What follows belongs to an exercise in optimizing a design on an open flow for small area and a short achievable clock period; a production flow would make more cautious choices. The RTL was checked by simulation tests, not by an equivalence proof against the original design. Some runs may be left out. An edit can pass the tests and still lose a function that they never use.

==> run_1/wire_density.png <==
37 x 37 tiles, from dark purple (low) to yellow (high), scaled to the fullest tile. Values are wire area over tile area, all layers added.
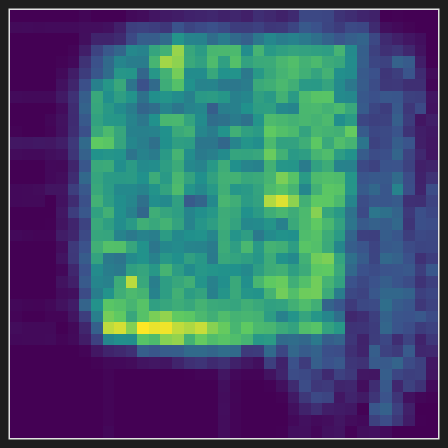
==> run_1/met1.png <==
Scale bar: 100 microns.
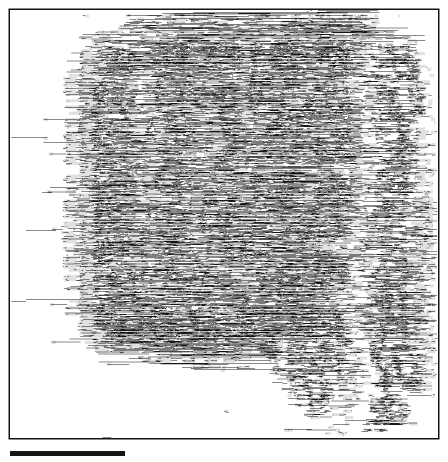
==> run_1/final_ir_drop.png <==
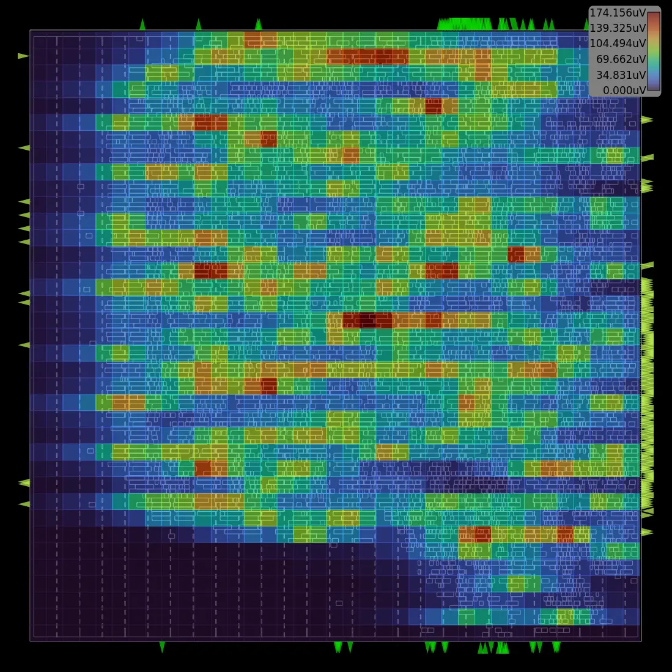
==> design/flow/design.v <==
module mips(
    input clk,
    input reset,
    output [31:0] imem_addr,
    input [31:0] imem_data,
    output [31:0] dmem_addr,
    output [31:0] dmem_wdata,
    output dmem_we,
    input [31:0] dmem_rdata,
    output wb_we,
    output [4:0] wb_reg,
    output [31:0] wb_data
);
reg [31:2] pc;
assign imem_addr = {pc, 2'b00};
wire [5:0] f_op = imem_data[31:26];
wire f_isR   = (f_op == 6'b000000);
wire f_isLW  = (f_op == 6'b100011);
wire f_isSW  = (f_op == 6'b101011);
wire f_isXI  = (f_op == 6'b001110);
wire f_isBNE = (f_op == 6'b000101);
reg d_wr, d_mw, d_br;             
reg d_lw, d_R, d_xi, d_sub, d_imm;
reg [4:0] d_rs, d_rt;
reg [15:0] d_imm16;
always @(posedge clk) begin
    if (reset) begin
        d_wr <= 1'b0;
        d_mw <= 1'b0;
        d_br <= 1'b0;
    end else begin
        d_wr <= f_isR | f_isLW | f_isXI;
        d_mw <= f_isSW;
        d_br <= f_isBNE;
    end
    d_lw  <= f_isLW;
    d_R   <= f_isR;
    d_xi  <= f_isXI;
    d_sub <= f_isR & (imem_data[5:0] == 6'b100010);
    d_imm <= f_isLW | f_isSW | f_isXI;
    d_rs  <= imem_data[25:21];
    d_rt  <= imem_data[20:16];
    d_imm16 <= imem_data[15:0];
end
reg [31:0] rf [1:31];
reg [31:1] rv;
wire [31:0] rdA, rdB;
wire [31:0] selA, selB;
genvar gi;
generate
    for (gi = 0; gi < 32; gi = gi + 1) begin : g_sel
        if (gi == 0) begin : g_z
            assign selA[gi] = 1'b0;
            assign selB[gi] = 1'b0;
        end else begin : g_nz
            assign selA[gi] = rv[gi] & (d_rs == gi);
            assign selB[gi] = rv[gi] & (d_rt == gi);
        end
    end
endgenerate
reg [31:0] muxA, muxB;
integer k;
always @(*) begin
    muxA = 32'b0;
    muxB = 32'b0;
    for (k = 1; k < 32; k = k + 1) begin
        muxA = muxA | ({32{selA[k]}} & rf[k]);
        muxB = muxB | ({32{selB[k]}} & rf[k]);
    end
end
assign rdA = muxA;
assign rdB = muxB;
reg w_we;
reg [4:0] w_reg;
reg [31:0] w_data;
integer j;
always @(posedge clk) begin
    for (j = 1; j < 32; j = j + 1)
        if (w_we && w_reg == j)
            rf[j] <= w_data;
end
always @(posedge clk) begin
    if (reset)
        rv <= 31'b0;
    else if (w_we && w_reg != 5'd0)
        rv[w_reg] <= 1'b1;
end
reg e_wr, e_mw, e_br;             
reg e_lw, e_xi, e_sub, e_imm;
reg [4:0] e_dest;
reg [31:0] e_a, e_b;
reg [15:0] e_imm16;
always @(posedge clk) begin
    if (reset) begin
        e_wr <= 1'b0;
        e_mw <= 1'b0;
        e_br <= 1'b0;
    end else begin
        e_wr <= d_wr;
        e_mw <= d_mw;
        e_br <= d_br;
    end
    e_lw  <= d_lw;
    e_xi  <= d_xi;
    e_sub <= d_sub;
    e_imm <= d_imm;
    e_dest <= d_R ? d_imm16[15:11] : d_rt;
    e_a <= rdA;
    e_b <= rdB;
    e_imm16 <= d_imm16;
end
wire [31:0] e_ext = {{16{e_imm16[15] & ~e_xi}}, e_imm16};
wire [31:0] e_opb = e_imm ? e_ext : e_b;
wire [31:0] e_sum = e_a + (e_opb ^ {32{e_sub}}) + {31'b0, e_sub};
wire [31:0] e_res = e_xi ? (e_a ^ e_opb) : e_sum;
wire taken = e_br & (e_a != e_b);
wire [31:2] pc_inc = pc + 30'd1;
wire [31:2] pc_br  = pc + {{14{e_imm16[15]}}, e_imm16} + 30'd1;
always @(posedge clk) begin
    if (reset)
        pc <= 30'b0;
    else
        pc <= taken ? pc_br : pc_inc;
end
reg m_wr, m_mw;                   
reg m_lw;
reg [4:0] m_dest;
reg [31:0] m_res, m_sd;
always @(posedge clk) begin
    if (reset) begin
        m_wr <= 1'b0;
        m_mw <= 1'b0;
    end else begin
        m_wr <= e_wr;
        m_mw <= e_mw;
    end
    m_lw   <= e_lw;
    m_dest <= e_dest;
    m_res  <= e_res;
    m_sd   <= e_b;
end
assign dmem_addr  = m_res;
assign dmem_wdata = m_sd;
assign dmem_we    = m_mw;
always @(posedge clk) begin
    if (reset)
        w_we <= 1'b0;
    else
        w_we <= m_wr;
    w_reg  <= m_dest;
    w_data <= m_lw ? dmem_rdata : m_res;
end
assign wb_we   = w_we;
assign wb_reg  = w_reg;
assign wb_data = w_data;
endmodule
==> design/flow/run.sh <==
#!/bin/bash
# synth_recipe.tcl (not shown) runs the flow's synth.tcl, then flattens the netlist and writes it again
# the make line also repeats each setting of config.mk as NAME=value (left out here)
make -C /OpenROAD-flow-scripts/flow DESIGN_CONFIG=/design/flow/config.mk WORK_HOME=/design/flow/orfs CLKGATE_MAP_FILE= SYNTH_SCRIPT=/design/flow/synth_recipe.tcl finish
==> design/flow/config.mk <==
export PLATFORM = sky130hd
export DESIGN_NAME = mips
export DESIGN_NICKNAME = mips
export VERILOG_FILES = /design/flow/design.v
export SDC_FILE = /design/flow/constraint.sdc
export NUM_CORES = 4
export LEC_CHECK = 0
export CAP_MARGIN = 20
export CORE_MARGIN = 2
export CORE_UTILIZATION = 40
export SLEW_MARGIN = 20
==> design/flow/constraint.sdc <==
create_clock -name core_clock -period 6.0 [get_ports {clk}]
set_input_delay 1.2000 -clock core_clock [delete_from_list [all_inputs] [get_ports {clk}]]
set_output_delay 1.2000 -clock core_clock [all_outputs]
set_load 0.01 [all_outputs]
==> key figures, run 1 <==
Clocking
  – Post-cts resize count: 0
  – CTS Buffer Depth: 3
  – Post-CTS setup buffers: 0
  – CTS Sinks: ~1,300
  – Clock latency on the worst-skew pair: about 800 ps
  – CTS tree: built
  – CTS root buf: clkbuf_16
  – # hold bufs at CTS: 0
  – CTS Buf Count: approximately 130
  – Clock transition at path regs: roughly 70 ps
  – H-tree levels: 4

Finish
  – Final Non-Filler Cells: between 5,000 and 6,000
  – Fillers: ~12,000
  – Largest register by flop count: rf
  – Total area of sequential cells: 0.0357 sq mm
  – Share of cells above drive strength 1: 12.0%
  – Multi-input logic area: between 0.015 and 0.02 sq mm
  – Synthesis-to-finish area growth: 16.6%
  – Leading cell types in the layout, fill and taps excluded: 992 x edfxtp_1, 575 x a22oi_1, 288 x dfxtp_1, 262 x nand3_1, 197 x clkdlybuf4s50_1
  – Max FFs per register: 992
  – Final #Nets: 4,257
  – Most common cell after layout, fill and taps aside: edfxtp_1

Logic synthesis
  – EDFF count, synth: 992
  – Synth warn: 2
  – Most used DFF post-synth: edfxtp_1
  – Register bit total from synthesis: between 1,000 and 1,500
  – Sequential share of the synthesized area: 66.3%
  – Synth cell types: 79
  – FFs w/ async S/R, synth: 0%
  – Synthesized area: between 0.05 and 0.06 sq mm
  – Cells after synthesis: between 3,000 and 4,000
  – Mean Syn Cell Area: approximately 14 sq um

Drt
  – Vias: approximately 44,000
  – Detailed Routing Iterations Pass 1: 9
  – Post-route ant nets: 0
  – Routed len/inst: 41.6 microns
  – Vias per inst: roughly 7.3
  – DRC Markers: 0
  – Number of DRC violations after detailed-routing iteration 0: approximately 12,000
  – Post-Route WL: between 200 and 250 mm

Die
  – Die Y: ~370 microns
  – Initial core utilization: about two fifths
  – I/O Pins: 201
  – Standard-cell rows: between 100 and 150
  – Die Span X: around 370 microns
  – Die outline area: 0.138 sq mm
  – CORE AREA: between 0.1 and 0.15 sq mm

Run status
  – Outcome: timing/DRC/antenna clean

Timing
  – Final critical-path required period: approximately 4100 ps
  – Slew Viols, Final: 0
  – Setup TNS: 0 ps
  – RSZ-0062 raised after global routing: no
  – Worst-case clock skew: between 40 and 50 ps
  – Final Hold Viols: 0
  – Crit share post-route: 68.0%
  – Worst slew margin: between 10% and 20%
  – Worst Tran Pin Value: ~1300 ps
  – # setup viols final: 0
  – Peak Freq: 0.245 GHz

Global route
  – Initial antenna violation count: 21
  – Largest net degree at the start of global routing: 70
  – Total grt overflow: 0
  – GRT Total Usage: 35.1%
  – First-pass GRT wire length: 332 mm
  – Vias in the first global route: just over 40,000

Critical path
  – Worst-path cell chain: buf_4 > mux2i_1 > xnor2_1 > fa_1 > a21oi_1 > o21ai_1 > a21oi_2 > o21ai_1 > a221oi_2 > a211oi_2 > nor2_2 > o21ai_1 > or4b_1 > nand3_1
  – Slowest-stage cell, CP: dfxtp_2
  – CP Data Arrival Time: approximately 4800 ps
  – Worst setup path class: flip-flop to flip-flop
  – Reg2reg setup slack: 1920 ps
  – Worst path buffer plus inverter count: 1
  – CP delay by family, top: compound AO/OA/AOI/OAI gates
  – Crit path required time: 6740 ps
  – Crit Path Max Fanout: 40
  – Crit path launch type: flip-flop
  – Delay of the slowest critical-path stage: 510 ps
  – Critical path capture point type: flip-flop
  – CP most frequent cell: o21ai_1

Job
  – Max_cap viols: 0

Placement
  – Placer congestion estimate: ~0.94
  – Placed insts: 5,748
  – DP HPWL: 140 mm
  – Port Buf Inserts: slightly below 200

Worst hold path
  – Hold Path Class: flip-flop to flip-flop
Notes on wire_density.png above:
densest ninth of the die: centre
mean over tiles: 0.34
emptiest ninth of the die: lower left

Notes on met1.png above:
longest straight run: 187 microns
main direction: horizontal
wire length on this layer: 83.0 mm
share of all routed wire: 33%

Notes on final_ir_drop.png above:

run 1: synth_stat cells (all sizes together) (3+ instances only):
cell type    n  area, sq um
a31oi        8         71.3
a221oi     164         1450
nor2b       24          150
or4         66          495
o21a         7         52.6
nand2       67          251
buf         72          322
nor2       145          549
and2         9         56.3
nor3b       11         82.6
nor4b        3         26.3
dfxtp      297         5950
ha          74          926
mux2i       19          194
xnor2      100          883
a21o        37          278
xor2        71          622
mux2        41          462
a211o        5         43.8
and4         5         43.8
a222oi      64          641
a21oi       89          457
edfxtp     992        29800
nand2b      25          156
o21bai      15          113
a22o       164         1440
nor4        14          100
o31a         3         26.3
a22oi      575         4320
o21ai       67          339
a211oi      24          190
nand3      262         1310
nor3        15         80.1
or3          3         18.8
clkbuf     221          830
inv         31          116
nand4       49          313
and3        69          432
run 1: kinds of logic (layout without fill, tap and decap cells):
group           count (synthesis)  in the layout  share of synthesized area, %
flops                        1289           1289                          66.3
compound gates               1245           1245                          17.9
simple gates                  776            776                          7.69
buf+inv                       324            605                          2.35
xor+xnor                      171            171                          2.79
fa+ha+maj                      76             76                          1.79
mux                            60             60                          1.22
other cells                     1              7                       0.00696
run 1: layer usage:
metal  part of all wire (%)  up-vias  GRT usage, %  routed length, microns
met5                   0.16        -         0.734                     408
met4                    7.7       32          20.6                   19300
met3                     18     1423          16.8                   44800
met2                     41     4881          50.6                  102000
met1                     33    21200          42.5                   83000
li1                       -    16500             -                       -
run 1: worst reg2reg max path, cell delays in order, from the launching register on:
cell      delay, ps
dfxtp_2         510
buf_4           440
mux2i_1         360
xnor2_1         150
fa_1            450
a21oi_1         200
o21ai_1         130
a21oi_2         210
o21ai_1         110
a221oi_2        470
a211oi_2        200
nor2_2          140
o21ai_1         110
or4b_1          470
nand3_1          90
run 1: worst paths after layout:
path	from	endpoint	depth (start not counted)
setup reg to reg	e_imm$_DFF_P_	m_res[30]$_DFF_P_	14
setup / recovery	e_imm$_DFF_P_	m_res[30]$_DFF_P_	14
hold reg to reg	d_lw$_DFF_P_	e_lw$_DFF_P_	0
hold / removal	d_lw$_DFF_P_	e_lw$_DFF_P_	0
run 1: layout make-up:
type / count / share of cell area (%)
well taps: 1768 / 3.52
multi-input cells: 2330 / 27.5
repair buffers: 331 / 4.87
flip-flops and latches: 1289 / 56.9
diodes: 5 / 0.0199
inverters: 31 / 0.185
clock inverters: 72 / 1.12
clock buffers: 171 / 5.93
run 1: stage by stage:
stage	hold slack, ps	worst slack (ps)	instance area, sq um	util, %
2_1_floorplan	310	2450	53900	-
3_3_place_gp	312	1940	58300	43.6
3_5_place_dp	312	1930	58400	43.7
4_1_cts	319	1930	62800	47.0
5_1_grt	325	1380	62800	47.0
6_report	314	1920	62800	47.0
==> run 2: a larger rewrite; changed files in full <==
removed: design/flow/run.sh
==> design/flow/design.v <==
module ks_adder #(parameter N = 32, parameter L = 5) (
    input  [N-1:0] a,
    input  [N-1:0] b,
    input          cin,
    output [N-1:0] s
);
wire [N-1:0] p = a ^ b;
wire [N-1:0] g = a & b;
wire [(L+1)*N-1:0] G, P;
assign G[N-1:0] = {g[N-1:1], g[0] | (p[0] & cin)};
assign P[N-1:0] = p;
genvar l, i;
generate
    for (l = 0; l < L; l = l + 1) begin : g_lvl
        for (i = 0; i < N; i = i + 1) begin : g_bit
            if (i >= (1 << l)) begin : g_op
                assign G[(l+1)*N + i] = G[l*N + i] | (P[l*N + i] & G[l*N + i - (1 << l)]);
                assign P[(l+1)*N + i] = P[l*N + i] & P[l*N + i - (1 << l)];
            end else begin : g_pass
                assign G[(l+1)*N + i] = G[l*N + i];
                assign P[(l+1)*N + i] = P[l*N + i];
            end
        end
    end
endgenerate
wire [N-1:0] c = {G[L*N +: N-1], cin};
assign s = p ^ c;
endmodule
module mips(
    input clk,
    input reset,
    output [31:0] imem_addr,
    input [31:0] imem_data,
    output [31:0] dmem_addr,
    output [31:0] dmem_wdata,
    output dmem_we,
    input [31:0] dmem_rdata,
    output wb_we,
    output [4:0] wb_reg,
    output [31:0] wb_data
);
reg [31:2] pc;
assign imem_addr = {pc, 2'b00};
wire [5:0] f_op = imem_data[31:26];
wire f_isR   = (f_op == 6'b000000);
wire f_isLW  = (f_op == 6'b100011);
wire f_isSW  = (f_op == 6'b101011);
wire f_isXI  = (f_op == 6'b001110);
wire f_isBNE = (f_op == 6'b000101);
reg d_wr, d_mw, d_br;             
reg d_lw, d_R, d_xi, d_sub, d_sx;
reg [4:0] d_rt;
reg [15:0] d_imm16;
always @(posedge clk) begin
    if (reset) begin
        d_wr <= 1'b0;
        d_mw <= 1'b0;
        d_br <= 1'b0;
    end else begin
        d_wr <= f_isR | f_isLW | f_isXI;
        d_mw <= f_isSW;
        d_br <= f_isBNE;
    end
    d_lw  <= f_isLW;
    d_R   <= f_isR;
    d_xi  <= f_isXI;
    d_sub <= f_isR & (imem_data[5:0] == 6'b100010);
    d_sx  <= f_isLW | f_isSW | f_isBNE;    
    d_rt  <= imem_data[20:16];
    d_imm16 <= imem_data[15:0];
end
reg [31:0] rf [1:31];
reg [31:1] rv;
reg [31:1] w_dec;                 
reg w_we;
reg [4:0] w_reg;
reg [31:0] w_data;                
reg [31:0] w_rfd;                 
wire [31:1] rv_next = {31{~reset}} & (rv | w_dec);
reg [31:1] d_selA, d_selB;
integer k;
always @(posedge clk) begin
    for (k = 1; k < 32; k = k + 1) begin
        d_selA[k] <= rv_next[k] & (imem_data[25:21] == k);
        d_selB[k] <= rv_next[k] & (imem_data[20:16] == k);
    end
end
reg [31:0] rdA, rdB;
always @(*) begin
    rdA = 32'b0;
    rdB = 32'b0;
    for (k = 1; k < 32; k = k + 1) begin
        rdA = rdA | ({32{d_selA[k]}} & rf[k]);
        rdB = rdB | ({32{d_selB[k]}} & rf[k]);
    end
end
integer j;
always @(posedge clk) begin
    for (j = 1; j < 32; j = j + 1)
        if (w_dec[j])
            rf[j] <= w_rfd;
    rv <= rv_next;
end
reg e_wr, e_mw, e_br;             
reg e_lw, e_cin;
reg [4:0] e_dest;
reg [31:0] e_a, e_b, e_opb;
wire [31:0] d_sext = {{16{d_imm16[15]}}, d_imm16};
wire [31:0] d_zx   = {16'b0, d_imm16 & {16{d_xi}}};
wire [31:0] d_off1 = d_sext + 32'd1;    
always @(posedge clk) begin
    if (reset) begin
        e_wr <= 1'b0;
        e_mw <= 1'b0;
        e_br <= 1'b0;
    end else begin
        e_wr <= d_wr;
        e_mw <= d_mw;
        e_br <= d_br;
    end
    e_lw  <= d_lw;
    e_cin <= d_sub;
    e_dest <= d_R ? d_imm16[15:11] : d_rt;
    e_a <= rdA ^ d_zx;
    e_b <= rdB;
    e_opb <= d_br ? d_off1 : (d_sx ? d_sext : ((rdB & {32{d_R}}) ^ {32{d_sub}}));
end
wire [31:0] e_res;
ks_adder #(.N(32), .L(5)) u_alu (.a(e_a), .b(e_opb), .cin(e_cin), .s(e_res));
wire taken = e_br & (e_a != e_b);
wire off_neg = e_opb[31];
wire [17:0] br_lo = {1'b0, pc[18:2]} + {1'b0, e_opb[16:0]};
wire [17:0] in_lo = {1'b0, pc[18:2]} + 18'd1;
wire [31:19] pc_hi   = pc[31:19];
wire [31:19] pc_hip1 = pc_hi + 13'd1;
wire [31:19] pc_him1 = pc_hi - 13'd1;
wire [31:19] br_hi = (br_lo[17] == off_neg) ? pc_hi : (br_lo[17] ? pc_hip1 : pc_him1);
wire [31:19] in_hi = in_lo[17] ? pc_hip1 : pc_hi;
wire [31:2] pc_br  = {br_hi, br_lo[16:0]};
wire [31:2] pc_inc = {in_hi, in_lo[16:0]};
always @(posedge clk) begin
    if (reset)
        pc <= 30'b0;
    else
        pc <= taken ? pc_br : pc_inc;
end
reg m_wr, m_mw;                   
reg m_lw;
reg [4:0] m_dest;
reg [31:0] m_res, m_sd;
always @(posedge clk) begin
    if (reset) begin
        m_wr <= 1'b0;
        m_mw <= 1'b0;
    end else begin
        m_wr <= e_wr;
        m_mw <= e_mw;
    end
    m_lw   <= e_lw;
    m_dest <= e_dest;
    m_res  <= e_res;
    m_sd   <= e_b;
end
assign dmem_addr  = m_res;
assign dmem_wdata = m_sd;
assign dmem_we    = m_mw;
always @(posedge clk) begin
    if (reset)
        w_we <= 1'b0;
    else
        w_we <= m_wr;
    for (j = 1; j < 32; j = j + 1)
        w_dec[j] <= ~reset & m_wr & (m_dest == j);
    w_reg  <= m_dest;
    w_data <= m_lw ? dmem_rdata : m_res;
    if (m_wr)
        w_rfd <= m_lw ? dmem_rdata : m_res;
end
assign wb_we   = w_we;
assign wb_reg  = w_reg;
assign wb_data = w_data;
endmodule
==> design/flow/flow/run.sh <==
#!/bin/bash
# Standard layout (standard.sh, unchanged synthesis), with the port
# buffers made from buf_4 instead of the delay-cell default.
set -euo pipefail
export BUFFER_PORTS_ARGS="-buffer_cell sky130_fd_sc_hd__buf_4"
bash standard.sh > standard_flow.log 2>&1
==> design/flow/standard.sh <==
#!/bin/bash
# synth_recipe.tcl (not shown) runs the flow's synth.tcl, then flattens the netlist and writes it again
# the make line also repeats each setting of config.mk as NAME=value (left out here)
make -C /OpenROAD-flow-scripts/flow DESIGN_CONFIG=/design/flow/config.mk WORK_HOME=/design/flow/orfs CLKGATE_MAP_FILE= SYNTH_SCRIPT=/design/flow/synth_recipe.tcl "${@:-finish}"
==> design/flow/config.mk <==
export PLATFORM = sky130hd
export DESIGN_NAME = mips
export DESIGN_NICKNAME = mips
export VERILOG_FILES = /design/flow/design.v
export SDC_FILE = /design/flow/constraint.sdc
export NUM_CORES = 4
export LEC_CHECK = 0
export CAP_MARGIN = 20
export CORE_MARGIN = 2
export CORE_UTILIZATION = 40
export SETUP_SLACK_MARGIN = 3.2
export SLEW_MARGIN = 20
==> run_2/met1.png <==
Scale bar: 100 microns.
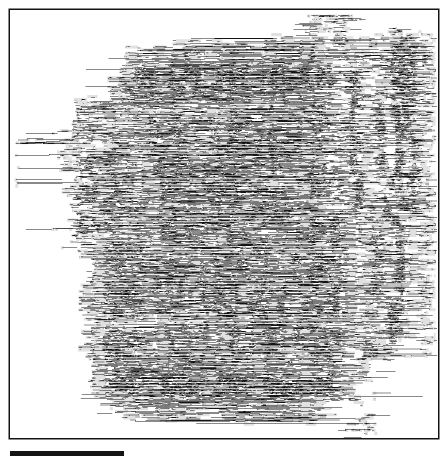
share of all routed wire: 33%
wire length on this layer: 83.5 mm
nets with wire on the layer: 3,976
longest straight run: 152 microns

==> run_2/metal_stack.png <==
Only two layers are drawn.
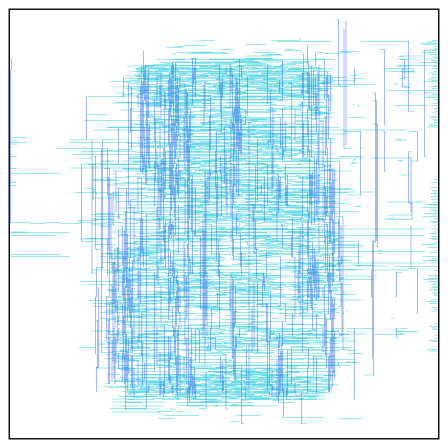
legend:
  cyan:
    layer: met3
    wire_length: 48.1 mm
  blue:
    layer: met4
    wire_length: 19,900 microns

==> run_2/wire_density.png <==
38 x 38 tiles, from dark purple (low) to yellow (high), scaled to the fullest tile. Values are wire area over tile area, all layers added.
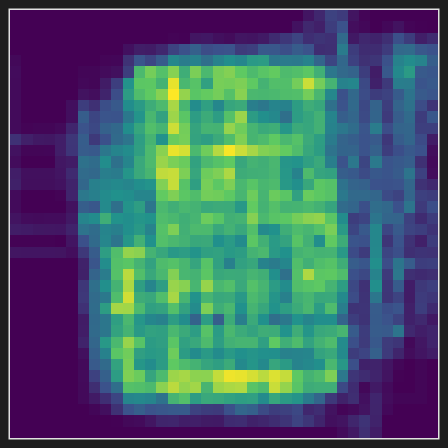
mean over tiles: 0.34
emptiest ninth of the die: upper left
nearly empty tiles: 21%
tiles over half the peak: 36%
densest ninth of the die: centre

==> run 2 against run 1 <==
  * Still clean
  * Synthesized cell count down 0.71%
  * Fmax up 42%
  * Area after synthesis up 3.0%
  * Sequential share of layout area up 2.8 points
  * Largest cell class unchanged
==> key figures, run 2 <==
Finish
  – Synthesis-to-finish area growth: 17.6% (was 16.6%)
  – Share of cells above drive strength 1: 19.2% (was 12.0%)
  – Leading cell types in the layout, fill and taps excluded: 1,024 x edfxtp_1, 576 x a22oi_1, 284 x buf_4, 279 x dfxtp_1, 192 x nand3_1 (was 992 x edfxtp_1, 575 x a22oi_1, 288 x dfxtp_1, 262 x nand3_1, 197 x clkdlybuf4s50_1)
  – Design Area, Final: 0.0653 sq mm (was 0.0628 sq mm)
  – Max FFs per register: 992 (unchanged)
  – Multi-input logic area: 0.0163 sq mm (was 0.0173 sq mm)
  – Fillers: 11,700 (was 11,600)
  – Final #Nets: 4,262 (was 4,257)
  – Total area of sequential cells: 0.0390 sq mm (was 0.0357 sq mm)
  – Largest register by flop count: rf (unchanged)
  – Most common cell after layout, fill and taps aside: edfxtp_1 (unchanged)

Placement
  – DP HPWL: 126 mm (was 140 mm)
  – Worst Setup Slack post-DPL: 2450 ps (was 1930 ps)
  – Port Buf Inserts: 198 (unchanged)
  – Dpl cell area: 0.0591 sq mm (was 0.0584 sq mm)
  – Placer congestion estimate: 0.904 (was 0.945)

Clocking
  – CTS tree: built (unchanged)
  – Clock transition at path regs: 60 ps (was 70 ps)
  – CTS Sinks: 1,423 (was 1,289)
  – CTS root buf: clkbuf_16 (unchanged)
  – CTS Buffer Depth: 3 (unchanged)
  – H-tree levels: 4 (unchanged)
  – CTS Buf Count: 145 (was 132)
  – # hold bufs at CTS: 0 (unchanged)
  – Clock latency on the worst-skew pair: 800 ps (about the same)

Global route
  – Total grt overflow: 0 (unchanged)
  – GRT Total Usage: 34.1% (was 35.1%)
  – Vias in the first global route: 40,600 (was 40,700)
  – First-pass GRT wire length: 332 mm (about the same)
  – Initial antenna violation count: 18 (was 21)
  – Largest net degree at the start of global routing: 43 (was 70)

Drt
  – Vias per inst: 7.24 (was 7.34)
  – DRC Markers: 0 (unchanged)
  – Post-route ant nets: 0 (unchanged)
  – Detailed Routing Iterations Pass 1: 11 (was 9)
  – Post-Route WL: 253 mm (was 250 mm)
  – Vias: 44,000 (about the same)
  – Number of DRC violations after detailed-routing iteration 0: 10,700 (was 11,700)
  – Routed len/inst: 41.7 microns (was 41.6 microns)

Timing
  – RSZ-0062 raised after global routing: yes (was no)
  – Setup TNS: 0 ps (unchanged)
  – Final worst slack: 3120 ps (was 1920 ps)
  – Peak Freq: 0.347 GHz (was 0.245 GHz)
  – Final critical-path required period: 2880 ps (was 4080 ps)
  – Crit share post-route: 48.0% (was 68.0%)
  – Final Hold Viols: 0 (unchanged)
  – # setup viols final: 0 (unchanged)
  – Worst Tran Pin Value: 1170 ps (was 1280 ps)
  – Slew Viols, Final: 0 (unchanged)
  – Worst slew margin: 21.8% (was 14.6%)
  – Worst-case clock skew: 27.2 ps (was 44.7 ps)

Logic synthesis
  – Synthesized area: 0.0555 sq mm (was 0.0539 sq mm)
  – Sequential share of the synthesized area: 69.7% (was 66.3%)
  – Count leader, synth: edfxtp_1 (unchanged)
  – Synth top area cells: edfxtp_1 55%, dfxtp_1 14%, a22oi_1 7.8% (was edfxtp_1 55%, dfxtp_1 11%, a22oi_1 8.0%)
  – Synth cell types: 70 (was 79)
  – Register bit total from synthesis: 1,423 (was 1,289)
  – FFs w/ async S/R, synth: 0% (unchanged)
  – Cells after synthesis: 3,914 (was 3,942)
  – Synth area leader: edfxtp_1 (unchanged)
  – Post-synth top cells: 1,024 x edfxtp_1, 577 x a22oi_1, 399 x dfxtp_1 (was 992 x edfxtp_1, 575 x a22oi_1, 297 x dfxtp_1)
  – Synth top area share: 55.4% (was 55.3%)
  – Synth warn: 2 (unchanged)
  – Mean Syn Cell Area: 14.2 sq um (was 13.7 sq um)
  – EDFF count, synth: 1,024 (was 992)
  – Most used DFF post-synth: edfxtp_1 (unchanged)

Die
  – Standard-cell rows: 136 (was 134)
  – Die Span X: 377 microns (was 371 microns)
  – I/O Pins: 201 (unchanged)
  – CORE AREA: 0.138 sq mm (was 0.134 sq mm)
  – Die outline area: 0.142 sq mm (was 0.138 sq mm)
  – Die Y: 377 microns (was 371 microns)
  – Initial core utilization: 40.3% (about the same)

Job
  – Max_cap viols: 0 (unchanged)

Critical path
  – Reg2reg setup slack: 3120 ps (was 1920 ps)
  – Crit Path Max Fanout: 22 (was 40)
  – Crit path launch type: flip-flop (unchanged)
  – Worst setup path class: flip-flop to flip-flop (unchanged)
  – CP Data Arrival Time: 3500 ps (was 4820 ps)
  – Critical path capture point type: flip-flop (unchanged)
  – Crit path required time: 6620 ps (was 6740 ps)

Run status
  – Outcome: timing/DRC/antenna clean (unchanged)

Worst hold path
  – Hold Path Class: flip-flop to flip-flop (unchanged)
[run 2: per-layer routing]
metal	part of all wire (%)	routed length [microns]	GRT usage, %	vias up
li1	-	-	-	16500
met1	33	83500	41.9	21200
met2	40	101000	48.0	5029
met3	19	48100	17.9	1301
met4	7.9	19900	19.0	18
met5	0.14	352	0	-
[run 2: metrics by stage]
| stage | utilization (%) | std cells | hold WS, ps |
|---|---|---|---|
| 2_1_floorplan | - | 3915 | 310 |
| 3_3_place_gp | 42.9 | 5734 | 313 |
| 6_report | 47.4 | 6073 | 311 |
| 4_1_cts | 46.9 | 6030 | 320 |
| 3_5_place_dp | 42.9 | 5735 | 314 |
| 5_1_grt | 47.4 | 6057 | 316 |
[run 2: layout make-up]
type,instances,area share [%]
diodes,16,0.0613
clock buffers,181,6.15
clock inverters,87,1.36
inverters,54,0.316
multi-input cells,2202,24.9
flip-flops and latches,1423,59.7
well taps,1794,3.44
repair buffers,316,4.04
[run 2: worst max-delay path: stages, from the launching register on]
cell      delay, ps
dfxtp_2         540
buf_4           480
a22o_1          330
a221oi_1        300
nand4_1         130
nor3_1          750
xor2_1          150
[run 2: logic make-up after synthesis]
group,after synthesis,synth area share [%]
AO/OA/AOI/OAI,1198,16.7
XOR/XNOR,136,2.14
adder cells (fa/ha/maj),54,1.26
buffers and inverters,292,2.00
flip-flops,1423,69.7
multiplexers,47,0.939
other,1,0.00675
AND/OR/NAND/NOR,763,7.22
[run 2: repair_timing]
item	in CTS	in global routing
pin swaps	28	38
buffers inserted	26	22
endpoints found under the setup margin	49	53
cloned	1	2
resized for setup	90	89
[run 2: worst paths after layout]
kind                            depth (start not counted)           endpoint                from
worst min-delay path                                    0  m_dest[0]$_DFF_P_   e_dest[0]$_DFF_P_
worst max-delay path                                    6     e_a[7]$_DFF_P_  d_selA[12]$_DFF_P_
worst min register to register                          0  m_dest[0]$_DFF_P_   e_dest[0]$_DFF_P_
worst max register to register                          6     e_a[7]$_DFF_P_  d_selA[12]$_DFF_P_
--- run 3 (diff from run 2) ---
--- a/design/flow/config.mk
+++ b/design/flow/config.mk
@@ -8,5 +8,7 @@
 export CAP_MARGIN = 20
 export CORE_MARGIN = 2
 export CORE_UTILIZATION = 40
+export CTS_CLUSTER_DIAMETER = 100
+export CTS_CLUSTER_SIZE = 22
 export SETUP_SLACK_MARGIN = 3.2
 export SLEW_MARGIN = 20
==> run_3/met1.png <==
Scale bar: 100 microns.
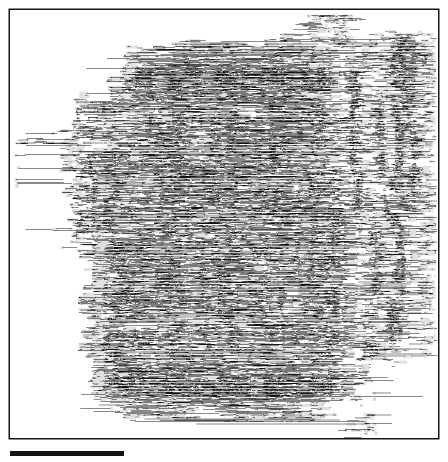
longest straight run: 152 microns
wire length on this layer: 83.3 mm
main direction: horizontal

==> run_3/wire_density.png <==
38 x 38 tiles, from dark purple (low) to yellow (high), scaled to the fullest tile. Values are wire area over tile area, all layers added.
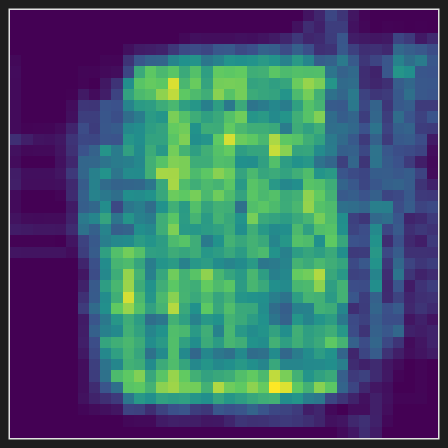
mean over tiles: 0.33
fullest tile: 1.0
tiles over half the peak: 33%
emptiest ninth of the die: upper left

==> run_3/metal_stack.png <==
Only two layers are drawn.
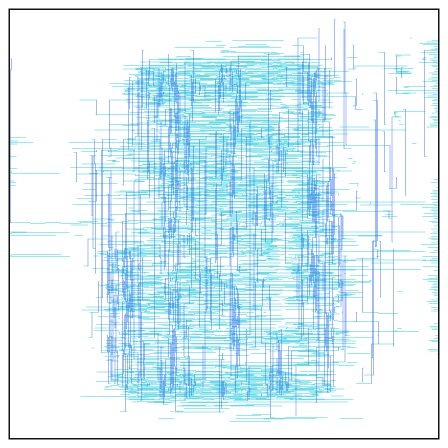
legend:
  cyan:
    layer: met3
    wire_length: 47.0 mm
  blue:
    layer: met4
    wire_length: 18,500 microns

==> run 3 against run 2 <==
  * Hold slack improved by 17 ps
  * Register-to-register slack lost 90 ps
  * Wire length decreased by 1.2%
  * Clock-buffer cell count decreased by 51
  * Area after synthesis stayed put
  * Utilization fell by 2.1 points
  * Largest cell class unchanged
==> key figures, run 3 <==
Die
  – Die outline area: 0.142 sq mm (unchanged)
  – Die Span X: 377 microns (unchanged)
  – CORE AREA: 0.138 sq mm (unchanged)
  – I/O Pins: 201 (unchanged)
  – Initial core utilization: 40.3% (unchanged)
  – Standard-cell rows: 136 (unchanged)

Critical path
  – Worst reg2reg startpoint: d_selA[15]$_DFF_P_ (was d_selA[12]$_DFF_P_)
  – R2R Path End: e_a[8]$_DFF_P_ (was e_a[7]$_DFF_P_)
  – Reg2reg setup slack: 3030 ps (was 3120 ps)
  – Crit path required time: 6540 ps (was 6620 ps)
  – Crit Path Max Fanout: 19 (was 22)
  – Delay of the slowest critical-path stage: 980 ps (was 750 ps)
  – Stages on the worst setup path: 6 (unchanged)
  – R2r worst-path depth: 6 (unchanged)
  – Crit path launch type: flip-flop (unchanged)
  – Worst setup path class: flip-flop to flip-flop (unchanged)
  – CP Data Arrival Time: 3510 ps (was 3500 ps)
  – CP delay by family, top: simple AND/OR/NAND/NOR gates (unchanged)
  – Worst-path cell chain: buf_4 > a22o_1 > a221oi_1 > nand4_1 > nor3_1 > xor2_1 (unchanged)
  – Slowest-stage cell, CP: nor3_1 (unchanged)

Drt
  – Number of DRC violations after detailed-routing iteration 0: 10,600 (was 10,700)
  – Vias per inst: 7.35 (was 7.24)
  – Post-route ant nets: 0 (unchanged)
  – Vias: 43,700 (was 44,000)
  – Post-Route WL: 250 mm (was 253 mm)
  – DRC Markers: 0 (unchanged)
  – Detailed Routing Iterations Pass 1: 11 (unchanged)
  – Routed len/inst: 42.1 microns (was 41.7 microns)

Finish
  – Share of cells above drive strength 1: 15.9% (was 19.2%)
  – Final Non-Filler Cells: 5,937 (was 6,073)
  – Leading cell types in the layout, fill and taps excluded: 1,024 x edfxtp_1, 577 x a22oi_1, 282 x dfxtp_1, 279 x buf_4, 192 x nand3_1 (was 1,024 x edfxtp_1, 576 x a22oi_1, 284 x buf_4, 279 x dfxtp_1, 192 x nand3_1)
  – Synthesis-to-finish area growth: 12.5% (was 17.6%)
  – Design Area, Final: 0.0625 sq mm (was 0.0653 sq mm)
  – Largest register by flop count: rf (unchanged)
  – Final #Nets: 4,187 (was 4,262)
  – Most common cell after layout, fill and taps aside: edfxtp_1 (unchanged)
  – Max FFs per register: 992 (unchanged)

Global route
  – Total grt overflow: 0 (unchanged)
  – Largest net degree at the start of global routing: 43 (unchanged)
  – First-pass GRT wire length: 329 mm (was 332 mm)
  – Vias in the first global route: 40,100 (was 40,600)
  – Initial antenna violation count: 17 (was 18)
  – GRT Total Usage: 33.7% (was 34.1%)

Timing
  – RSZ-0062 raised after global routing: yes (unchanged)
  – Final critical-path required period: 2970 ps (was 2880 ps)
  – Peak Freq: 0.336 GHz (was 0.347 GHz)
  – Setup TNS: 0 ps (unchanged)
  – Slew Viols, Final: 0 (unchanged)
  – # setup viols final: 0 (unchanged)
  – Worst slew margin: 20.5% (was 21.8%)
  – Crit share post-route: 49.5% (was 48.0%)
  – Final Hold Viols: 0 (unchanged)
  – Worst Tran Pin Value: 1190 ps (was 1170 ps)

Placement
  – Placer congestion estimate: 0.904 (unchanged)
  – DP HPWL: 126 mm (unchanged)
  – Dpl cell area: 0.0591 sq mm (unchanged)
  – Port Buf Inserts: 198 (unchanged)

Clocking
  – H-tree levels: 3 (was 4)
  – # hold bufs at CTS: 0 (unchanged)
  – Clock transition at path regs: 100 ps (was 60 ps)
  – CTS Buffer Depth: 3 (unchanged)
  – CTS tree: built (unchanged)
  – CTS Sinks: 1,423 (unchanged)
  – CTS Buf Count: 76 (was 145)
  – CTS root buf: clkbuf_16 (unchanged)
  – Clock latency on the worst-skew pair: 700 ps (was 800 ps)

Logic synthesis
  – Most used DFF post-synth: edfxtp_1 (unchanged)
  – Synth Area in XOR/XNOR: 2.14% (unchanged)
  – Post-Synth Simple-Gate Area: 7.22% (unchanged)
  – Synth Area in Compound Gates: 16.7% (unchanged)
  – Sequential share of the synthesized area: 69.7% (unchanged)
  – Mux share of post-synthesis cell area: 0.939% (unchanged)
  – Count leader, synth: edfxtp_1 (unchanged)
  – Synth warn: 2 (unchanged)
  – Synth top area cells: edfxtp_1 55%, dfxtp_1 14%, a22oi_1 7.8% (unchanged)
  – Synthesized area: 0.0555 sq mm (unchanged)
  – FFs w/ async S/R, synth: 0% (unchanged)
  – Post-synth top cells: 1,024 x edfxtp_1, 577 x a22oi_1, 399 x dfxtp_1 (unchanged)
  – Synth area leader: edfxtp_1 (unchanged)
  – Mean Syn Cell Area: 14.2 sq um (unchanged)
  – Main combinational cell family by area after synthesis: compound AO/OA/AOI/OAI gates (unchanged)
  – Cells after synthesis: 3,914 (unchanged)
  – Post-Synth Adder-Cell Area: 1.26% (unchanged)
  – Synth cell types: 70 (unchanged)

Worst hold path
  – Min-delay src: e_dest[1]$_DFF_P_ (was e_dest[0]$_DFF_P_)
  – Hold Path Class: flip-flop to flip-flop (unchanged)
  – Hold EP: m_dest[1]$_DFF_P_ (was m_dest[0]$_DFF_P_)

Job
  – Max_cap viols: 0 (unchanged)

Run status
  – Outcome: timing/DRC/antenna clean (unchanged)
## run 3: cell counts after synthesis
Identical to the previous run, type by type.
## run 3: timing repair
action                                 CTS  global route
endpoints found under the hold margin    0             0
gates cloned                             2             1
gates resized for setup                 85            70
setup endpoints to repair               49            52
buffers inserted                        23            18
pin swaps                               26            25
## run 3: how the worst max path moves through the flow
stage	from	to	slack (ps)
4_1_cts	e_opb[0]$_DFF_P_	m_res[30]$_DFF_P_	3130
3_5_place_dp	e_a[0]$_DFF_P_	m_res[30]$_DFF_P_	2450
5_1_grt	e_opb[0]$_DFF_P_	m_res[30]$_DFF_P_	3030
3_3_place_gp	e_a[0]$_DFF_P_	m_res[30]$_DFF_P_	2380
6_report	d_selA[15]$_DFF_P_	e_a[8]$_DFF_P_	3030
2_1_floorplan	e_a[0]$_DFF_P_	m_res[30]$_DFF_P_	3220
## run 3: layer usage
layer / vias to the layer above / part of all wire, % / wire (microns) / global-route usage, %
met5: - / 0.079 / 198 / 0.720
met4: 18 / 7.4 / 18500 / 18.2
met3: 1283 / 19 / 47000 / 17.1
met2: 4966 / 40 / 101000 / 47.8
met1: 21200 / 33 / 83300 / 41.6
li1: 16200 / - / - / -
## run 3: final cells by class
class                   instances  area, sq um
flip-flops and latches       1423        39000
multi-input cells            2203        16200
well taps                    1794         2240
repair buffers                309         2520
fillers                     12000        75200
clock buffers                 130         2210
inverters                      54          206
diodes                         20         50.0
clock inverters                 4         61.3
## run 3: through the flow
step	util, %	hold slack (ps)	worst slack [ps]
CTS	44.9	334	3130
global route	45.3	331	3030
finish	45.4	329	3030
global placement	42.9	313	2380
floorplan	-	310	3220
detailed placement	42.9	314	2450
## run 3: cell families after synthesis
group | after synthesis
and+or+nand+nor | 763
adders and majority gates | 54
xor gates and xnor gates | 136
muxes | 47
DFF | 1423
other | 1
buffers and inverters | 292
AOI/OAI and AO/OA | 1198
--- run 4 (diff from run 3) ---
--- a/design/flow/design.v
+++ b/design/flow/design.v
@@ -1,31 +1,3 @@
-module ks_adder #(parameter N = 32, parameter L = 5) (
-    input  [N-1:0] a,
-    input  [N-1:0] b,
-    input          cin,
-    output [N-1:0] s
-);
-wire [N-1:0] p = a ^ b;
-wire [N-1:0] g = a & b;
-wire [(L+1)*N-1:0] G, P;
-assign G[N-1:0] = {g[N-1:1], g[0] | (p[0] & cin)};
-assign P[N-1:0] = p;
-genvar l, i;
-generate
-    for (l = 0; l < L; l = l + 1) begin : g_lvl
-        for (i = 0; i < N; i = i + 1) begin : g_bit
-            if (i >= (1 << l)) begin : g_op
-                assign G[(l+1)*N + i] = G[l*N + i] | (P[l*N + i] & G[l*N + i - (1 << l)]);
-                assign P[(l+1)*N + i] = P[l*N + i] & P[l*N + i - (1 << l)];
-            end else begin : g_pass
-                assign G[(l+1)*N + i] = G[l*N + i];
-                assign P[(l+1)*N + i] = P[l*N + i];
-            end
-        end
-    end
-endgenerate
-wire [N-1:0] c = {G[L*N +: N-1], cin};
-assign s = p ^ c;
-endmodule
 module mips(
     input clk,
     input reset,
@@ -125,8 +97,12 @@
     e_b <= rdB;
     e_opb <= d_br ? d_off1 : (d_sx ? d_sext : ((rdB & {32{d_R}}) ^ {32{d_sub}}));
 end
-wire [31:0] e_res;
-ks_adder #(.N(32), .L(5)) u_alu (.a(e_a), .b(e_opb), .cin(e_cin), .s(e_res));
+wire [17:0] e_lo1 = {1'b0, e_a[15:0], 1'b1} + {1'b0, e_opb[15:0], e_cin};
+wire [16:0] e_lo  = e_lo1[17:1];
+wire [15:0] e_hi0 = e_a[31:16] + e_opb[31:16];
+wire [16:0] e_hi1c = {e_a[31:16], 1'b1} + {e_opb[31:16], 1'b1};
+wire [15:0] e_hi1 = e_hi1c[16:1];
+wire [31:0] e_res = {e_lo[16] ? e_hi1 : e_hi0, e_lo[15:0]};
 wire taken = e_br & (e_a != e_b);
 wire off_neg = e_opb[31];
 wire [17:0] br_lo = {1'b0, pc[18:2]} + {1'b0, e_opb[16:0]};
@@ -134,15 +110,16 @@
 wire [31:19] pc_hi   = pc[31:19];
 wire [31:19] pc_hip1 = pc_hi + 13'd1;
 wire [31:19] pc_him1 = pc_hi - 13'd1;
-wire [31:19] br_hi = (br_lo[17] == off_neg) ? pc_hi : (br_lo[17] ? pc_hip1 : pc_him1);
-wire [31:19] in_hi = in_lo[17] ? pc_hip1 : pc_hi;
-wire [31:2] pc_br  = {br_hi, br_lo[16:0]};
-wire [31:2] pc_inc = {in_hi, in_lo[16:0]};
+wire hi_p1 = taken ? (br_lo[17] & ~off_neg) : in_lo[17];
+wire hi_m1 = taken & ~br_lo[17] & off_neg;
+wire hi_0  = ~hi_p1 & ~hi_m1;
+wire [31:19] pc_hi_next = ({13{hi_p1}} & pc_hip1) | ({13{hi_m1}} & pc_him1) | ({13{hi_0}} & pc_hi);
+wire [18:2] pc_lo_next = taken ? br_lo[16:0] : in_lo[16:0];
 always @(posedge clk) begin
     if (reset)
         pc <= 30'b0;
     else
-        pc <= taken ? pc_br : pc_inc;
+        pc <= {pc_hi_next, pc_lo_next};
 end
 reg m_wr, m_mw;                   
 reg m_lw;
--- a/design/flow/config.mk
+++ b/design/flow/config.mk
@@ -7,8 +7,8 @@
 export LEC_CHECK = 0
 export CAP_MARGIN = 20
 export CORE_MARGIN = 2
-export CORE_UTILIZATION = 40
+export CORE_UTILIZATION = 50
 export CTS_CLUSTER_DIAMETER = 100
 export CTS_CLUSTER_SIZE = 22
-export SETUP_SLACK_MARGIN = 3.2
+export SETUP_SLACK_MARGIN = 3.5
 export SLEW_MARGIN = 20
==> run_4/clock_map.png <==
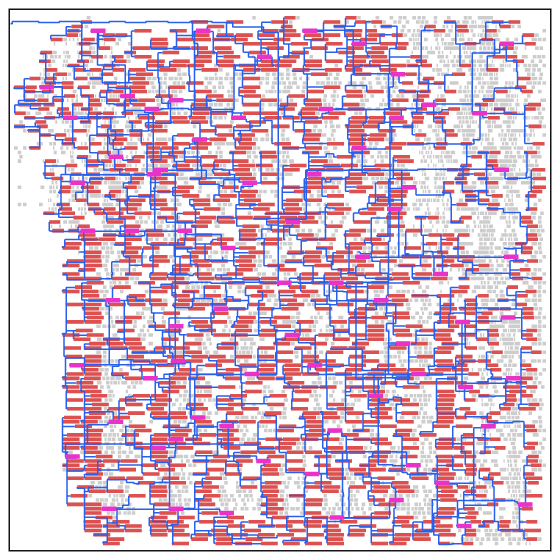
legend:
  magenta:
    item: cells driving clock nets
    count: 74
  red:
    item: flip-flops
    count: 1,423
  blue:
    item: clock wires
    length: 15,100 microns
routed clock nets: 75

==> run_4/met1.png <==
Scale bar: 100 microns.
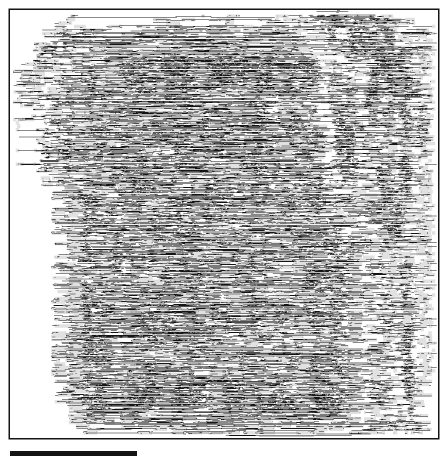
nets with wire on the layer: 4,028
share of all routed wire: 32%
main direction: horizontal
wire length on this layer: 82.9 mm

==> run_4/final_ir_drop.png <==
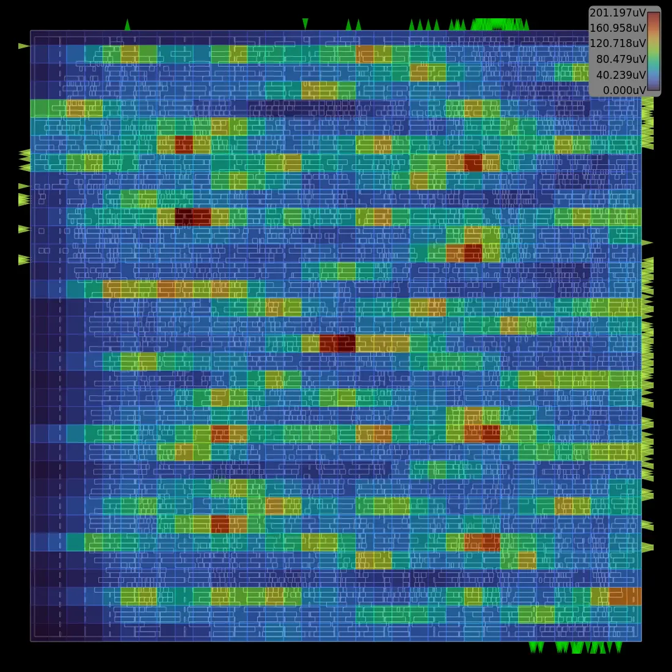

==> run 4 against run 3 <==
  * Hold slack better by 3.5 ps
  * Critical path depth up 4
  * Via count rose by 2.2%
  * Sequential cell count did not move
  * Die area is 19% lower
  * Critical endpoint is now m_res[28]$_DFF_P_
  * Register-to-register slack better by 110 ps
  * Non-clock buffer count grew 85
  * Final cell count decreased by 3.3%
  * Design area is 2.3% higher
  * Still clean on timing, DRC and antenna
  * Synthesized cell count grew 1.1%
==> key figures, run 4 <==
Run status
  – Outcome: timing/DRC/antenna clean (unchanged)

Logic synthesis
  – Most used DFF post-synth: edfxtp_1 (unchanged)
  – Synth top area cells: edfxtp_1 55%, dfxtp_1 14%, a22oi_1 7.7% (was edfxtp_1 55%, dfxtp_1 14%, a22oi_1 7.8%)
  – Sequential share of the synthesized area: 69.4% (was 69.7%)
  – Register bit total from synthesis: 1,423 (unchanged)
  – Count leader, synth: edfxtp_1 (unchanged)
  – Mean Syn Cell Area: 14.1 sq um (was 14.2 sq um)
  – Post-synth top cells: 1,024 x edfxtp_1, 575 x a22oi_1, 399 x dfxtp_1 (was 1,024 x edfxtp_1, 577 x a22oi_1, 399 x dfxtp_1)
  – EDFF count, synth: 1,024 (unchanged)
  – Synth cell types: 80 (was 70)
  – FFs w/ async S/R, synth: 0% (unchanged)
  – Synthesized area: 0.0558 sq mm (was 0.0555 sq mm)
  – Synth area leader: edfxtp_1 (unchanged)
  – Synth warn: 2 (unchanged)
  – Cells after synthesis: 3,956 (was 3,914)
  – Synth top area share: 55.1% (was 55.4%)

Worst hold path
  – Hold Path Class: flip-flop to flip-flop (unchanged)

Drt
  – Routed len/inst: 44.4 microns (was 42.1 microns)
  – Post-Route WL: 255 mm (was 250 mm)
  – Detailed Routing Iterations Pass 1: 13 (was 11)
  – Vias per inst: 7.77 (was 7.35)
  – Vias: 44,600 (was 43,700)
  – Number of DRC violations after detailed-routing iteration 0: 10,800 (was 10,600)
  – Post-route ant nets: 0 (unchanged)
  – DRC Markers: 0 (unchanged)

Die
  – I/O Pins: 201 (unchanged)
  – Standard-cell rows: 122 (was 136)
  – Die Y: 338 microns (was 377 microns)
  – Die outline area: 0.114 sq mm (was 0.142 sq mm)
  – Initial core utilization: 50.4% (was 40.3%)
  – CORE AREA: 0.111 sq mm (was 0.138 sq mm)
  – Die Span X: 338 microns (was 377 microns)

Timing
  – RSZ-0062 raised after global routing: yes (unchanged)
  – Peak Freq: 0.350 GHz (was 0.336 GHz)
  – Slew Viols, Final: 0 (unchanged)
  – Final Hold Viols: 0 (unchanged)
  – # setup viols final: 0 (unchanged)
  – Worst slew margin: 18.0% (was 20.5%)
  – Worst-case clock skew: 35.6 ps (was 28.9 ps)
  – Setup TNS: 0 ps (unchanged)
  – Worst Tran Pin Value: 1230 ps (was 1190 ps)
  – Crit share post-route: 47.7% (was 49.5%)
  – Final critical-path required period: 2860 ps (was 2970 ps)

Finish
  – Share of cells above drive strength 1: 19.7% (was 15.9%)
  – Max FFs per register: 992 (unchanged)
  – Synthesis-to-finish area growth: 14.5% (was 12.5%)
  – Leading cell types in the layout, fill and taps excluded: 1,024 x edfxtp_1, 574 x a22oi_1, 331 x buf_4, 247 x dfxtp_1, 186 x nand3_1 (was 1,024 x edfxtp_1, 577 x a22oi_1, 282 x dfxtp_1, 279 x buf_4, 192 x nand3_1)
  – Fillers: 8,740 (was 12,000)
  – Largest register by flop count: rf (unchanged)
  – Final #Nets: 4,310 (was 4,187)
  – Most common cell after layout, fill and taps aside: edfxtp_1 (unchanged)
  – Total area of sequential cells: 0.0391 sq mm (was 0.0390 sq mm)
  – Multi-input logic area: 0.0169 sq mm (was 0.0162 sq mm)

Global route
  – Initial antenna violation count: 17 (unchanged)
  – Vias in the first global route: 41,000 (was 40,100)
  – GRT Total Usage: 43.2% (was 33.7%)
  – First-pass GRT wire length: 334 mm (was 329 mm)
  – Total grt overflow: 0 (unchanged)
  – Largest net degree at the start of global routing: 44 (was 43)

Critical path
  – Crit path required time: 6620 ps (was 6540 ps)
  – Crit Path Max Fanout: 4 (was 19)
  – Slowest-stage cell, CP: or4b_1 (was nor3_1)
  – CP Data Arrival Time: 3480 ps (was 3510 ps)
  – Worst-path cell chain: ha_4 > or3_4 > and2_4 > a221o_2 > o31ai_4 > o311ai_4 > buf_6 > a31oi_4 > or4b_1 > o211ai_1 (was buf_4 > a22o_1 > a221oi_1 > nand4_1 > nor3_1 > xor2_1)
  – Worst setup path class: flip-flop to flip-flop (unchanged)
  – Crit path launch type: flip-flop (unchanged)
  – Critical path capture point type: flip-flop (unchanged)
  – Delay of the slowest critical-path stage: 460 ps (was 980 ps)

Placement
  – Port Buf Inserts: 198 (unchanged)
  – Placer congestion estimate: 0.957 (was 0.904)
  – DP HPWL: 129 mm (was 126 mm)

Clocking
  – CTS Buffer Depth: 3 (unchanged)
  – CTS Buf Count: 74 (was 76)
  – Clock latency on the worst-skew pair: 710 ps (was 700 ps)
  – Clock transition at path regs: 90 ps (was 100 ps)
  – H-tree levels: 3 (unchanged)
  – CTS tree: built (unchanged)
  – CTS root buf: clkbuf_16 (unchanged)
  – CTS Sinks: 1,423 (unchanged)

Job
  – Max_cap viols: 0 (unchanged)
run 4: timing repair:
action / 4_1_cts / 5_1_grt
endpoints found under the hold margin: 0 / 0
cloned: 2 / 3
hold buffers: 0 / 0
buffers inserted: 56 / 49
pin swaps: 45 / 54
endpoints found under the setup margin: 120 / 86
resized for setup: 209 / 128
run 4: path summary, 6_finish.rpt:
| kind | from | endpoint | slack [ps] | cells after the start |
|---|---|---|---|---|
| worst max-delay path | e_opb[9]$_DFF_P_ | m_res[28]$_DFF_P_ | 3140 | 10 |
| worst min-delay path | e_dest[4]$_DFF_P_ | m_dest[4]$_DFF_P_ | 330 | 0 |
| worst max register to register | e_opb[9]$_DFF_P_ | m_res[28]$_DFF_P_ | 3140 | 10 |
| worst min register to register | e_dest[4]$_DFF_P_ | m_dest[4]$_DFF_P_ | 330 | 0 |
run 4: area by class of cell:
| cell class | instances | area share, % |
|---|---|---|
| inverters | 64 | 0.376 |
| flip-flops and latches | 1423 | 61.1 |
| well taps | 1488 | 2.91 |
| diodes | 21 | 0.0823 |
| clock buffers | 122 | 3.35 |
| multi-input cells | 2230 | 26.5 |
| clock inverters | 2 | 0.0274 |
| repair buffers | 394 | 5.65 |
run 4: kinds of logic after synthesis:
kind of cell | share of synthesized area (%)
AO/OA/AOI/OAI | 16.9
multiplexers | 0.964
other | 0.00672
XOR/XNOR | 2.09
flip-flops | 69.4
AND/OR/NAND/NOR | 7.23
buffers and inverters | 2.08
adder cells (fa/ha/maj) | 1.33
run 4: worst max-delay path, delay by kind of cell (launching register included):
| family | cells | cell delay, ps |
|---|---|---|
| compound gates | 5 | 1110 |
| simple gates | 3 | 970 |
| flops | 1 | 370 |
| fa+ha+maj | 1 | 170 |
| buf+inv | 1 | 160 |
run 4: per-layer routing:
layer / vias up / global-route usage (%) / share of wire (%)
li1: 16600 / - / -
met1: 21500 / 53.1 / 32
met2: 5195 / 60.4 / 40
met3: 1399 / 21.8 / 19
met4: 19 / 27.1 / 8.4
met5: - / 0 / 0.099
run 4: per-stage QoR:
step | instances | hold WS (ps) | worst slack (ps) | utilization, % | instance area, sq um
detailed placement | 5488 | 313 | 2550 | 53.4 | 59200
floorplan | 3957 | 310 | 3310 | - | 55900
global route | 5724 | 345 | 3080 | 57.7 | 63800
finish | 5744 | 332 | 3140 | 57.7 | 63900
global placement | 5488 | 310 | 2540 | 53.4 | 59200
CTS | 5670 | 334 | 3180 | 56.7 | 62700
--- run 5 (diff from run 4) ---
--- a/design/flow/config.mk
+++ b/design/flow/config.mk
@@ -7,7 +7,7 @@
 export LEC_CHECK = 0
 export CAP_MARGIN = 20
 export CORE_MARGIN = 2
-export CORE_UTILIZATION = 50
+export CORE_UTILIZATION = 60
 export CTS_CLUSTER_DIAMETER = 100
 export CTS_CLUSTER_SIZE = 22
 export SETUP_SLACK_MARGIN = 3.5
==> run_5/final_ir_drop.png <==
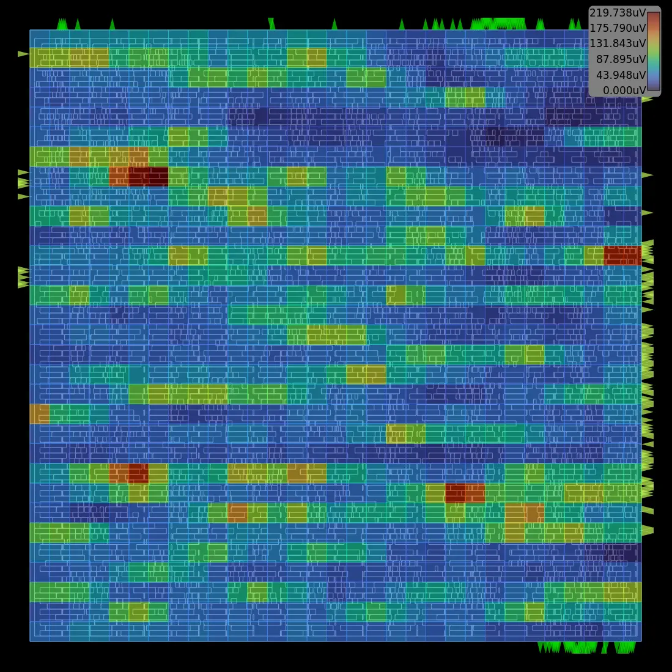

==> run_5/met1.png <==
Scale bar: 100 microns.
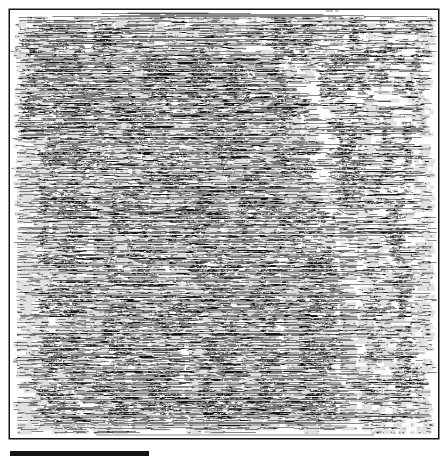
longest straight run: 208 microns
share of all routed wire: 31%
nets with wire on the layer: 4,033
wire length on this layer: 77.3 mm
main direction: horizontal

==> run_5/clock_map.png <==
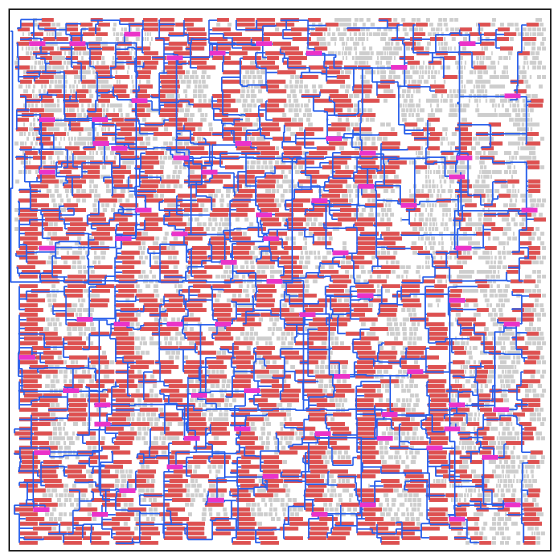
legend:
  blue:
    item: clock wires
    length: 14,100 microns
  magenta:
    item: cells driving clock nets
    count: 74
  red:
    item: flip-flops
    count: 1,423
flops lie: all over the die
routed clock nets: 75

==> run 5 against run 4 <==
  * Critical path depth fell by 1
  * First-iteration DRC count is 9.0% higher
  * Clock-buffer cell count is 9 lower
  * Register-to-register slack about the same
  * Final cell count is 4.3% lower
  * Setup slack barely moved
  * Fmax is essentially flat
  * Utilization up 12 points
==> key figures, run 5 <==
Run status
  – Outcome: timing/DRC/antenna clean (unchanged)

Clocking
  – Clock latency on the worst-skew pair: 730 ps (was 710 ps)
  – CTS Buf Count: 74 (unchanged)
  – CTS tree: built (unchanged)
  – CTS Sinks: 1,423 (unchanged)
  – # hold bufs at CTS: 0 (unchanged)
  – CTS Buffer Depth: 3 (unchanged)
  – Clock transition at path regs: 100 ps (was 90 ps)
  – CTS root buf: clkbuf_16 (unchanged)
  – H-tree levels: 3 (unchanged)

Timing
  – Slew Viols, Final: 0 (unchanged)
  – Final Hold Viols: 0 (unchanged)
  – Worst Tran Pin Value: 1290 ps (was 1230 ps)
  – Setup TNS: 0 ps (unchanged)
  – WHS: 329 ps (was 332 ps)
  – Worst slew margin: 14.1% (was 18.0%)
  – Worst-case clock skew: 58.4 ps (was 35.6 ps)
  – Peak Freq: 0.350 GHz (about the same)
  – RSZ-0062 raised after global routing: yes (unchanged)
  – Crit share post-route: 47.7% (about the same)
  – # setup viols final: 0 (unchanged)
  – Final critical-path required period: 2860 ps (about the same)

Drt
  – Vias: 46,000 (was 44,600)
  – DRC Markers: 0 (unchanged)
  – Post-route ant nets: 0 (unchanged)
  – Number of DRC violations after detailed-routing iteration 0: 11,800 (was 10,800)
  – Detailed Routing Iterations Pass 1: 14 (was 13)
  – Vias per inst: 8.38 (was 7.77)
  – Routed len/inst: 45.8 microns (was 44.4 microns)
  – Post-Route WL: 251 mm (was 255 mm)

Logic synthesis
  – Count leader, synth: edfxtp_1 (unchanged)
  – Most used DFF post-synth: edfxtp_1 (unchanged)
  – Cells after synthesis: 3,956 (unchanged)
  – Sequential share of the synthesized area: 69.4% (unchanged)
  – Post-Synth Simple-Gate Area: 7.23% (unchanged)
  – Main combinational cell family by area after synthesis: compound AO/OA/AOI/OAI gates (unchanged)
  – Synth Area in Compound Gates: 16.9% (unchanged)
  – Synth Area in XOR/XNOR: 2.09% (unchanged)
  – Synth top area cells: edfxtp_1 55%, dfxtp_1 14%, a22oi_1 7.7% (unchanged)
  – Mean Syn Cell Area: 14.1 sq um (unchanged)
  – Post-Synth Adder-Cell Area: 1.33% (unchanged)
  – Post-synth top cells: 1,024 x edfxtp_1, 575 x a22oi_1, 399 x dfxtp_1 (unchanged)
  – Synth area leader: edfxtp_1 (unchanged)
  – FFs w/ async S/R, synth: 0% (unchanged)
  – Mux share of post-synthesis cell area: 0.964% (unchanged)
  – Register bit total from synthesis: 1,423 (unchanged)
  – EDFF count, synth: 1,024 (unchanged)
  – Synth warn: 2 (unchanged)
  – Synthesized area: 0.0558 sq mm (unchanged)
  – Synth top area share: 55.1% (unchanged)
  – Synth cell types: 80 (unchanged)

Critical path
  – Critical path capture point type: flip-flop (unchanged)
  – CP delay by family, top: simple AND/OR/NAND/NOR gates (was compound AO/OA/AOI/OAI gates)
  – Crit path required time: 6560 ps (was 6620 ps)
  – CP Data Arrival Time: 3420 ps (was 3480 ps)
  – Delay of the slowest critical-path stage: 430 ps (was 460 ps)
  – Worst-path cell chain: ha_4 > or3_4 > and2_4 > a221o_1 > or3_4 > o311ai_4 > a31oi_4 > or4b_4 > o211ai_1 (was ha_4 > or3_4 > and2_4 > a221o_2 > o31ai_4 > o311ai_4 > buf_6 > a31oi_4 > or4b_1 > o211ai_1)
  – Crit path launch type: flip-flop (unchanged)
  – Worst setup path class: flip-flop to flip-flop (unchanged)
  – Slowest-stage cell, CP: or3_4 (was or4b_1)
  – CP most frequent cell: or3_4
  – Worst path buffer plus inverter count: 0 (was 1)
  – Crit Path Max Fanout: 4 (unchanged)

Die
  – Standard-cell rows: 111 (was 122)
  – Initial core utilization: 60.7% (was 50.4%)
  – CORE AREA: 0.0919 sq mm (was 0.111 sq mm)
  – Die Span X: 309 microns (was 338 microns)
  – Die Y: 309 microns (was 338 microns)
  – I/O Pins: 201 (unchanged)
  – Die outline area: 0.0954 sq mm (was 0.114 sq mm)

Placement
  – Port Buf Inserts: 198 (unchanged)
  – Dpl cell area: 0.0586 sq mm (was 0.0592 sq mm)
  – Placer congestion estimate: 0.970 (was 0.957)
  – DP HPWL: 120 mm (was 129 mm)

Finish
  – Design Area, Final: 0.0637 sq mm (was 0.0639 sq mm)
  – Share of cells above drive strength 1: 19.1% (was 19.7%)
  – Leading cell types in the layout, fill and taps excluded: 1,024 x edfxtp_1, 574 x a22oi_1, 314 x buf_4, 252 x dfxtp_1, 185 x nand3_1 (was 1,024 x edfxtp_1, 574 x a22oi_1, 331 x buf_4, 247 x dfxtp_1, 186 x nand3_1)
  – Largest register by flop count: rf (unchanged)
  – Synthesis-to-finish area growth: 14.1% (was 14.5%)
  – Most common cell after layout, fill and taps aside: edfxtp_1 (unchanged)
  – Max FFs per register: 992 (unchanged)
  – Final #Nets: 4,294 (was 4,310)
  – Fillers: 6,243 (was 8,740)
  – Core Util, Final: 69.2% (was 57.7%)

Global route
  – GRT Total Usage: 50.2% (was 43.2%)
  – Vias in the first global route: 41,200 (was 41,000)
  – Largest net degree at the start of global routing: 44 (unchanged)
  – Initial antenna violation count: 25 (was 17)
  – First-pass GRT wire length: 325 mm (was 334 mm)
  – Total grt overflow: 0 (unchanged)

Worst hold path
  – Hold Path Class: flip-flop to flip-flop (unchanged)

Job
  – Max_cap viols: 0 (unchanged)
==> run 5: through the flow <==
stage / worst slack (ps) / std cells
after floorplan: 3310 / 3957
after global placement: 2480 / 5194
after detailed placement: 2460 / 5194
after CTS: 3210 / 5360
after global routing: 3100 / 5461
final: 3140 / 5496
==> run 5: kinds of logic (layout without fill, tap and decap cells) <==
| logic type | count (synthesis) | in the layout |
|---|---|---|
| adders and majority gates | 57 | 57 |
| other | 1 | 39 |
| muxes | 48 | 48 |
| AOI/OAI and AO/OA | 1213 | 1213 |
| buffers and inverters | 304 | 563 |
| xor gates and xnor gates | 133 | 133 |
| and+or+nand+nor | 777 | 777 |
| DFF | 1423 | 1423 |
==> run 5: area by class of cell <==
cell class / instances / area [sq um] / share of cell area, %
tap: 1243 / 1560 / 2.44
sequential: 1423 / 39200 / 61.5
multi-input combinational: 2230 / 16800 / 26.5
clock buffer: 113 / 2000 / 3.14
antenna: 37 / 92.6 / 0.145
inverter: 64 / 240 / 0.377
clock inverter: 8 / 125 / 0.197
timing repair buffer: 378 / 3640 / 5.72
==> run 5: path summary, 6_finish.rpt <==
check / start / endpoint / slack [ps] / depth (start not counted)
worst min register to register: e_dest[4]$_DFF_P_ / m_dest[4]$_DFF_P_ / 330 / 0
worst min-delay path: e_dest[4]$_DFF_P_ / m_dest[4]$_DFF_P_ / 330 / 0
worst max register to register: e_opb[9]$_DFF_P_ / m_res[28]$_DFF_P_ / 3140 / 9
worst max-delay path: e_opb[9]$_DFF_P_ / m_res[28]$_DFF_P_ / 3140 / 9
==> run 5: routing by layer <==
layer / global-route usage (%) / up-vias / part of all wire (%)
met4: 30.9 / 31 / 9.8
li1: - / 16500 / -
met5: 1.52 / - / 0.31
met3: 27.3 / 1862 / 20
met1: 61.0 / 21800 / 31
met2: 69.8 / 5858 / 39
==> run 5: timing repair <==
| action | 4_1_cts | 5_1_grt |
|---|---|---|
| pin swaps | 55 | 41 |
| gates cloned | 1 | 7 |
| resized for setup | 182 | 119 |
| endpoints found under the setup margin | 109 | 85 |
| buffers inserted | 44 | 91 |
--- run 6 (diff from run 5) ---
--- a/design/flow/config.mk
+++ b/design/flow/config.mk
@@ -7,8 +7,8 @@
 export LEC_CHECK = 0
 export CAP_MARGIN = 20
 export CORE_MARGIN = 2
-export CORE_UTILIZATION = 60
+export CORE_UTILIZATION = 55
 export CTS_CLUSTER_DIAMETER = 100
 export CTS_CLUSTER_SIZE = 22
-export SETUP_SLACK_MARGIN = 3.5
+export SETUP_SLACK_MARGIN = 3.7
 export SLEW_MARGIN = 20
==> run_6/final_clocks.png <==
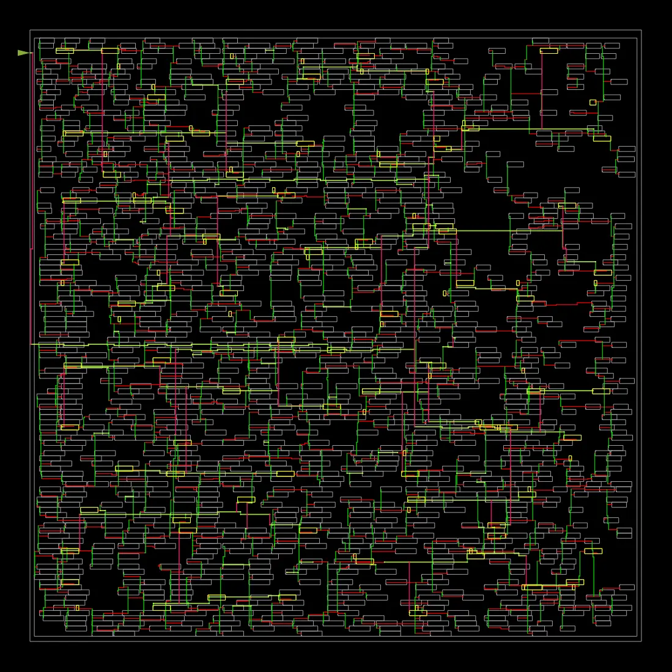
CTS Sinks: 1,423
CTS Buf Count: 74
clock buffer count: 118

==> run_6/met1.png <==
Scale bar: 100 microns.
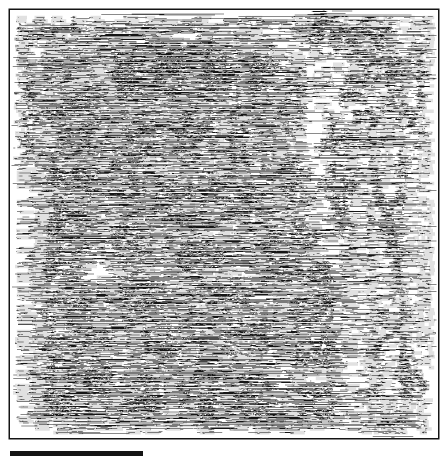
main direction: horizontal
longest straight run: 184 microns
share of all routed wire: 31%
wire length on this layer: 83.8 mm
nets with wire on the layer: 4,253

==> run_6/metal_stack.png <==
Only two layers are drawn.
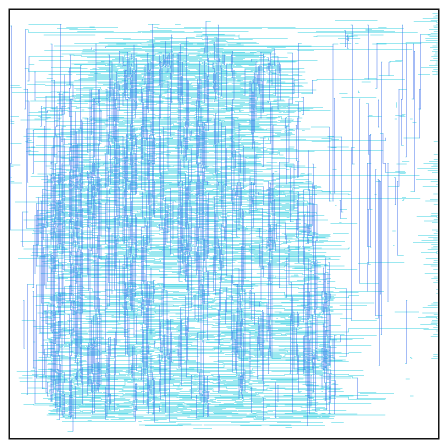
legend:
  cyan:
    layer: met3
    wire_length: 54.1 mm
  blue:
    layer: met4
    wire_length: 27.3 mm

==> run 6 against run 5 <==
  * Non-clock buffer count is 207 higher
  * Sequential share of layout area is 3.6 points lower
  * Fmax is 1.1% higher
  * Global-route usage is 0.38 points lower
  * Final cell count is 5.7% higher
  * Hold slack better by 4.9 ps
  * First-iteration DRC count is 7.1% higher
  * Largest cell class unchanged
  * Highest routed layer unchanged
==> key figures, run 6 <==
Finish
  – Largest register by flop count: rf (unchanged)
  – Synthesis-to-finish area growth: 21.8% (was 14.1%)
  – Max FFs per register: 992 (unchanged)
  – Design Area, Final: 0.0679 sq mm (was 0.0637 sq mm)
  – Fillers: 7,049 (was 6,243)
  – Share of cells above drive strength 1: 29.3% (was 19.1%)
  – Final #Nets: 4,501 (was 4,294)
  – Leading cell types in the layout, fill and taps excluded: 1,024 x edfxtp_1, 553 x a22oi_1, 300 x buf_4, 185 x nand3_1, 173 x buf_6 (was 1,024 x edfxtp_1, 574 x a22oi_1, 314 x buf_4, 252 x dfxtp_1, 185 x nand3_1)
  – Most common cell after layout, fill and taps aside: edfxtp_1 (unchanged)

Logic synthesis
  – Synth top area share: 55.1% (unchanged)
  – Cells after synthesis: 3,956 (unchanged)
  – Mean Syn Cell Area: 14.1 sq um (unchanged)
  – FFs w/ async S/R, synth: 0% (unchanged)
  – Synth top area cells: edfxtp_1 55%, dfxtp_1 14%, a22oi_1 7.7% (unchanged)
  – EDFF count, synth: 1,024 (unchanged)
  – Synthesized area: 0.0558 sq mm (unchanged)
  – Synth warn: 2 (unchanged)
  – Sequential share of the synthesized area: 69.4% (unchanged)
  – Synth cell types: 80 (unchanged)
  – Synth area leader: edfxtp_1 (unchanged)
  – Register bit total from synthesis: 1,423 (unchanged)
  – Post-synth top cells: 1,024 x edfxtp_1, 575 x a22oi_1, 399 x dfxtp_1 (unchanged)
  – Count leader, synth: edfxtp_1 (unchanged)

Timing
  – Peak Freq: 0.354 GHz (was 0.350 GHz)
  – Final Hold Viols: 0 (unchanged)
  – Setup TNS: 0 ps (unchanged)
  – Worst-case clock skew: 48.8 ps (was 58.4 ps)
  – Slew Viols, Final: 0 (unchanged)
  – Crit share post-route: 47.1% (was 47.7%)
  – # setup viols final: 0 (unchanged)
  – RSZ-0062 raised after global routing: yes (unchanged)
  – Worst slew margin: 5.86% (was 14.1%)
  – Worst Tran Pin Value: 1410 ps (was 1290 ps)
  – Final critical-path required period: 2830 ps (was 2860 ps)

Critical path
  – Critical path capture point type: flip-flop (unchanged)
  – Crit path launch type: flip-flop (unchanged)
  – CP startpoint: e_a[12]$_DFF_P_ (was e_opb[9]$_DFF_P_)
  – CP delay by family, top: simple AND/OR/NAND/NOR gates (unchanged)
  – Worst path buffer plus inverter count: 2 (was 0)
  – Crit Path Max Fanout: 7 (was 4)
  – R2r worst-path depth: 10 (was 9)
  – Crit path required time: 6590 ps (was 6560 ps)
  – Worst setup path class: flip-flop to flip-flop (unchanged)
  – CP Data Arrival Time: 3420 ps (about the same)
  – Worst reg2reg startpoint: e_a[12]$_DFF_P_ (was e_opb[9]$_DFF_P_)
  – Delay of the slowest critical-path stage: 450 ps (was 430 ps)
  – Reg2reg setup slack: 3170 ps (was 3140 ps)
  – Worst-path cell chain: xor2_4 > nor4_4 > nand2_2 > o41ai_4 > buf_12 > mux2_4 > nand2_8 > buf_6 > o22ai_2 > mux2_2 (was ha_4 > or3_4 > and2_4 > a221o_1 > or3_4 > o311ai_4 > a31oi_4 > or4b_4 > o211ai_1)

Clocking
  – Clock latency on the worst-skew pair: 730 ps (about the same)
  – CTS Buffer Depth: 3 (unchanged)
  – CTS root buf: clkbuf_16 (unchanged)
  – # hold bufs at CTS: 0 (unchanged)
  – H-tree levels: 3 (unchanged)
  – Clock transition at path regs: 90 ps (was 100 ps)
  – CTS tree: built (unchanged)

Worst hold path
  – Worst Hold Depth: 0 (unchanged)
  – Min-delay src: e_dest[2]$_DFF_P_ (was e_dest[4]$_DFF_P_)
  – Hold Path Class: flip-flop to flip-flop (unchanged)
  – Hold EP: m_dest[2]$_DFF_P_ (was m_dest[4]$_DFF_P_)

Drt
  – Vias: 47,600 (was 46,000)
  – Detailed Routing Iterations Pass 1: 14 (unchanged)
  – DRC Markers: 0 (unchanged)
  – Vias per inst: 8.19 (was 8.38)
  – Routed len/inst: 46.9 microns (was 45.8 microns)
  – Post-Route WL: 272 mm (was 251 mm)
  – Post-route ant nets: 0 (unchanged)
  – Number of DRC violations after detailed-routing iteration 0: 12,700 (was 11,800)

Global route
  – First-pass GRT wire length: 350 mm (was 325 mm)
  – GRT Total Usage: 49.8% (was 50.2%)
  – Initial antenna violation count: 24 (was 25)
  – Largest net degree at the start of global routing: 44 (unchanged)
  – Total grt overflow: 0 (unchanged)
  – Vias in the first global route: 42,900 (was 41,200)

Die
  – Die outline area: 0.104 sq mm (was 0.0954 sq mm)
  – Standard-cell rows: 116 (was 111)
  – Die Span X: 322 microns (was 309 microns)
  – CORE AREA: 0.100 sq mm (was 0.0919 sq mm)
  – Die Y: 322 microns (was 309 microns)
  – Initial core utilization: 55.6% (was 60.7%)
  – I/O Pins: 201 (unchanged)

Placement
  – Placer congestion estimate: 0.970 (about the same)
  – Dpl cell area: 0.0589 sq mm (was 0.0586 sq mm)
  – Port Buf Inserts: 198 (unchanged)

Run status
  – Outcome: timing/DRC/antenna clean (unchanged)
==> run 6: changes by cell type in the layout (fill, tap and decap cells not counted), moves of 31 or more <==
cell      change
buf_12       +40
dfxtp_2     +111
a221oi_2     +41
a221oi_1     -44
nand2_1      -31
dfxtp_1     -116
buf_6       +164
==> run 6: how the worst max path moves through the flow <==
stage,to,slack [ps],cells past startpoint
final,pc[27]$_SDFF_PP0_,3170,10
after global routing,pc[26]$_SDFF_PP0_,3130,10
after CTS,m_res[28]$_DFF_P_,3220,10
after detailed placement,pc[31]$_SDFF_PP0_,2420,9
after global placement,pc[24]$_SDFF_PP0_,2430,9
after floorplan,m_res[28]$_DFF_P_,3310,10
==> run 6: cell type report <==
cell class | count | area, sq um | share of cell area (%)
flip-flops and latches | 1423 | 39300 | 57.9
multi-input cells | 2230 | 17900 | 26.4
repair buffers | 585 | 6560 | 9.65
clock buffers | 118 | 2080 | 3.06
well taps | 1357 | 1700 | 2.50
inverters | 64 | 244 | 0.359
diodes | 31 | 77.6 | 0.114
clock inverters | 3 | 26.3 | 0.0387
==> run 6: layer usage <==
layer	track usage, %	share of wire, %
met2	68.3	39
met5	1.30	0.14
met4	35.5	10
met1	59.3	31
met3	26.9	20
==> run 6: worst reg2reg max path: cells and delay by family, from the launching register on <==
family / cells / cell delay (ps)
flops: 1 / 380
xor+xnor: 1 / 210
mux: 2 / 620
compound gates: 2 / 500
buf+inv: 2 / 280
simple gates: 3 / 740
==> run 6: metrics by stage <==
step	setup WS (ps)	hold slack, ps	instances	utilization, %
after floorplan	3310	310	3957	-
after global placement	2430	312	5330	58.7
after detailed placement	2420	313	5330	58.7
after CTS	3220	335	5646	64.9
after global routing	3130	342	5781	67.7
final	3170	334	5811	67.7
==> run 6: what timing repair did <==
| action | CTS | global route |
|---|---|---|
| gates resized for setup | 537 | 295 |
| cloned | 7 | 8 |
| setup buffers | 188 | 122 |
| pin swaps | 88 | 221 |
| setup endpoints to repair | 251 | 238 |
==> run 6: cells by family (layout without fill, tap and decap cells) <==
logic type / count (synthesis) / after routing / synth area share (%)
AO/OA/AOI/OAI: 1213 / 1213 / 16.9
XOR/XNOR: 133 / 133 / 2.09
adder cells (fa/ha/maj): 57 / 57 / 1.33
buffers and inverters: 304 / 770 / 2.08
flip-flops: 1423 / 1423 / 69.4
multiplexers: 48 / 48 / 0.964
other: 1 / 33 / 0.00672
AND/OR/NAND/NOR: 777 / 777 / 7.23
--- run 7 (diff from run 6) ---
==> design/flow/flow/run.sh (replaced) <==
#!/bin/bash
# Standard layout (standard.sh, unchanged synthesis), with the port
# buffers made from buf_2 instead of the delay-cell default.
set -euo pipefail
export BUFFER_PORTS_ARGS="-buffer_cell sky130_fd_sc_hd__buf_2"
bash standard.sh > standard_flow.log 2>&1
--- a/design/flow/config.mk
+++ b/design/flow/config.mk
@@ -7,8 +7,8 @@
 export LEC_CHECK = 0
 export CAP_MARGIN = 20
 export CORE_MARGIN = 2
-export CORE_UTILIZATION = 55
+export CORE_UTILIZATION = 50
 export CTS_CLUSTER_DIAMETER = 100
 export CTS_CLUSTER_SIZE = 22
-export SETUP_SLACK_MARGIN = 3.7
+export SETUP_SLACK_MARGIN = 3.5
 export SLEW_MARGIN = 20
==> run_7/final_clocks.png <==
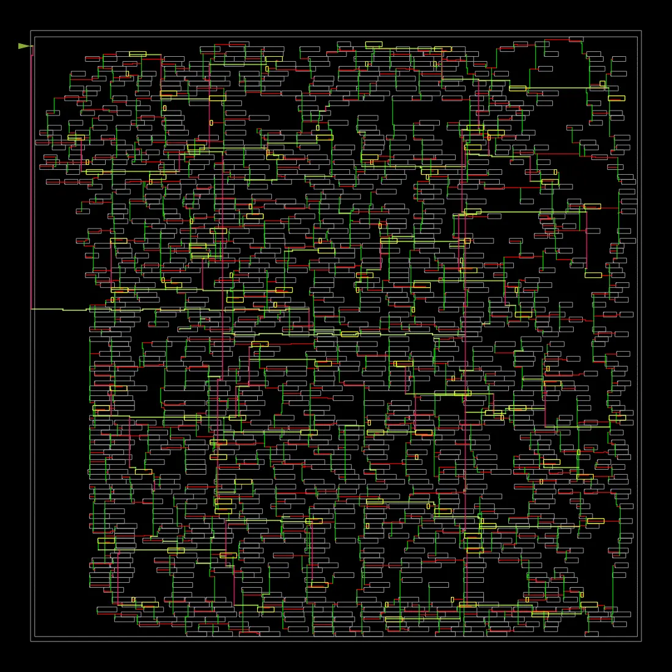
clock buffer count: 120
clock latency on the worst-skew pair: 700 ps

==> run_7/met1.png <==
Scale bar: 100 microns.
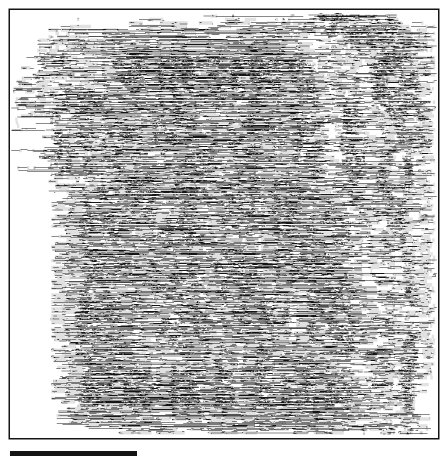
longest straight run: 172 microns
main direction: horizontal
nets with wire on the layer: 4,048
wire length on this layer: 82.6 mm
share of all routed wire: 33%

==> run_7/final_ir_drop.png <==
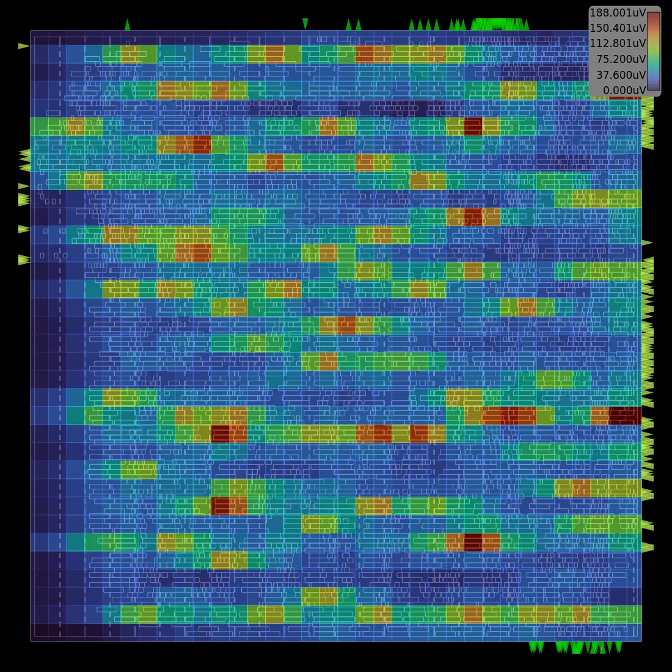

==> run 7 against run 6 <==
  * Design area fell by 6.7%
  * Wire length is 7.6% lower
  * Hold slack got worse by 3.2 ps
  * Fmax is 0.13% higher
  * Highest routed layer unchanged
  * Synthesized cell count stayed put
  * Critical endpoint is now pc[22]$_SDFF_PP0_
  * Critical path depth is 1 higher
==> key figures, run 7 <==
Finish
  – Largest register by flop count: rf (unchanged)
  – Synthesis-to-finish area growth: 13.7% (was 21.8%)
  – Max FFs per register: 992 (unchanged)
  – Core Util, Final: 57.3% (was 67.7%)
  – Share of cells above drive strength 1: 20.2% (was 29.3%)
  – Final #Nets: 4,320 (was 4,501)
  – Leading cell types in the layout, fill and taps excluded: 1,024 x edfxtp_1, 574 x a22oi_1, 245 x dfxtp_1, 196 x buf_2, 186 x nand3_1 (was 1,024 x edfxtp_1, 553 x a22oi_1, 300 x buf_4, 185 x nand3_1, 173 x buf_6)
  – Most common cell after layout, fill and taps aside: edfxtp_1 (unchanged)

Logic synthesis
  – Synth top area share: 55.1% (unchanged)
  – Cells after synthesis: 3,956 (unchanged)
  – Post-synth top cells: 1,024 x edfxtp_1, 575 x a22oi_1, 399 x dfxtp_1 (unchanged)
  – Most used DFF post-synth: edfxtp_1 (unchanged)
  – Sequential share of the synthesized area: 69.4% (unchanged)
  – Synthesized area: 0.0558 sq mm (unchanged)
  – Synth top area cells: edfxtp_1 55%, dfxtp_1 14%, a22oi_1 7.7% (unchanged)
  – Count leader, synth: edfxtp_1 (unchanged)
  – EDFF count, synth: 1,024 (unchanged)
  – Synth warn: 2 (unchanged)
  – FFs w/ async S/R, synth: 0% (unchanged)
  – Synth cell types: 80 (unchanged)
  – Synth area leader: edfxtp_1 (unchanged)
  – Mean Syn Cell Area: 14.1 sq um (unchanged)
  – Register bit total from synthesis: 1,423 (unchanged)

Global route
  – Met1 Use GR: 52.7% (was 59.3%)
  – GRT Total Usage: 42.8% (was 49.8%)
  – Initial antenna violation count: 19 (was 24)
  – Gr busiest metal: met2 (unchanged)
  – Met3 usage: 21.5% (was 26.9%)
  – GR met2 Demand/Resource: 60.0% (was 68.3%)
  – Vias in the first global route: 40,700 (was 42,900)
  – Largest net degree at the start of global routing: 44 (unchanged)
  – Total grt overflow: 0 (unchanged)
  – First-pass GRT wire length: 331 mm (was 350 mm)

Timing
  – Worst Tran Pin Value: 1270 ps (was 1410 ps)
  – Setup TNS: 0 ps (unchanged)
  – Worst slew margin: 15.6% (was 5.86%)
  – Worst-case clock skew: 26.8 ps (was 48.8 ps)
  – # setup viols final: 0 (unchanged)
  – Slew Viols, Final: 0 (unchanged)
  – Final Hold Viols: 0 (unchanged)
  – Peak Freq: 0.354 GHz (about the same)
  – Final critical-path required period: 2830 ps (about the same)
  – RSZ-0062 raised after global routing: yes (unchanged)
  – Crit share post-route: 47.1% (about the same)

Clocking
  – CTS Buffer Depth: 3 (unchanged)
  – # hold bufs at CTS: 0 (unchanged)
  – Clock transition at path regs: 90 ps (about the same)
  – H-tree levels: 3 (unchanged)
  – CTS Buf Count: 74 (unchanged)
  – CTS root buf: clkbuf_16 (unchanged)
  – CTS Sinks: 1,423 (unchanged)
  – CTS tree: built (unchanged)

Job
  – Max_cap viols: 0 (unchanged)

Critical path
  – CP most frequent cell: buf_6
  – R2R Path End: pc[22]$_SDFF_PP0_ (was pc[27]$_SDFF_PP0_)
  – R2r worst-path depth: 11 (was 10)
  – CP Data Arrival Time: 3400 ps (was 3420 ps)
  – CP startpoint: e_a[21]$_DFF_P_ (was e_a[12]$_DFF_P_)
  – Slowest-stage cell, CP: o41a_1 (was nor4_4)
  – Worst setup path class: flip-flop to flip-flop (unchanged)
  – Worst-path cell chain: xor2_4 > nor4_2 > nand2_2 > buf_6 > o41a_1 > buf_4 > buf_6 > o211ai_1 > a21oi_4 > a22oi_2 > mux2_4 (was xor2_4 > nor4_4 > nand2_2 > o41ai_4 > buf_12 > mux2_4 > nand2_8 > buf_6 > o22ai_2 > mux2_2)
  – Crit Path Max Fanout: 7 (unchanged)
  – CP delay by family, top: compound AO/OA/AOI/OAI gates (was simple AND/OR/NAND/NOR gates)
  – Critical path capture point type: flip-flop (unchanged)
  – Reg2reg setup slack: 3170 ps (about the same)
  – Worst reg2reg startpoint: e_a[21]$_DFF_P_ (was e_a[12]$_DFF_P_)
  – Stages on the worst setup path: 11 (was 10)
  – Crit path launch type: flip-flop (unchanged)
  – Crit path required time: 6580 ps (was 6590 ps)
  – Critical Path End: pc[22]$_SDFF_PP0_ (was pc[27]$_SDFF_PP0_)
  – Worst path buffer plus inverter count: 3 (was 2)
  – Delay of the slowest critical-path stage: 480 ps (was 450 ps)

Placement
  – Port Buf Inserts: 198 (unchanged)
  – Placer congestion estimate: 0.949 (was 0.970)
  – DP HPWL: 128 mm (was 126 mm)

Drt
  – Post-route ant nets: 0 (unchanged)
  – Detailed Routing Iterations Pass 1: 14 (unchanged)
  – Number of DRC violations after detailed-routing iteration 0: 10,700 (was 12,700)
  – Post-Route WL: 252 mm (was 272 mm)
  – Vias: 44,400 (was 47,600)
  – Vias per inst: 7.73 (was 8.19)
  – Routed len/inst: 43.8 microns (was 46.9 microns)
  – DRC Markers: 0 (unchanged)

Die
  – CORE AREA: 0.111 sq mm (was 0.100 sq mm)
  – Standard-cell rows: 122 (was 116)
  – Die Span X: 338 microns (was 322 microns)
  – Die outline area: 0.114 sq mm (was 0.104 sq mm)
  – Initial core utilization: 50.4% (was 55.6%)
  – I/O Pins: 201 (unchanged)

Worst hold path
  – Hold Path Class: flip-flop to flip-flop (unchanged)

Run status
  – Outcome: timing/DRC/antenna clean (unchanged)
run 7: kinds of logic after synthesis:
kind of cell,share of synthesized area (%)
xor gates and xnor gates,2.09
and+or+nand+nor,7.23
other,0.00672
AOI/OAI and AO/OA,16.9
adders and majority gates,1.33
muxes,0.964
DFF,69.4
buffers and inverters,2.08
run 7: what timing repair did:
item | CTS | global route
cloned | 1 | 1
pin swaps | 44 | 75
gates resized for setup | 204 | 157
endpoints found under the setup margin | 123 | 96
buffers inserted | 70 | 50
run 7: stage by stage:
stage | cell area, sq um | hold WS [ps] | cells | worst slack [ps]
2_1_floorplan | 55900 | 310 | 3957 | 3310
4_1_cts | 62200 | 331 | 5680 | 3150
3_3_place_gp | 58600 | 311 | 5486 | 2490
3_5_place_dp | 58600 | 312 | 5486 | 2510
6_report | 63400 | 331 | 5751 | 3170
5_1_grt | 63400 | 337 | 5734 | 3120
run 7: cell type report:
| cell class | instances | area (sq um) |
|---|---|---|
| diodes | 19 | 47.5 |
| clock buffers | 120 | 2130 |
| repair buffers | 404 | 3070 |
| inverters | 64 | 240 |
| well taps | 1488 | 1860 |
| multi-input cells | 2230 | 17000 |
| fillers | 8760 | 47300 |
| flip-flops and latches | 1423 | 39100 |
| clock inverters | 3 | 20.0 |
run 7: worst min-delay path by stage:
stage / start / endpoint / slack [ps] / depth (start not counted)
6_report: e_lw$_DFF_P_ / m_lw$_DFF_P_ / 330 / 0
5_1_grt: e_lw$_DFF_P_ / m_lw$_DFF_P_ / 340 / 0
4_1_cts: e_lw$_DFF_P_ / m_lw$_DFF_P_ / 330 / 0
3_5_place_dp: e_lw$_DFF_P_ / m_lw$_DFF_P_ / 310 / 0
3_3_place_gp: e_dest[0]$_DFF_P_ / m_dest[0]$_DFF_P_ / 310 / 0
2_1_floorplan: d_lw$_DFF_P_ / e_lw$_DFF_P_ / 310 / 0
run 7: layer usage:
layer	wire, microns	share of wire (%)	vias to the layer above
met5	388	0.15	-
met4	20400	8.1	18
met3	47800	19	1319
met2	101000	40	4984
met1	82600	33	21500
li1	-	-	16600

## what the ideal ports hide
How much do the figures lean on ideal ports? The routed layouts below were timed once more, with nothing changed but the port constraints.
Step 1 (the two cells are an assumption about what drives the block):
set clk [get_ports {clk}]
set_driving_cell -lib_cell sky130_fd_sc_hd__clkbuf_16 $clk
set_driving_cell -lib_cell sky130_fd_sc_hd__buf_2 [delete_from_list [all_inputs] $clk]
Step 2 also shifts input and output timing later by t, the mid clock arrival at the registers, as if the neighbouring blocks saw the same clock.
a / b / c = ideal ports / drivers / drivers and shift; a / b = the first two.
| run | t (ns) | slack for setup (ns) | slew at the worst register clock pin (ns) |
|---|---|---|---|
| run 1 | 0.863 | 1.918 / 1.918 / 1.918 | 0.07 / 0.07 |
| run 2 | 0.855 | 3.119 / 3.119 / 2.800 | 0.07 / 0.07 |
| run 3 | 0.757 | 3.027 / 3.027 / 2.848 | 0.10 / 0.10 |
| run 4 | 0.773 | 3.141 / 3.141 / 2.872 | 0.10 / 0.10 |
| run 5 | 0.770 | 3.141 / 3.141 / 2.844 | 0.10 / 0.10 |
| run 6 | 0.782 | 3.171 / 3.171 / 2.983 | 0.10 / 0.10 |
| run 7 | 0.763 | 3.175 / 3.175 / 2.852 | 0.10 / 0.10 |
After both steps every run listed still meets setup and hold. The setup slack of run 7, which loses most, moves by 0.000 ns with the drivers and by -0.323 ns with both steps.
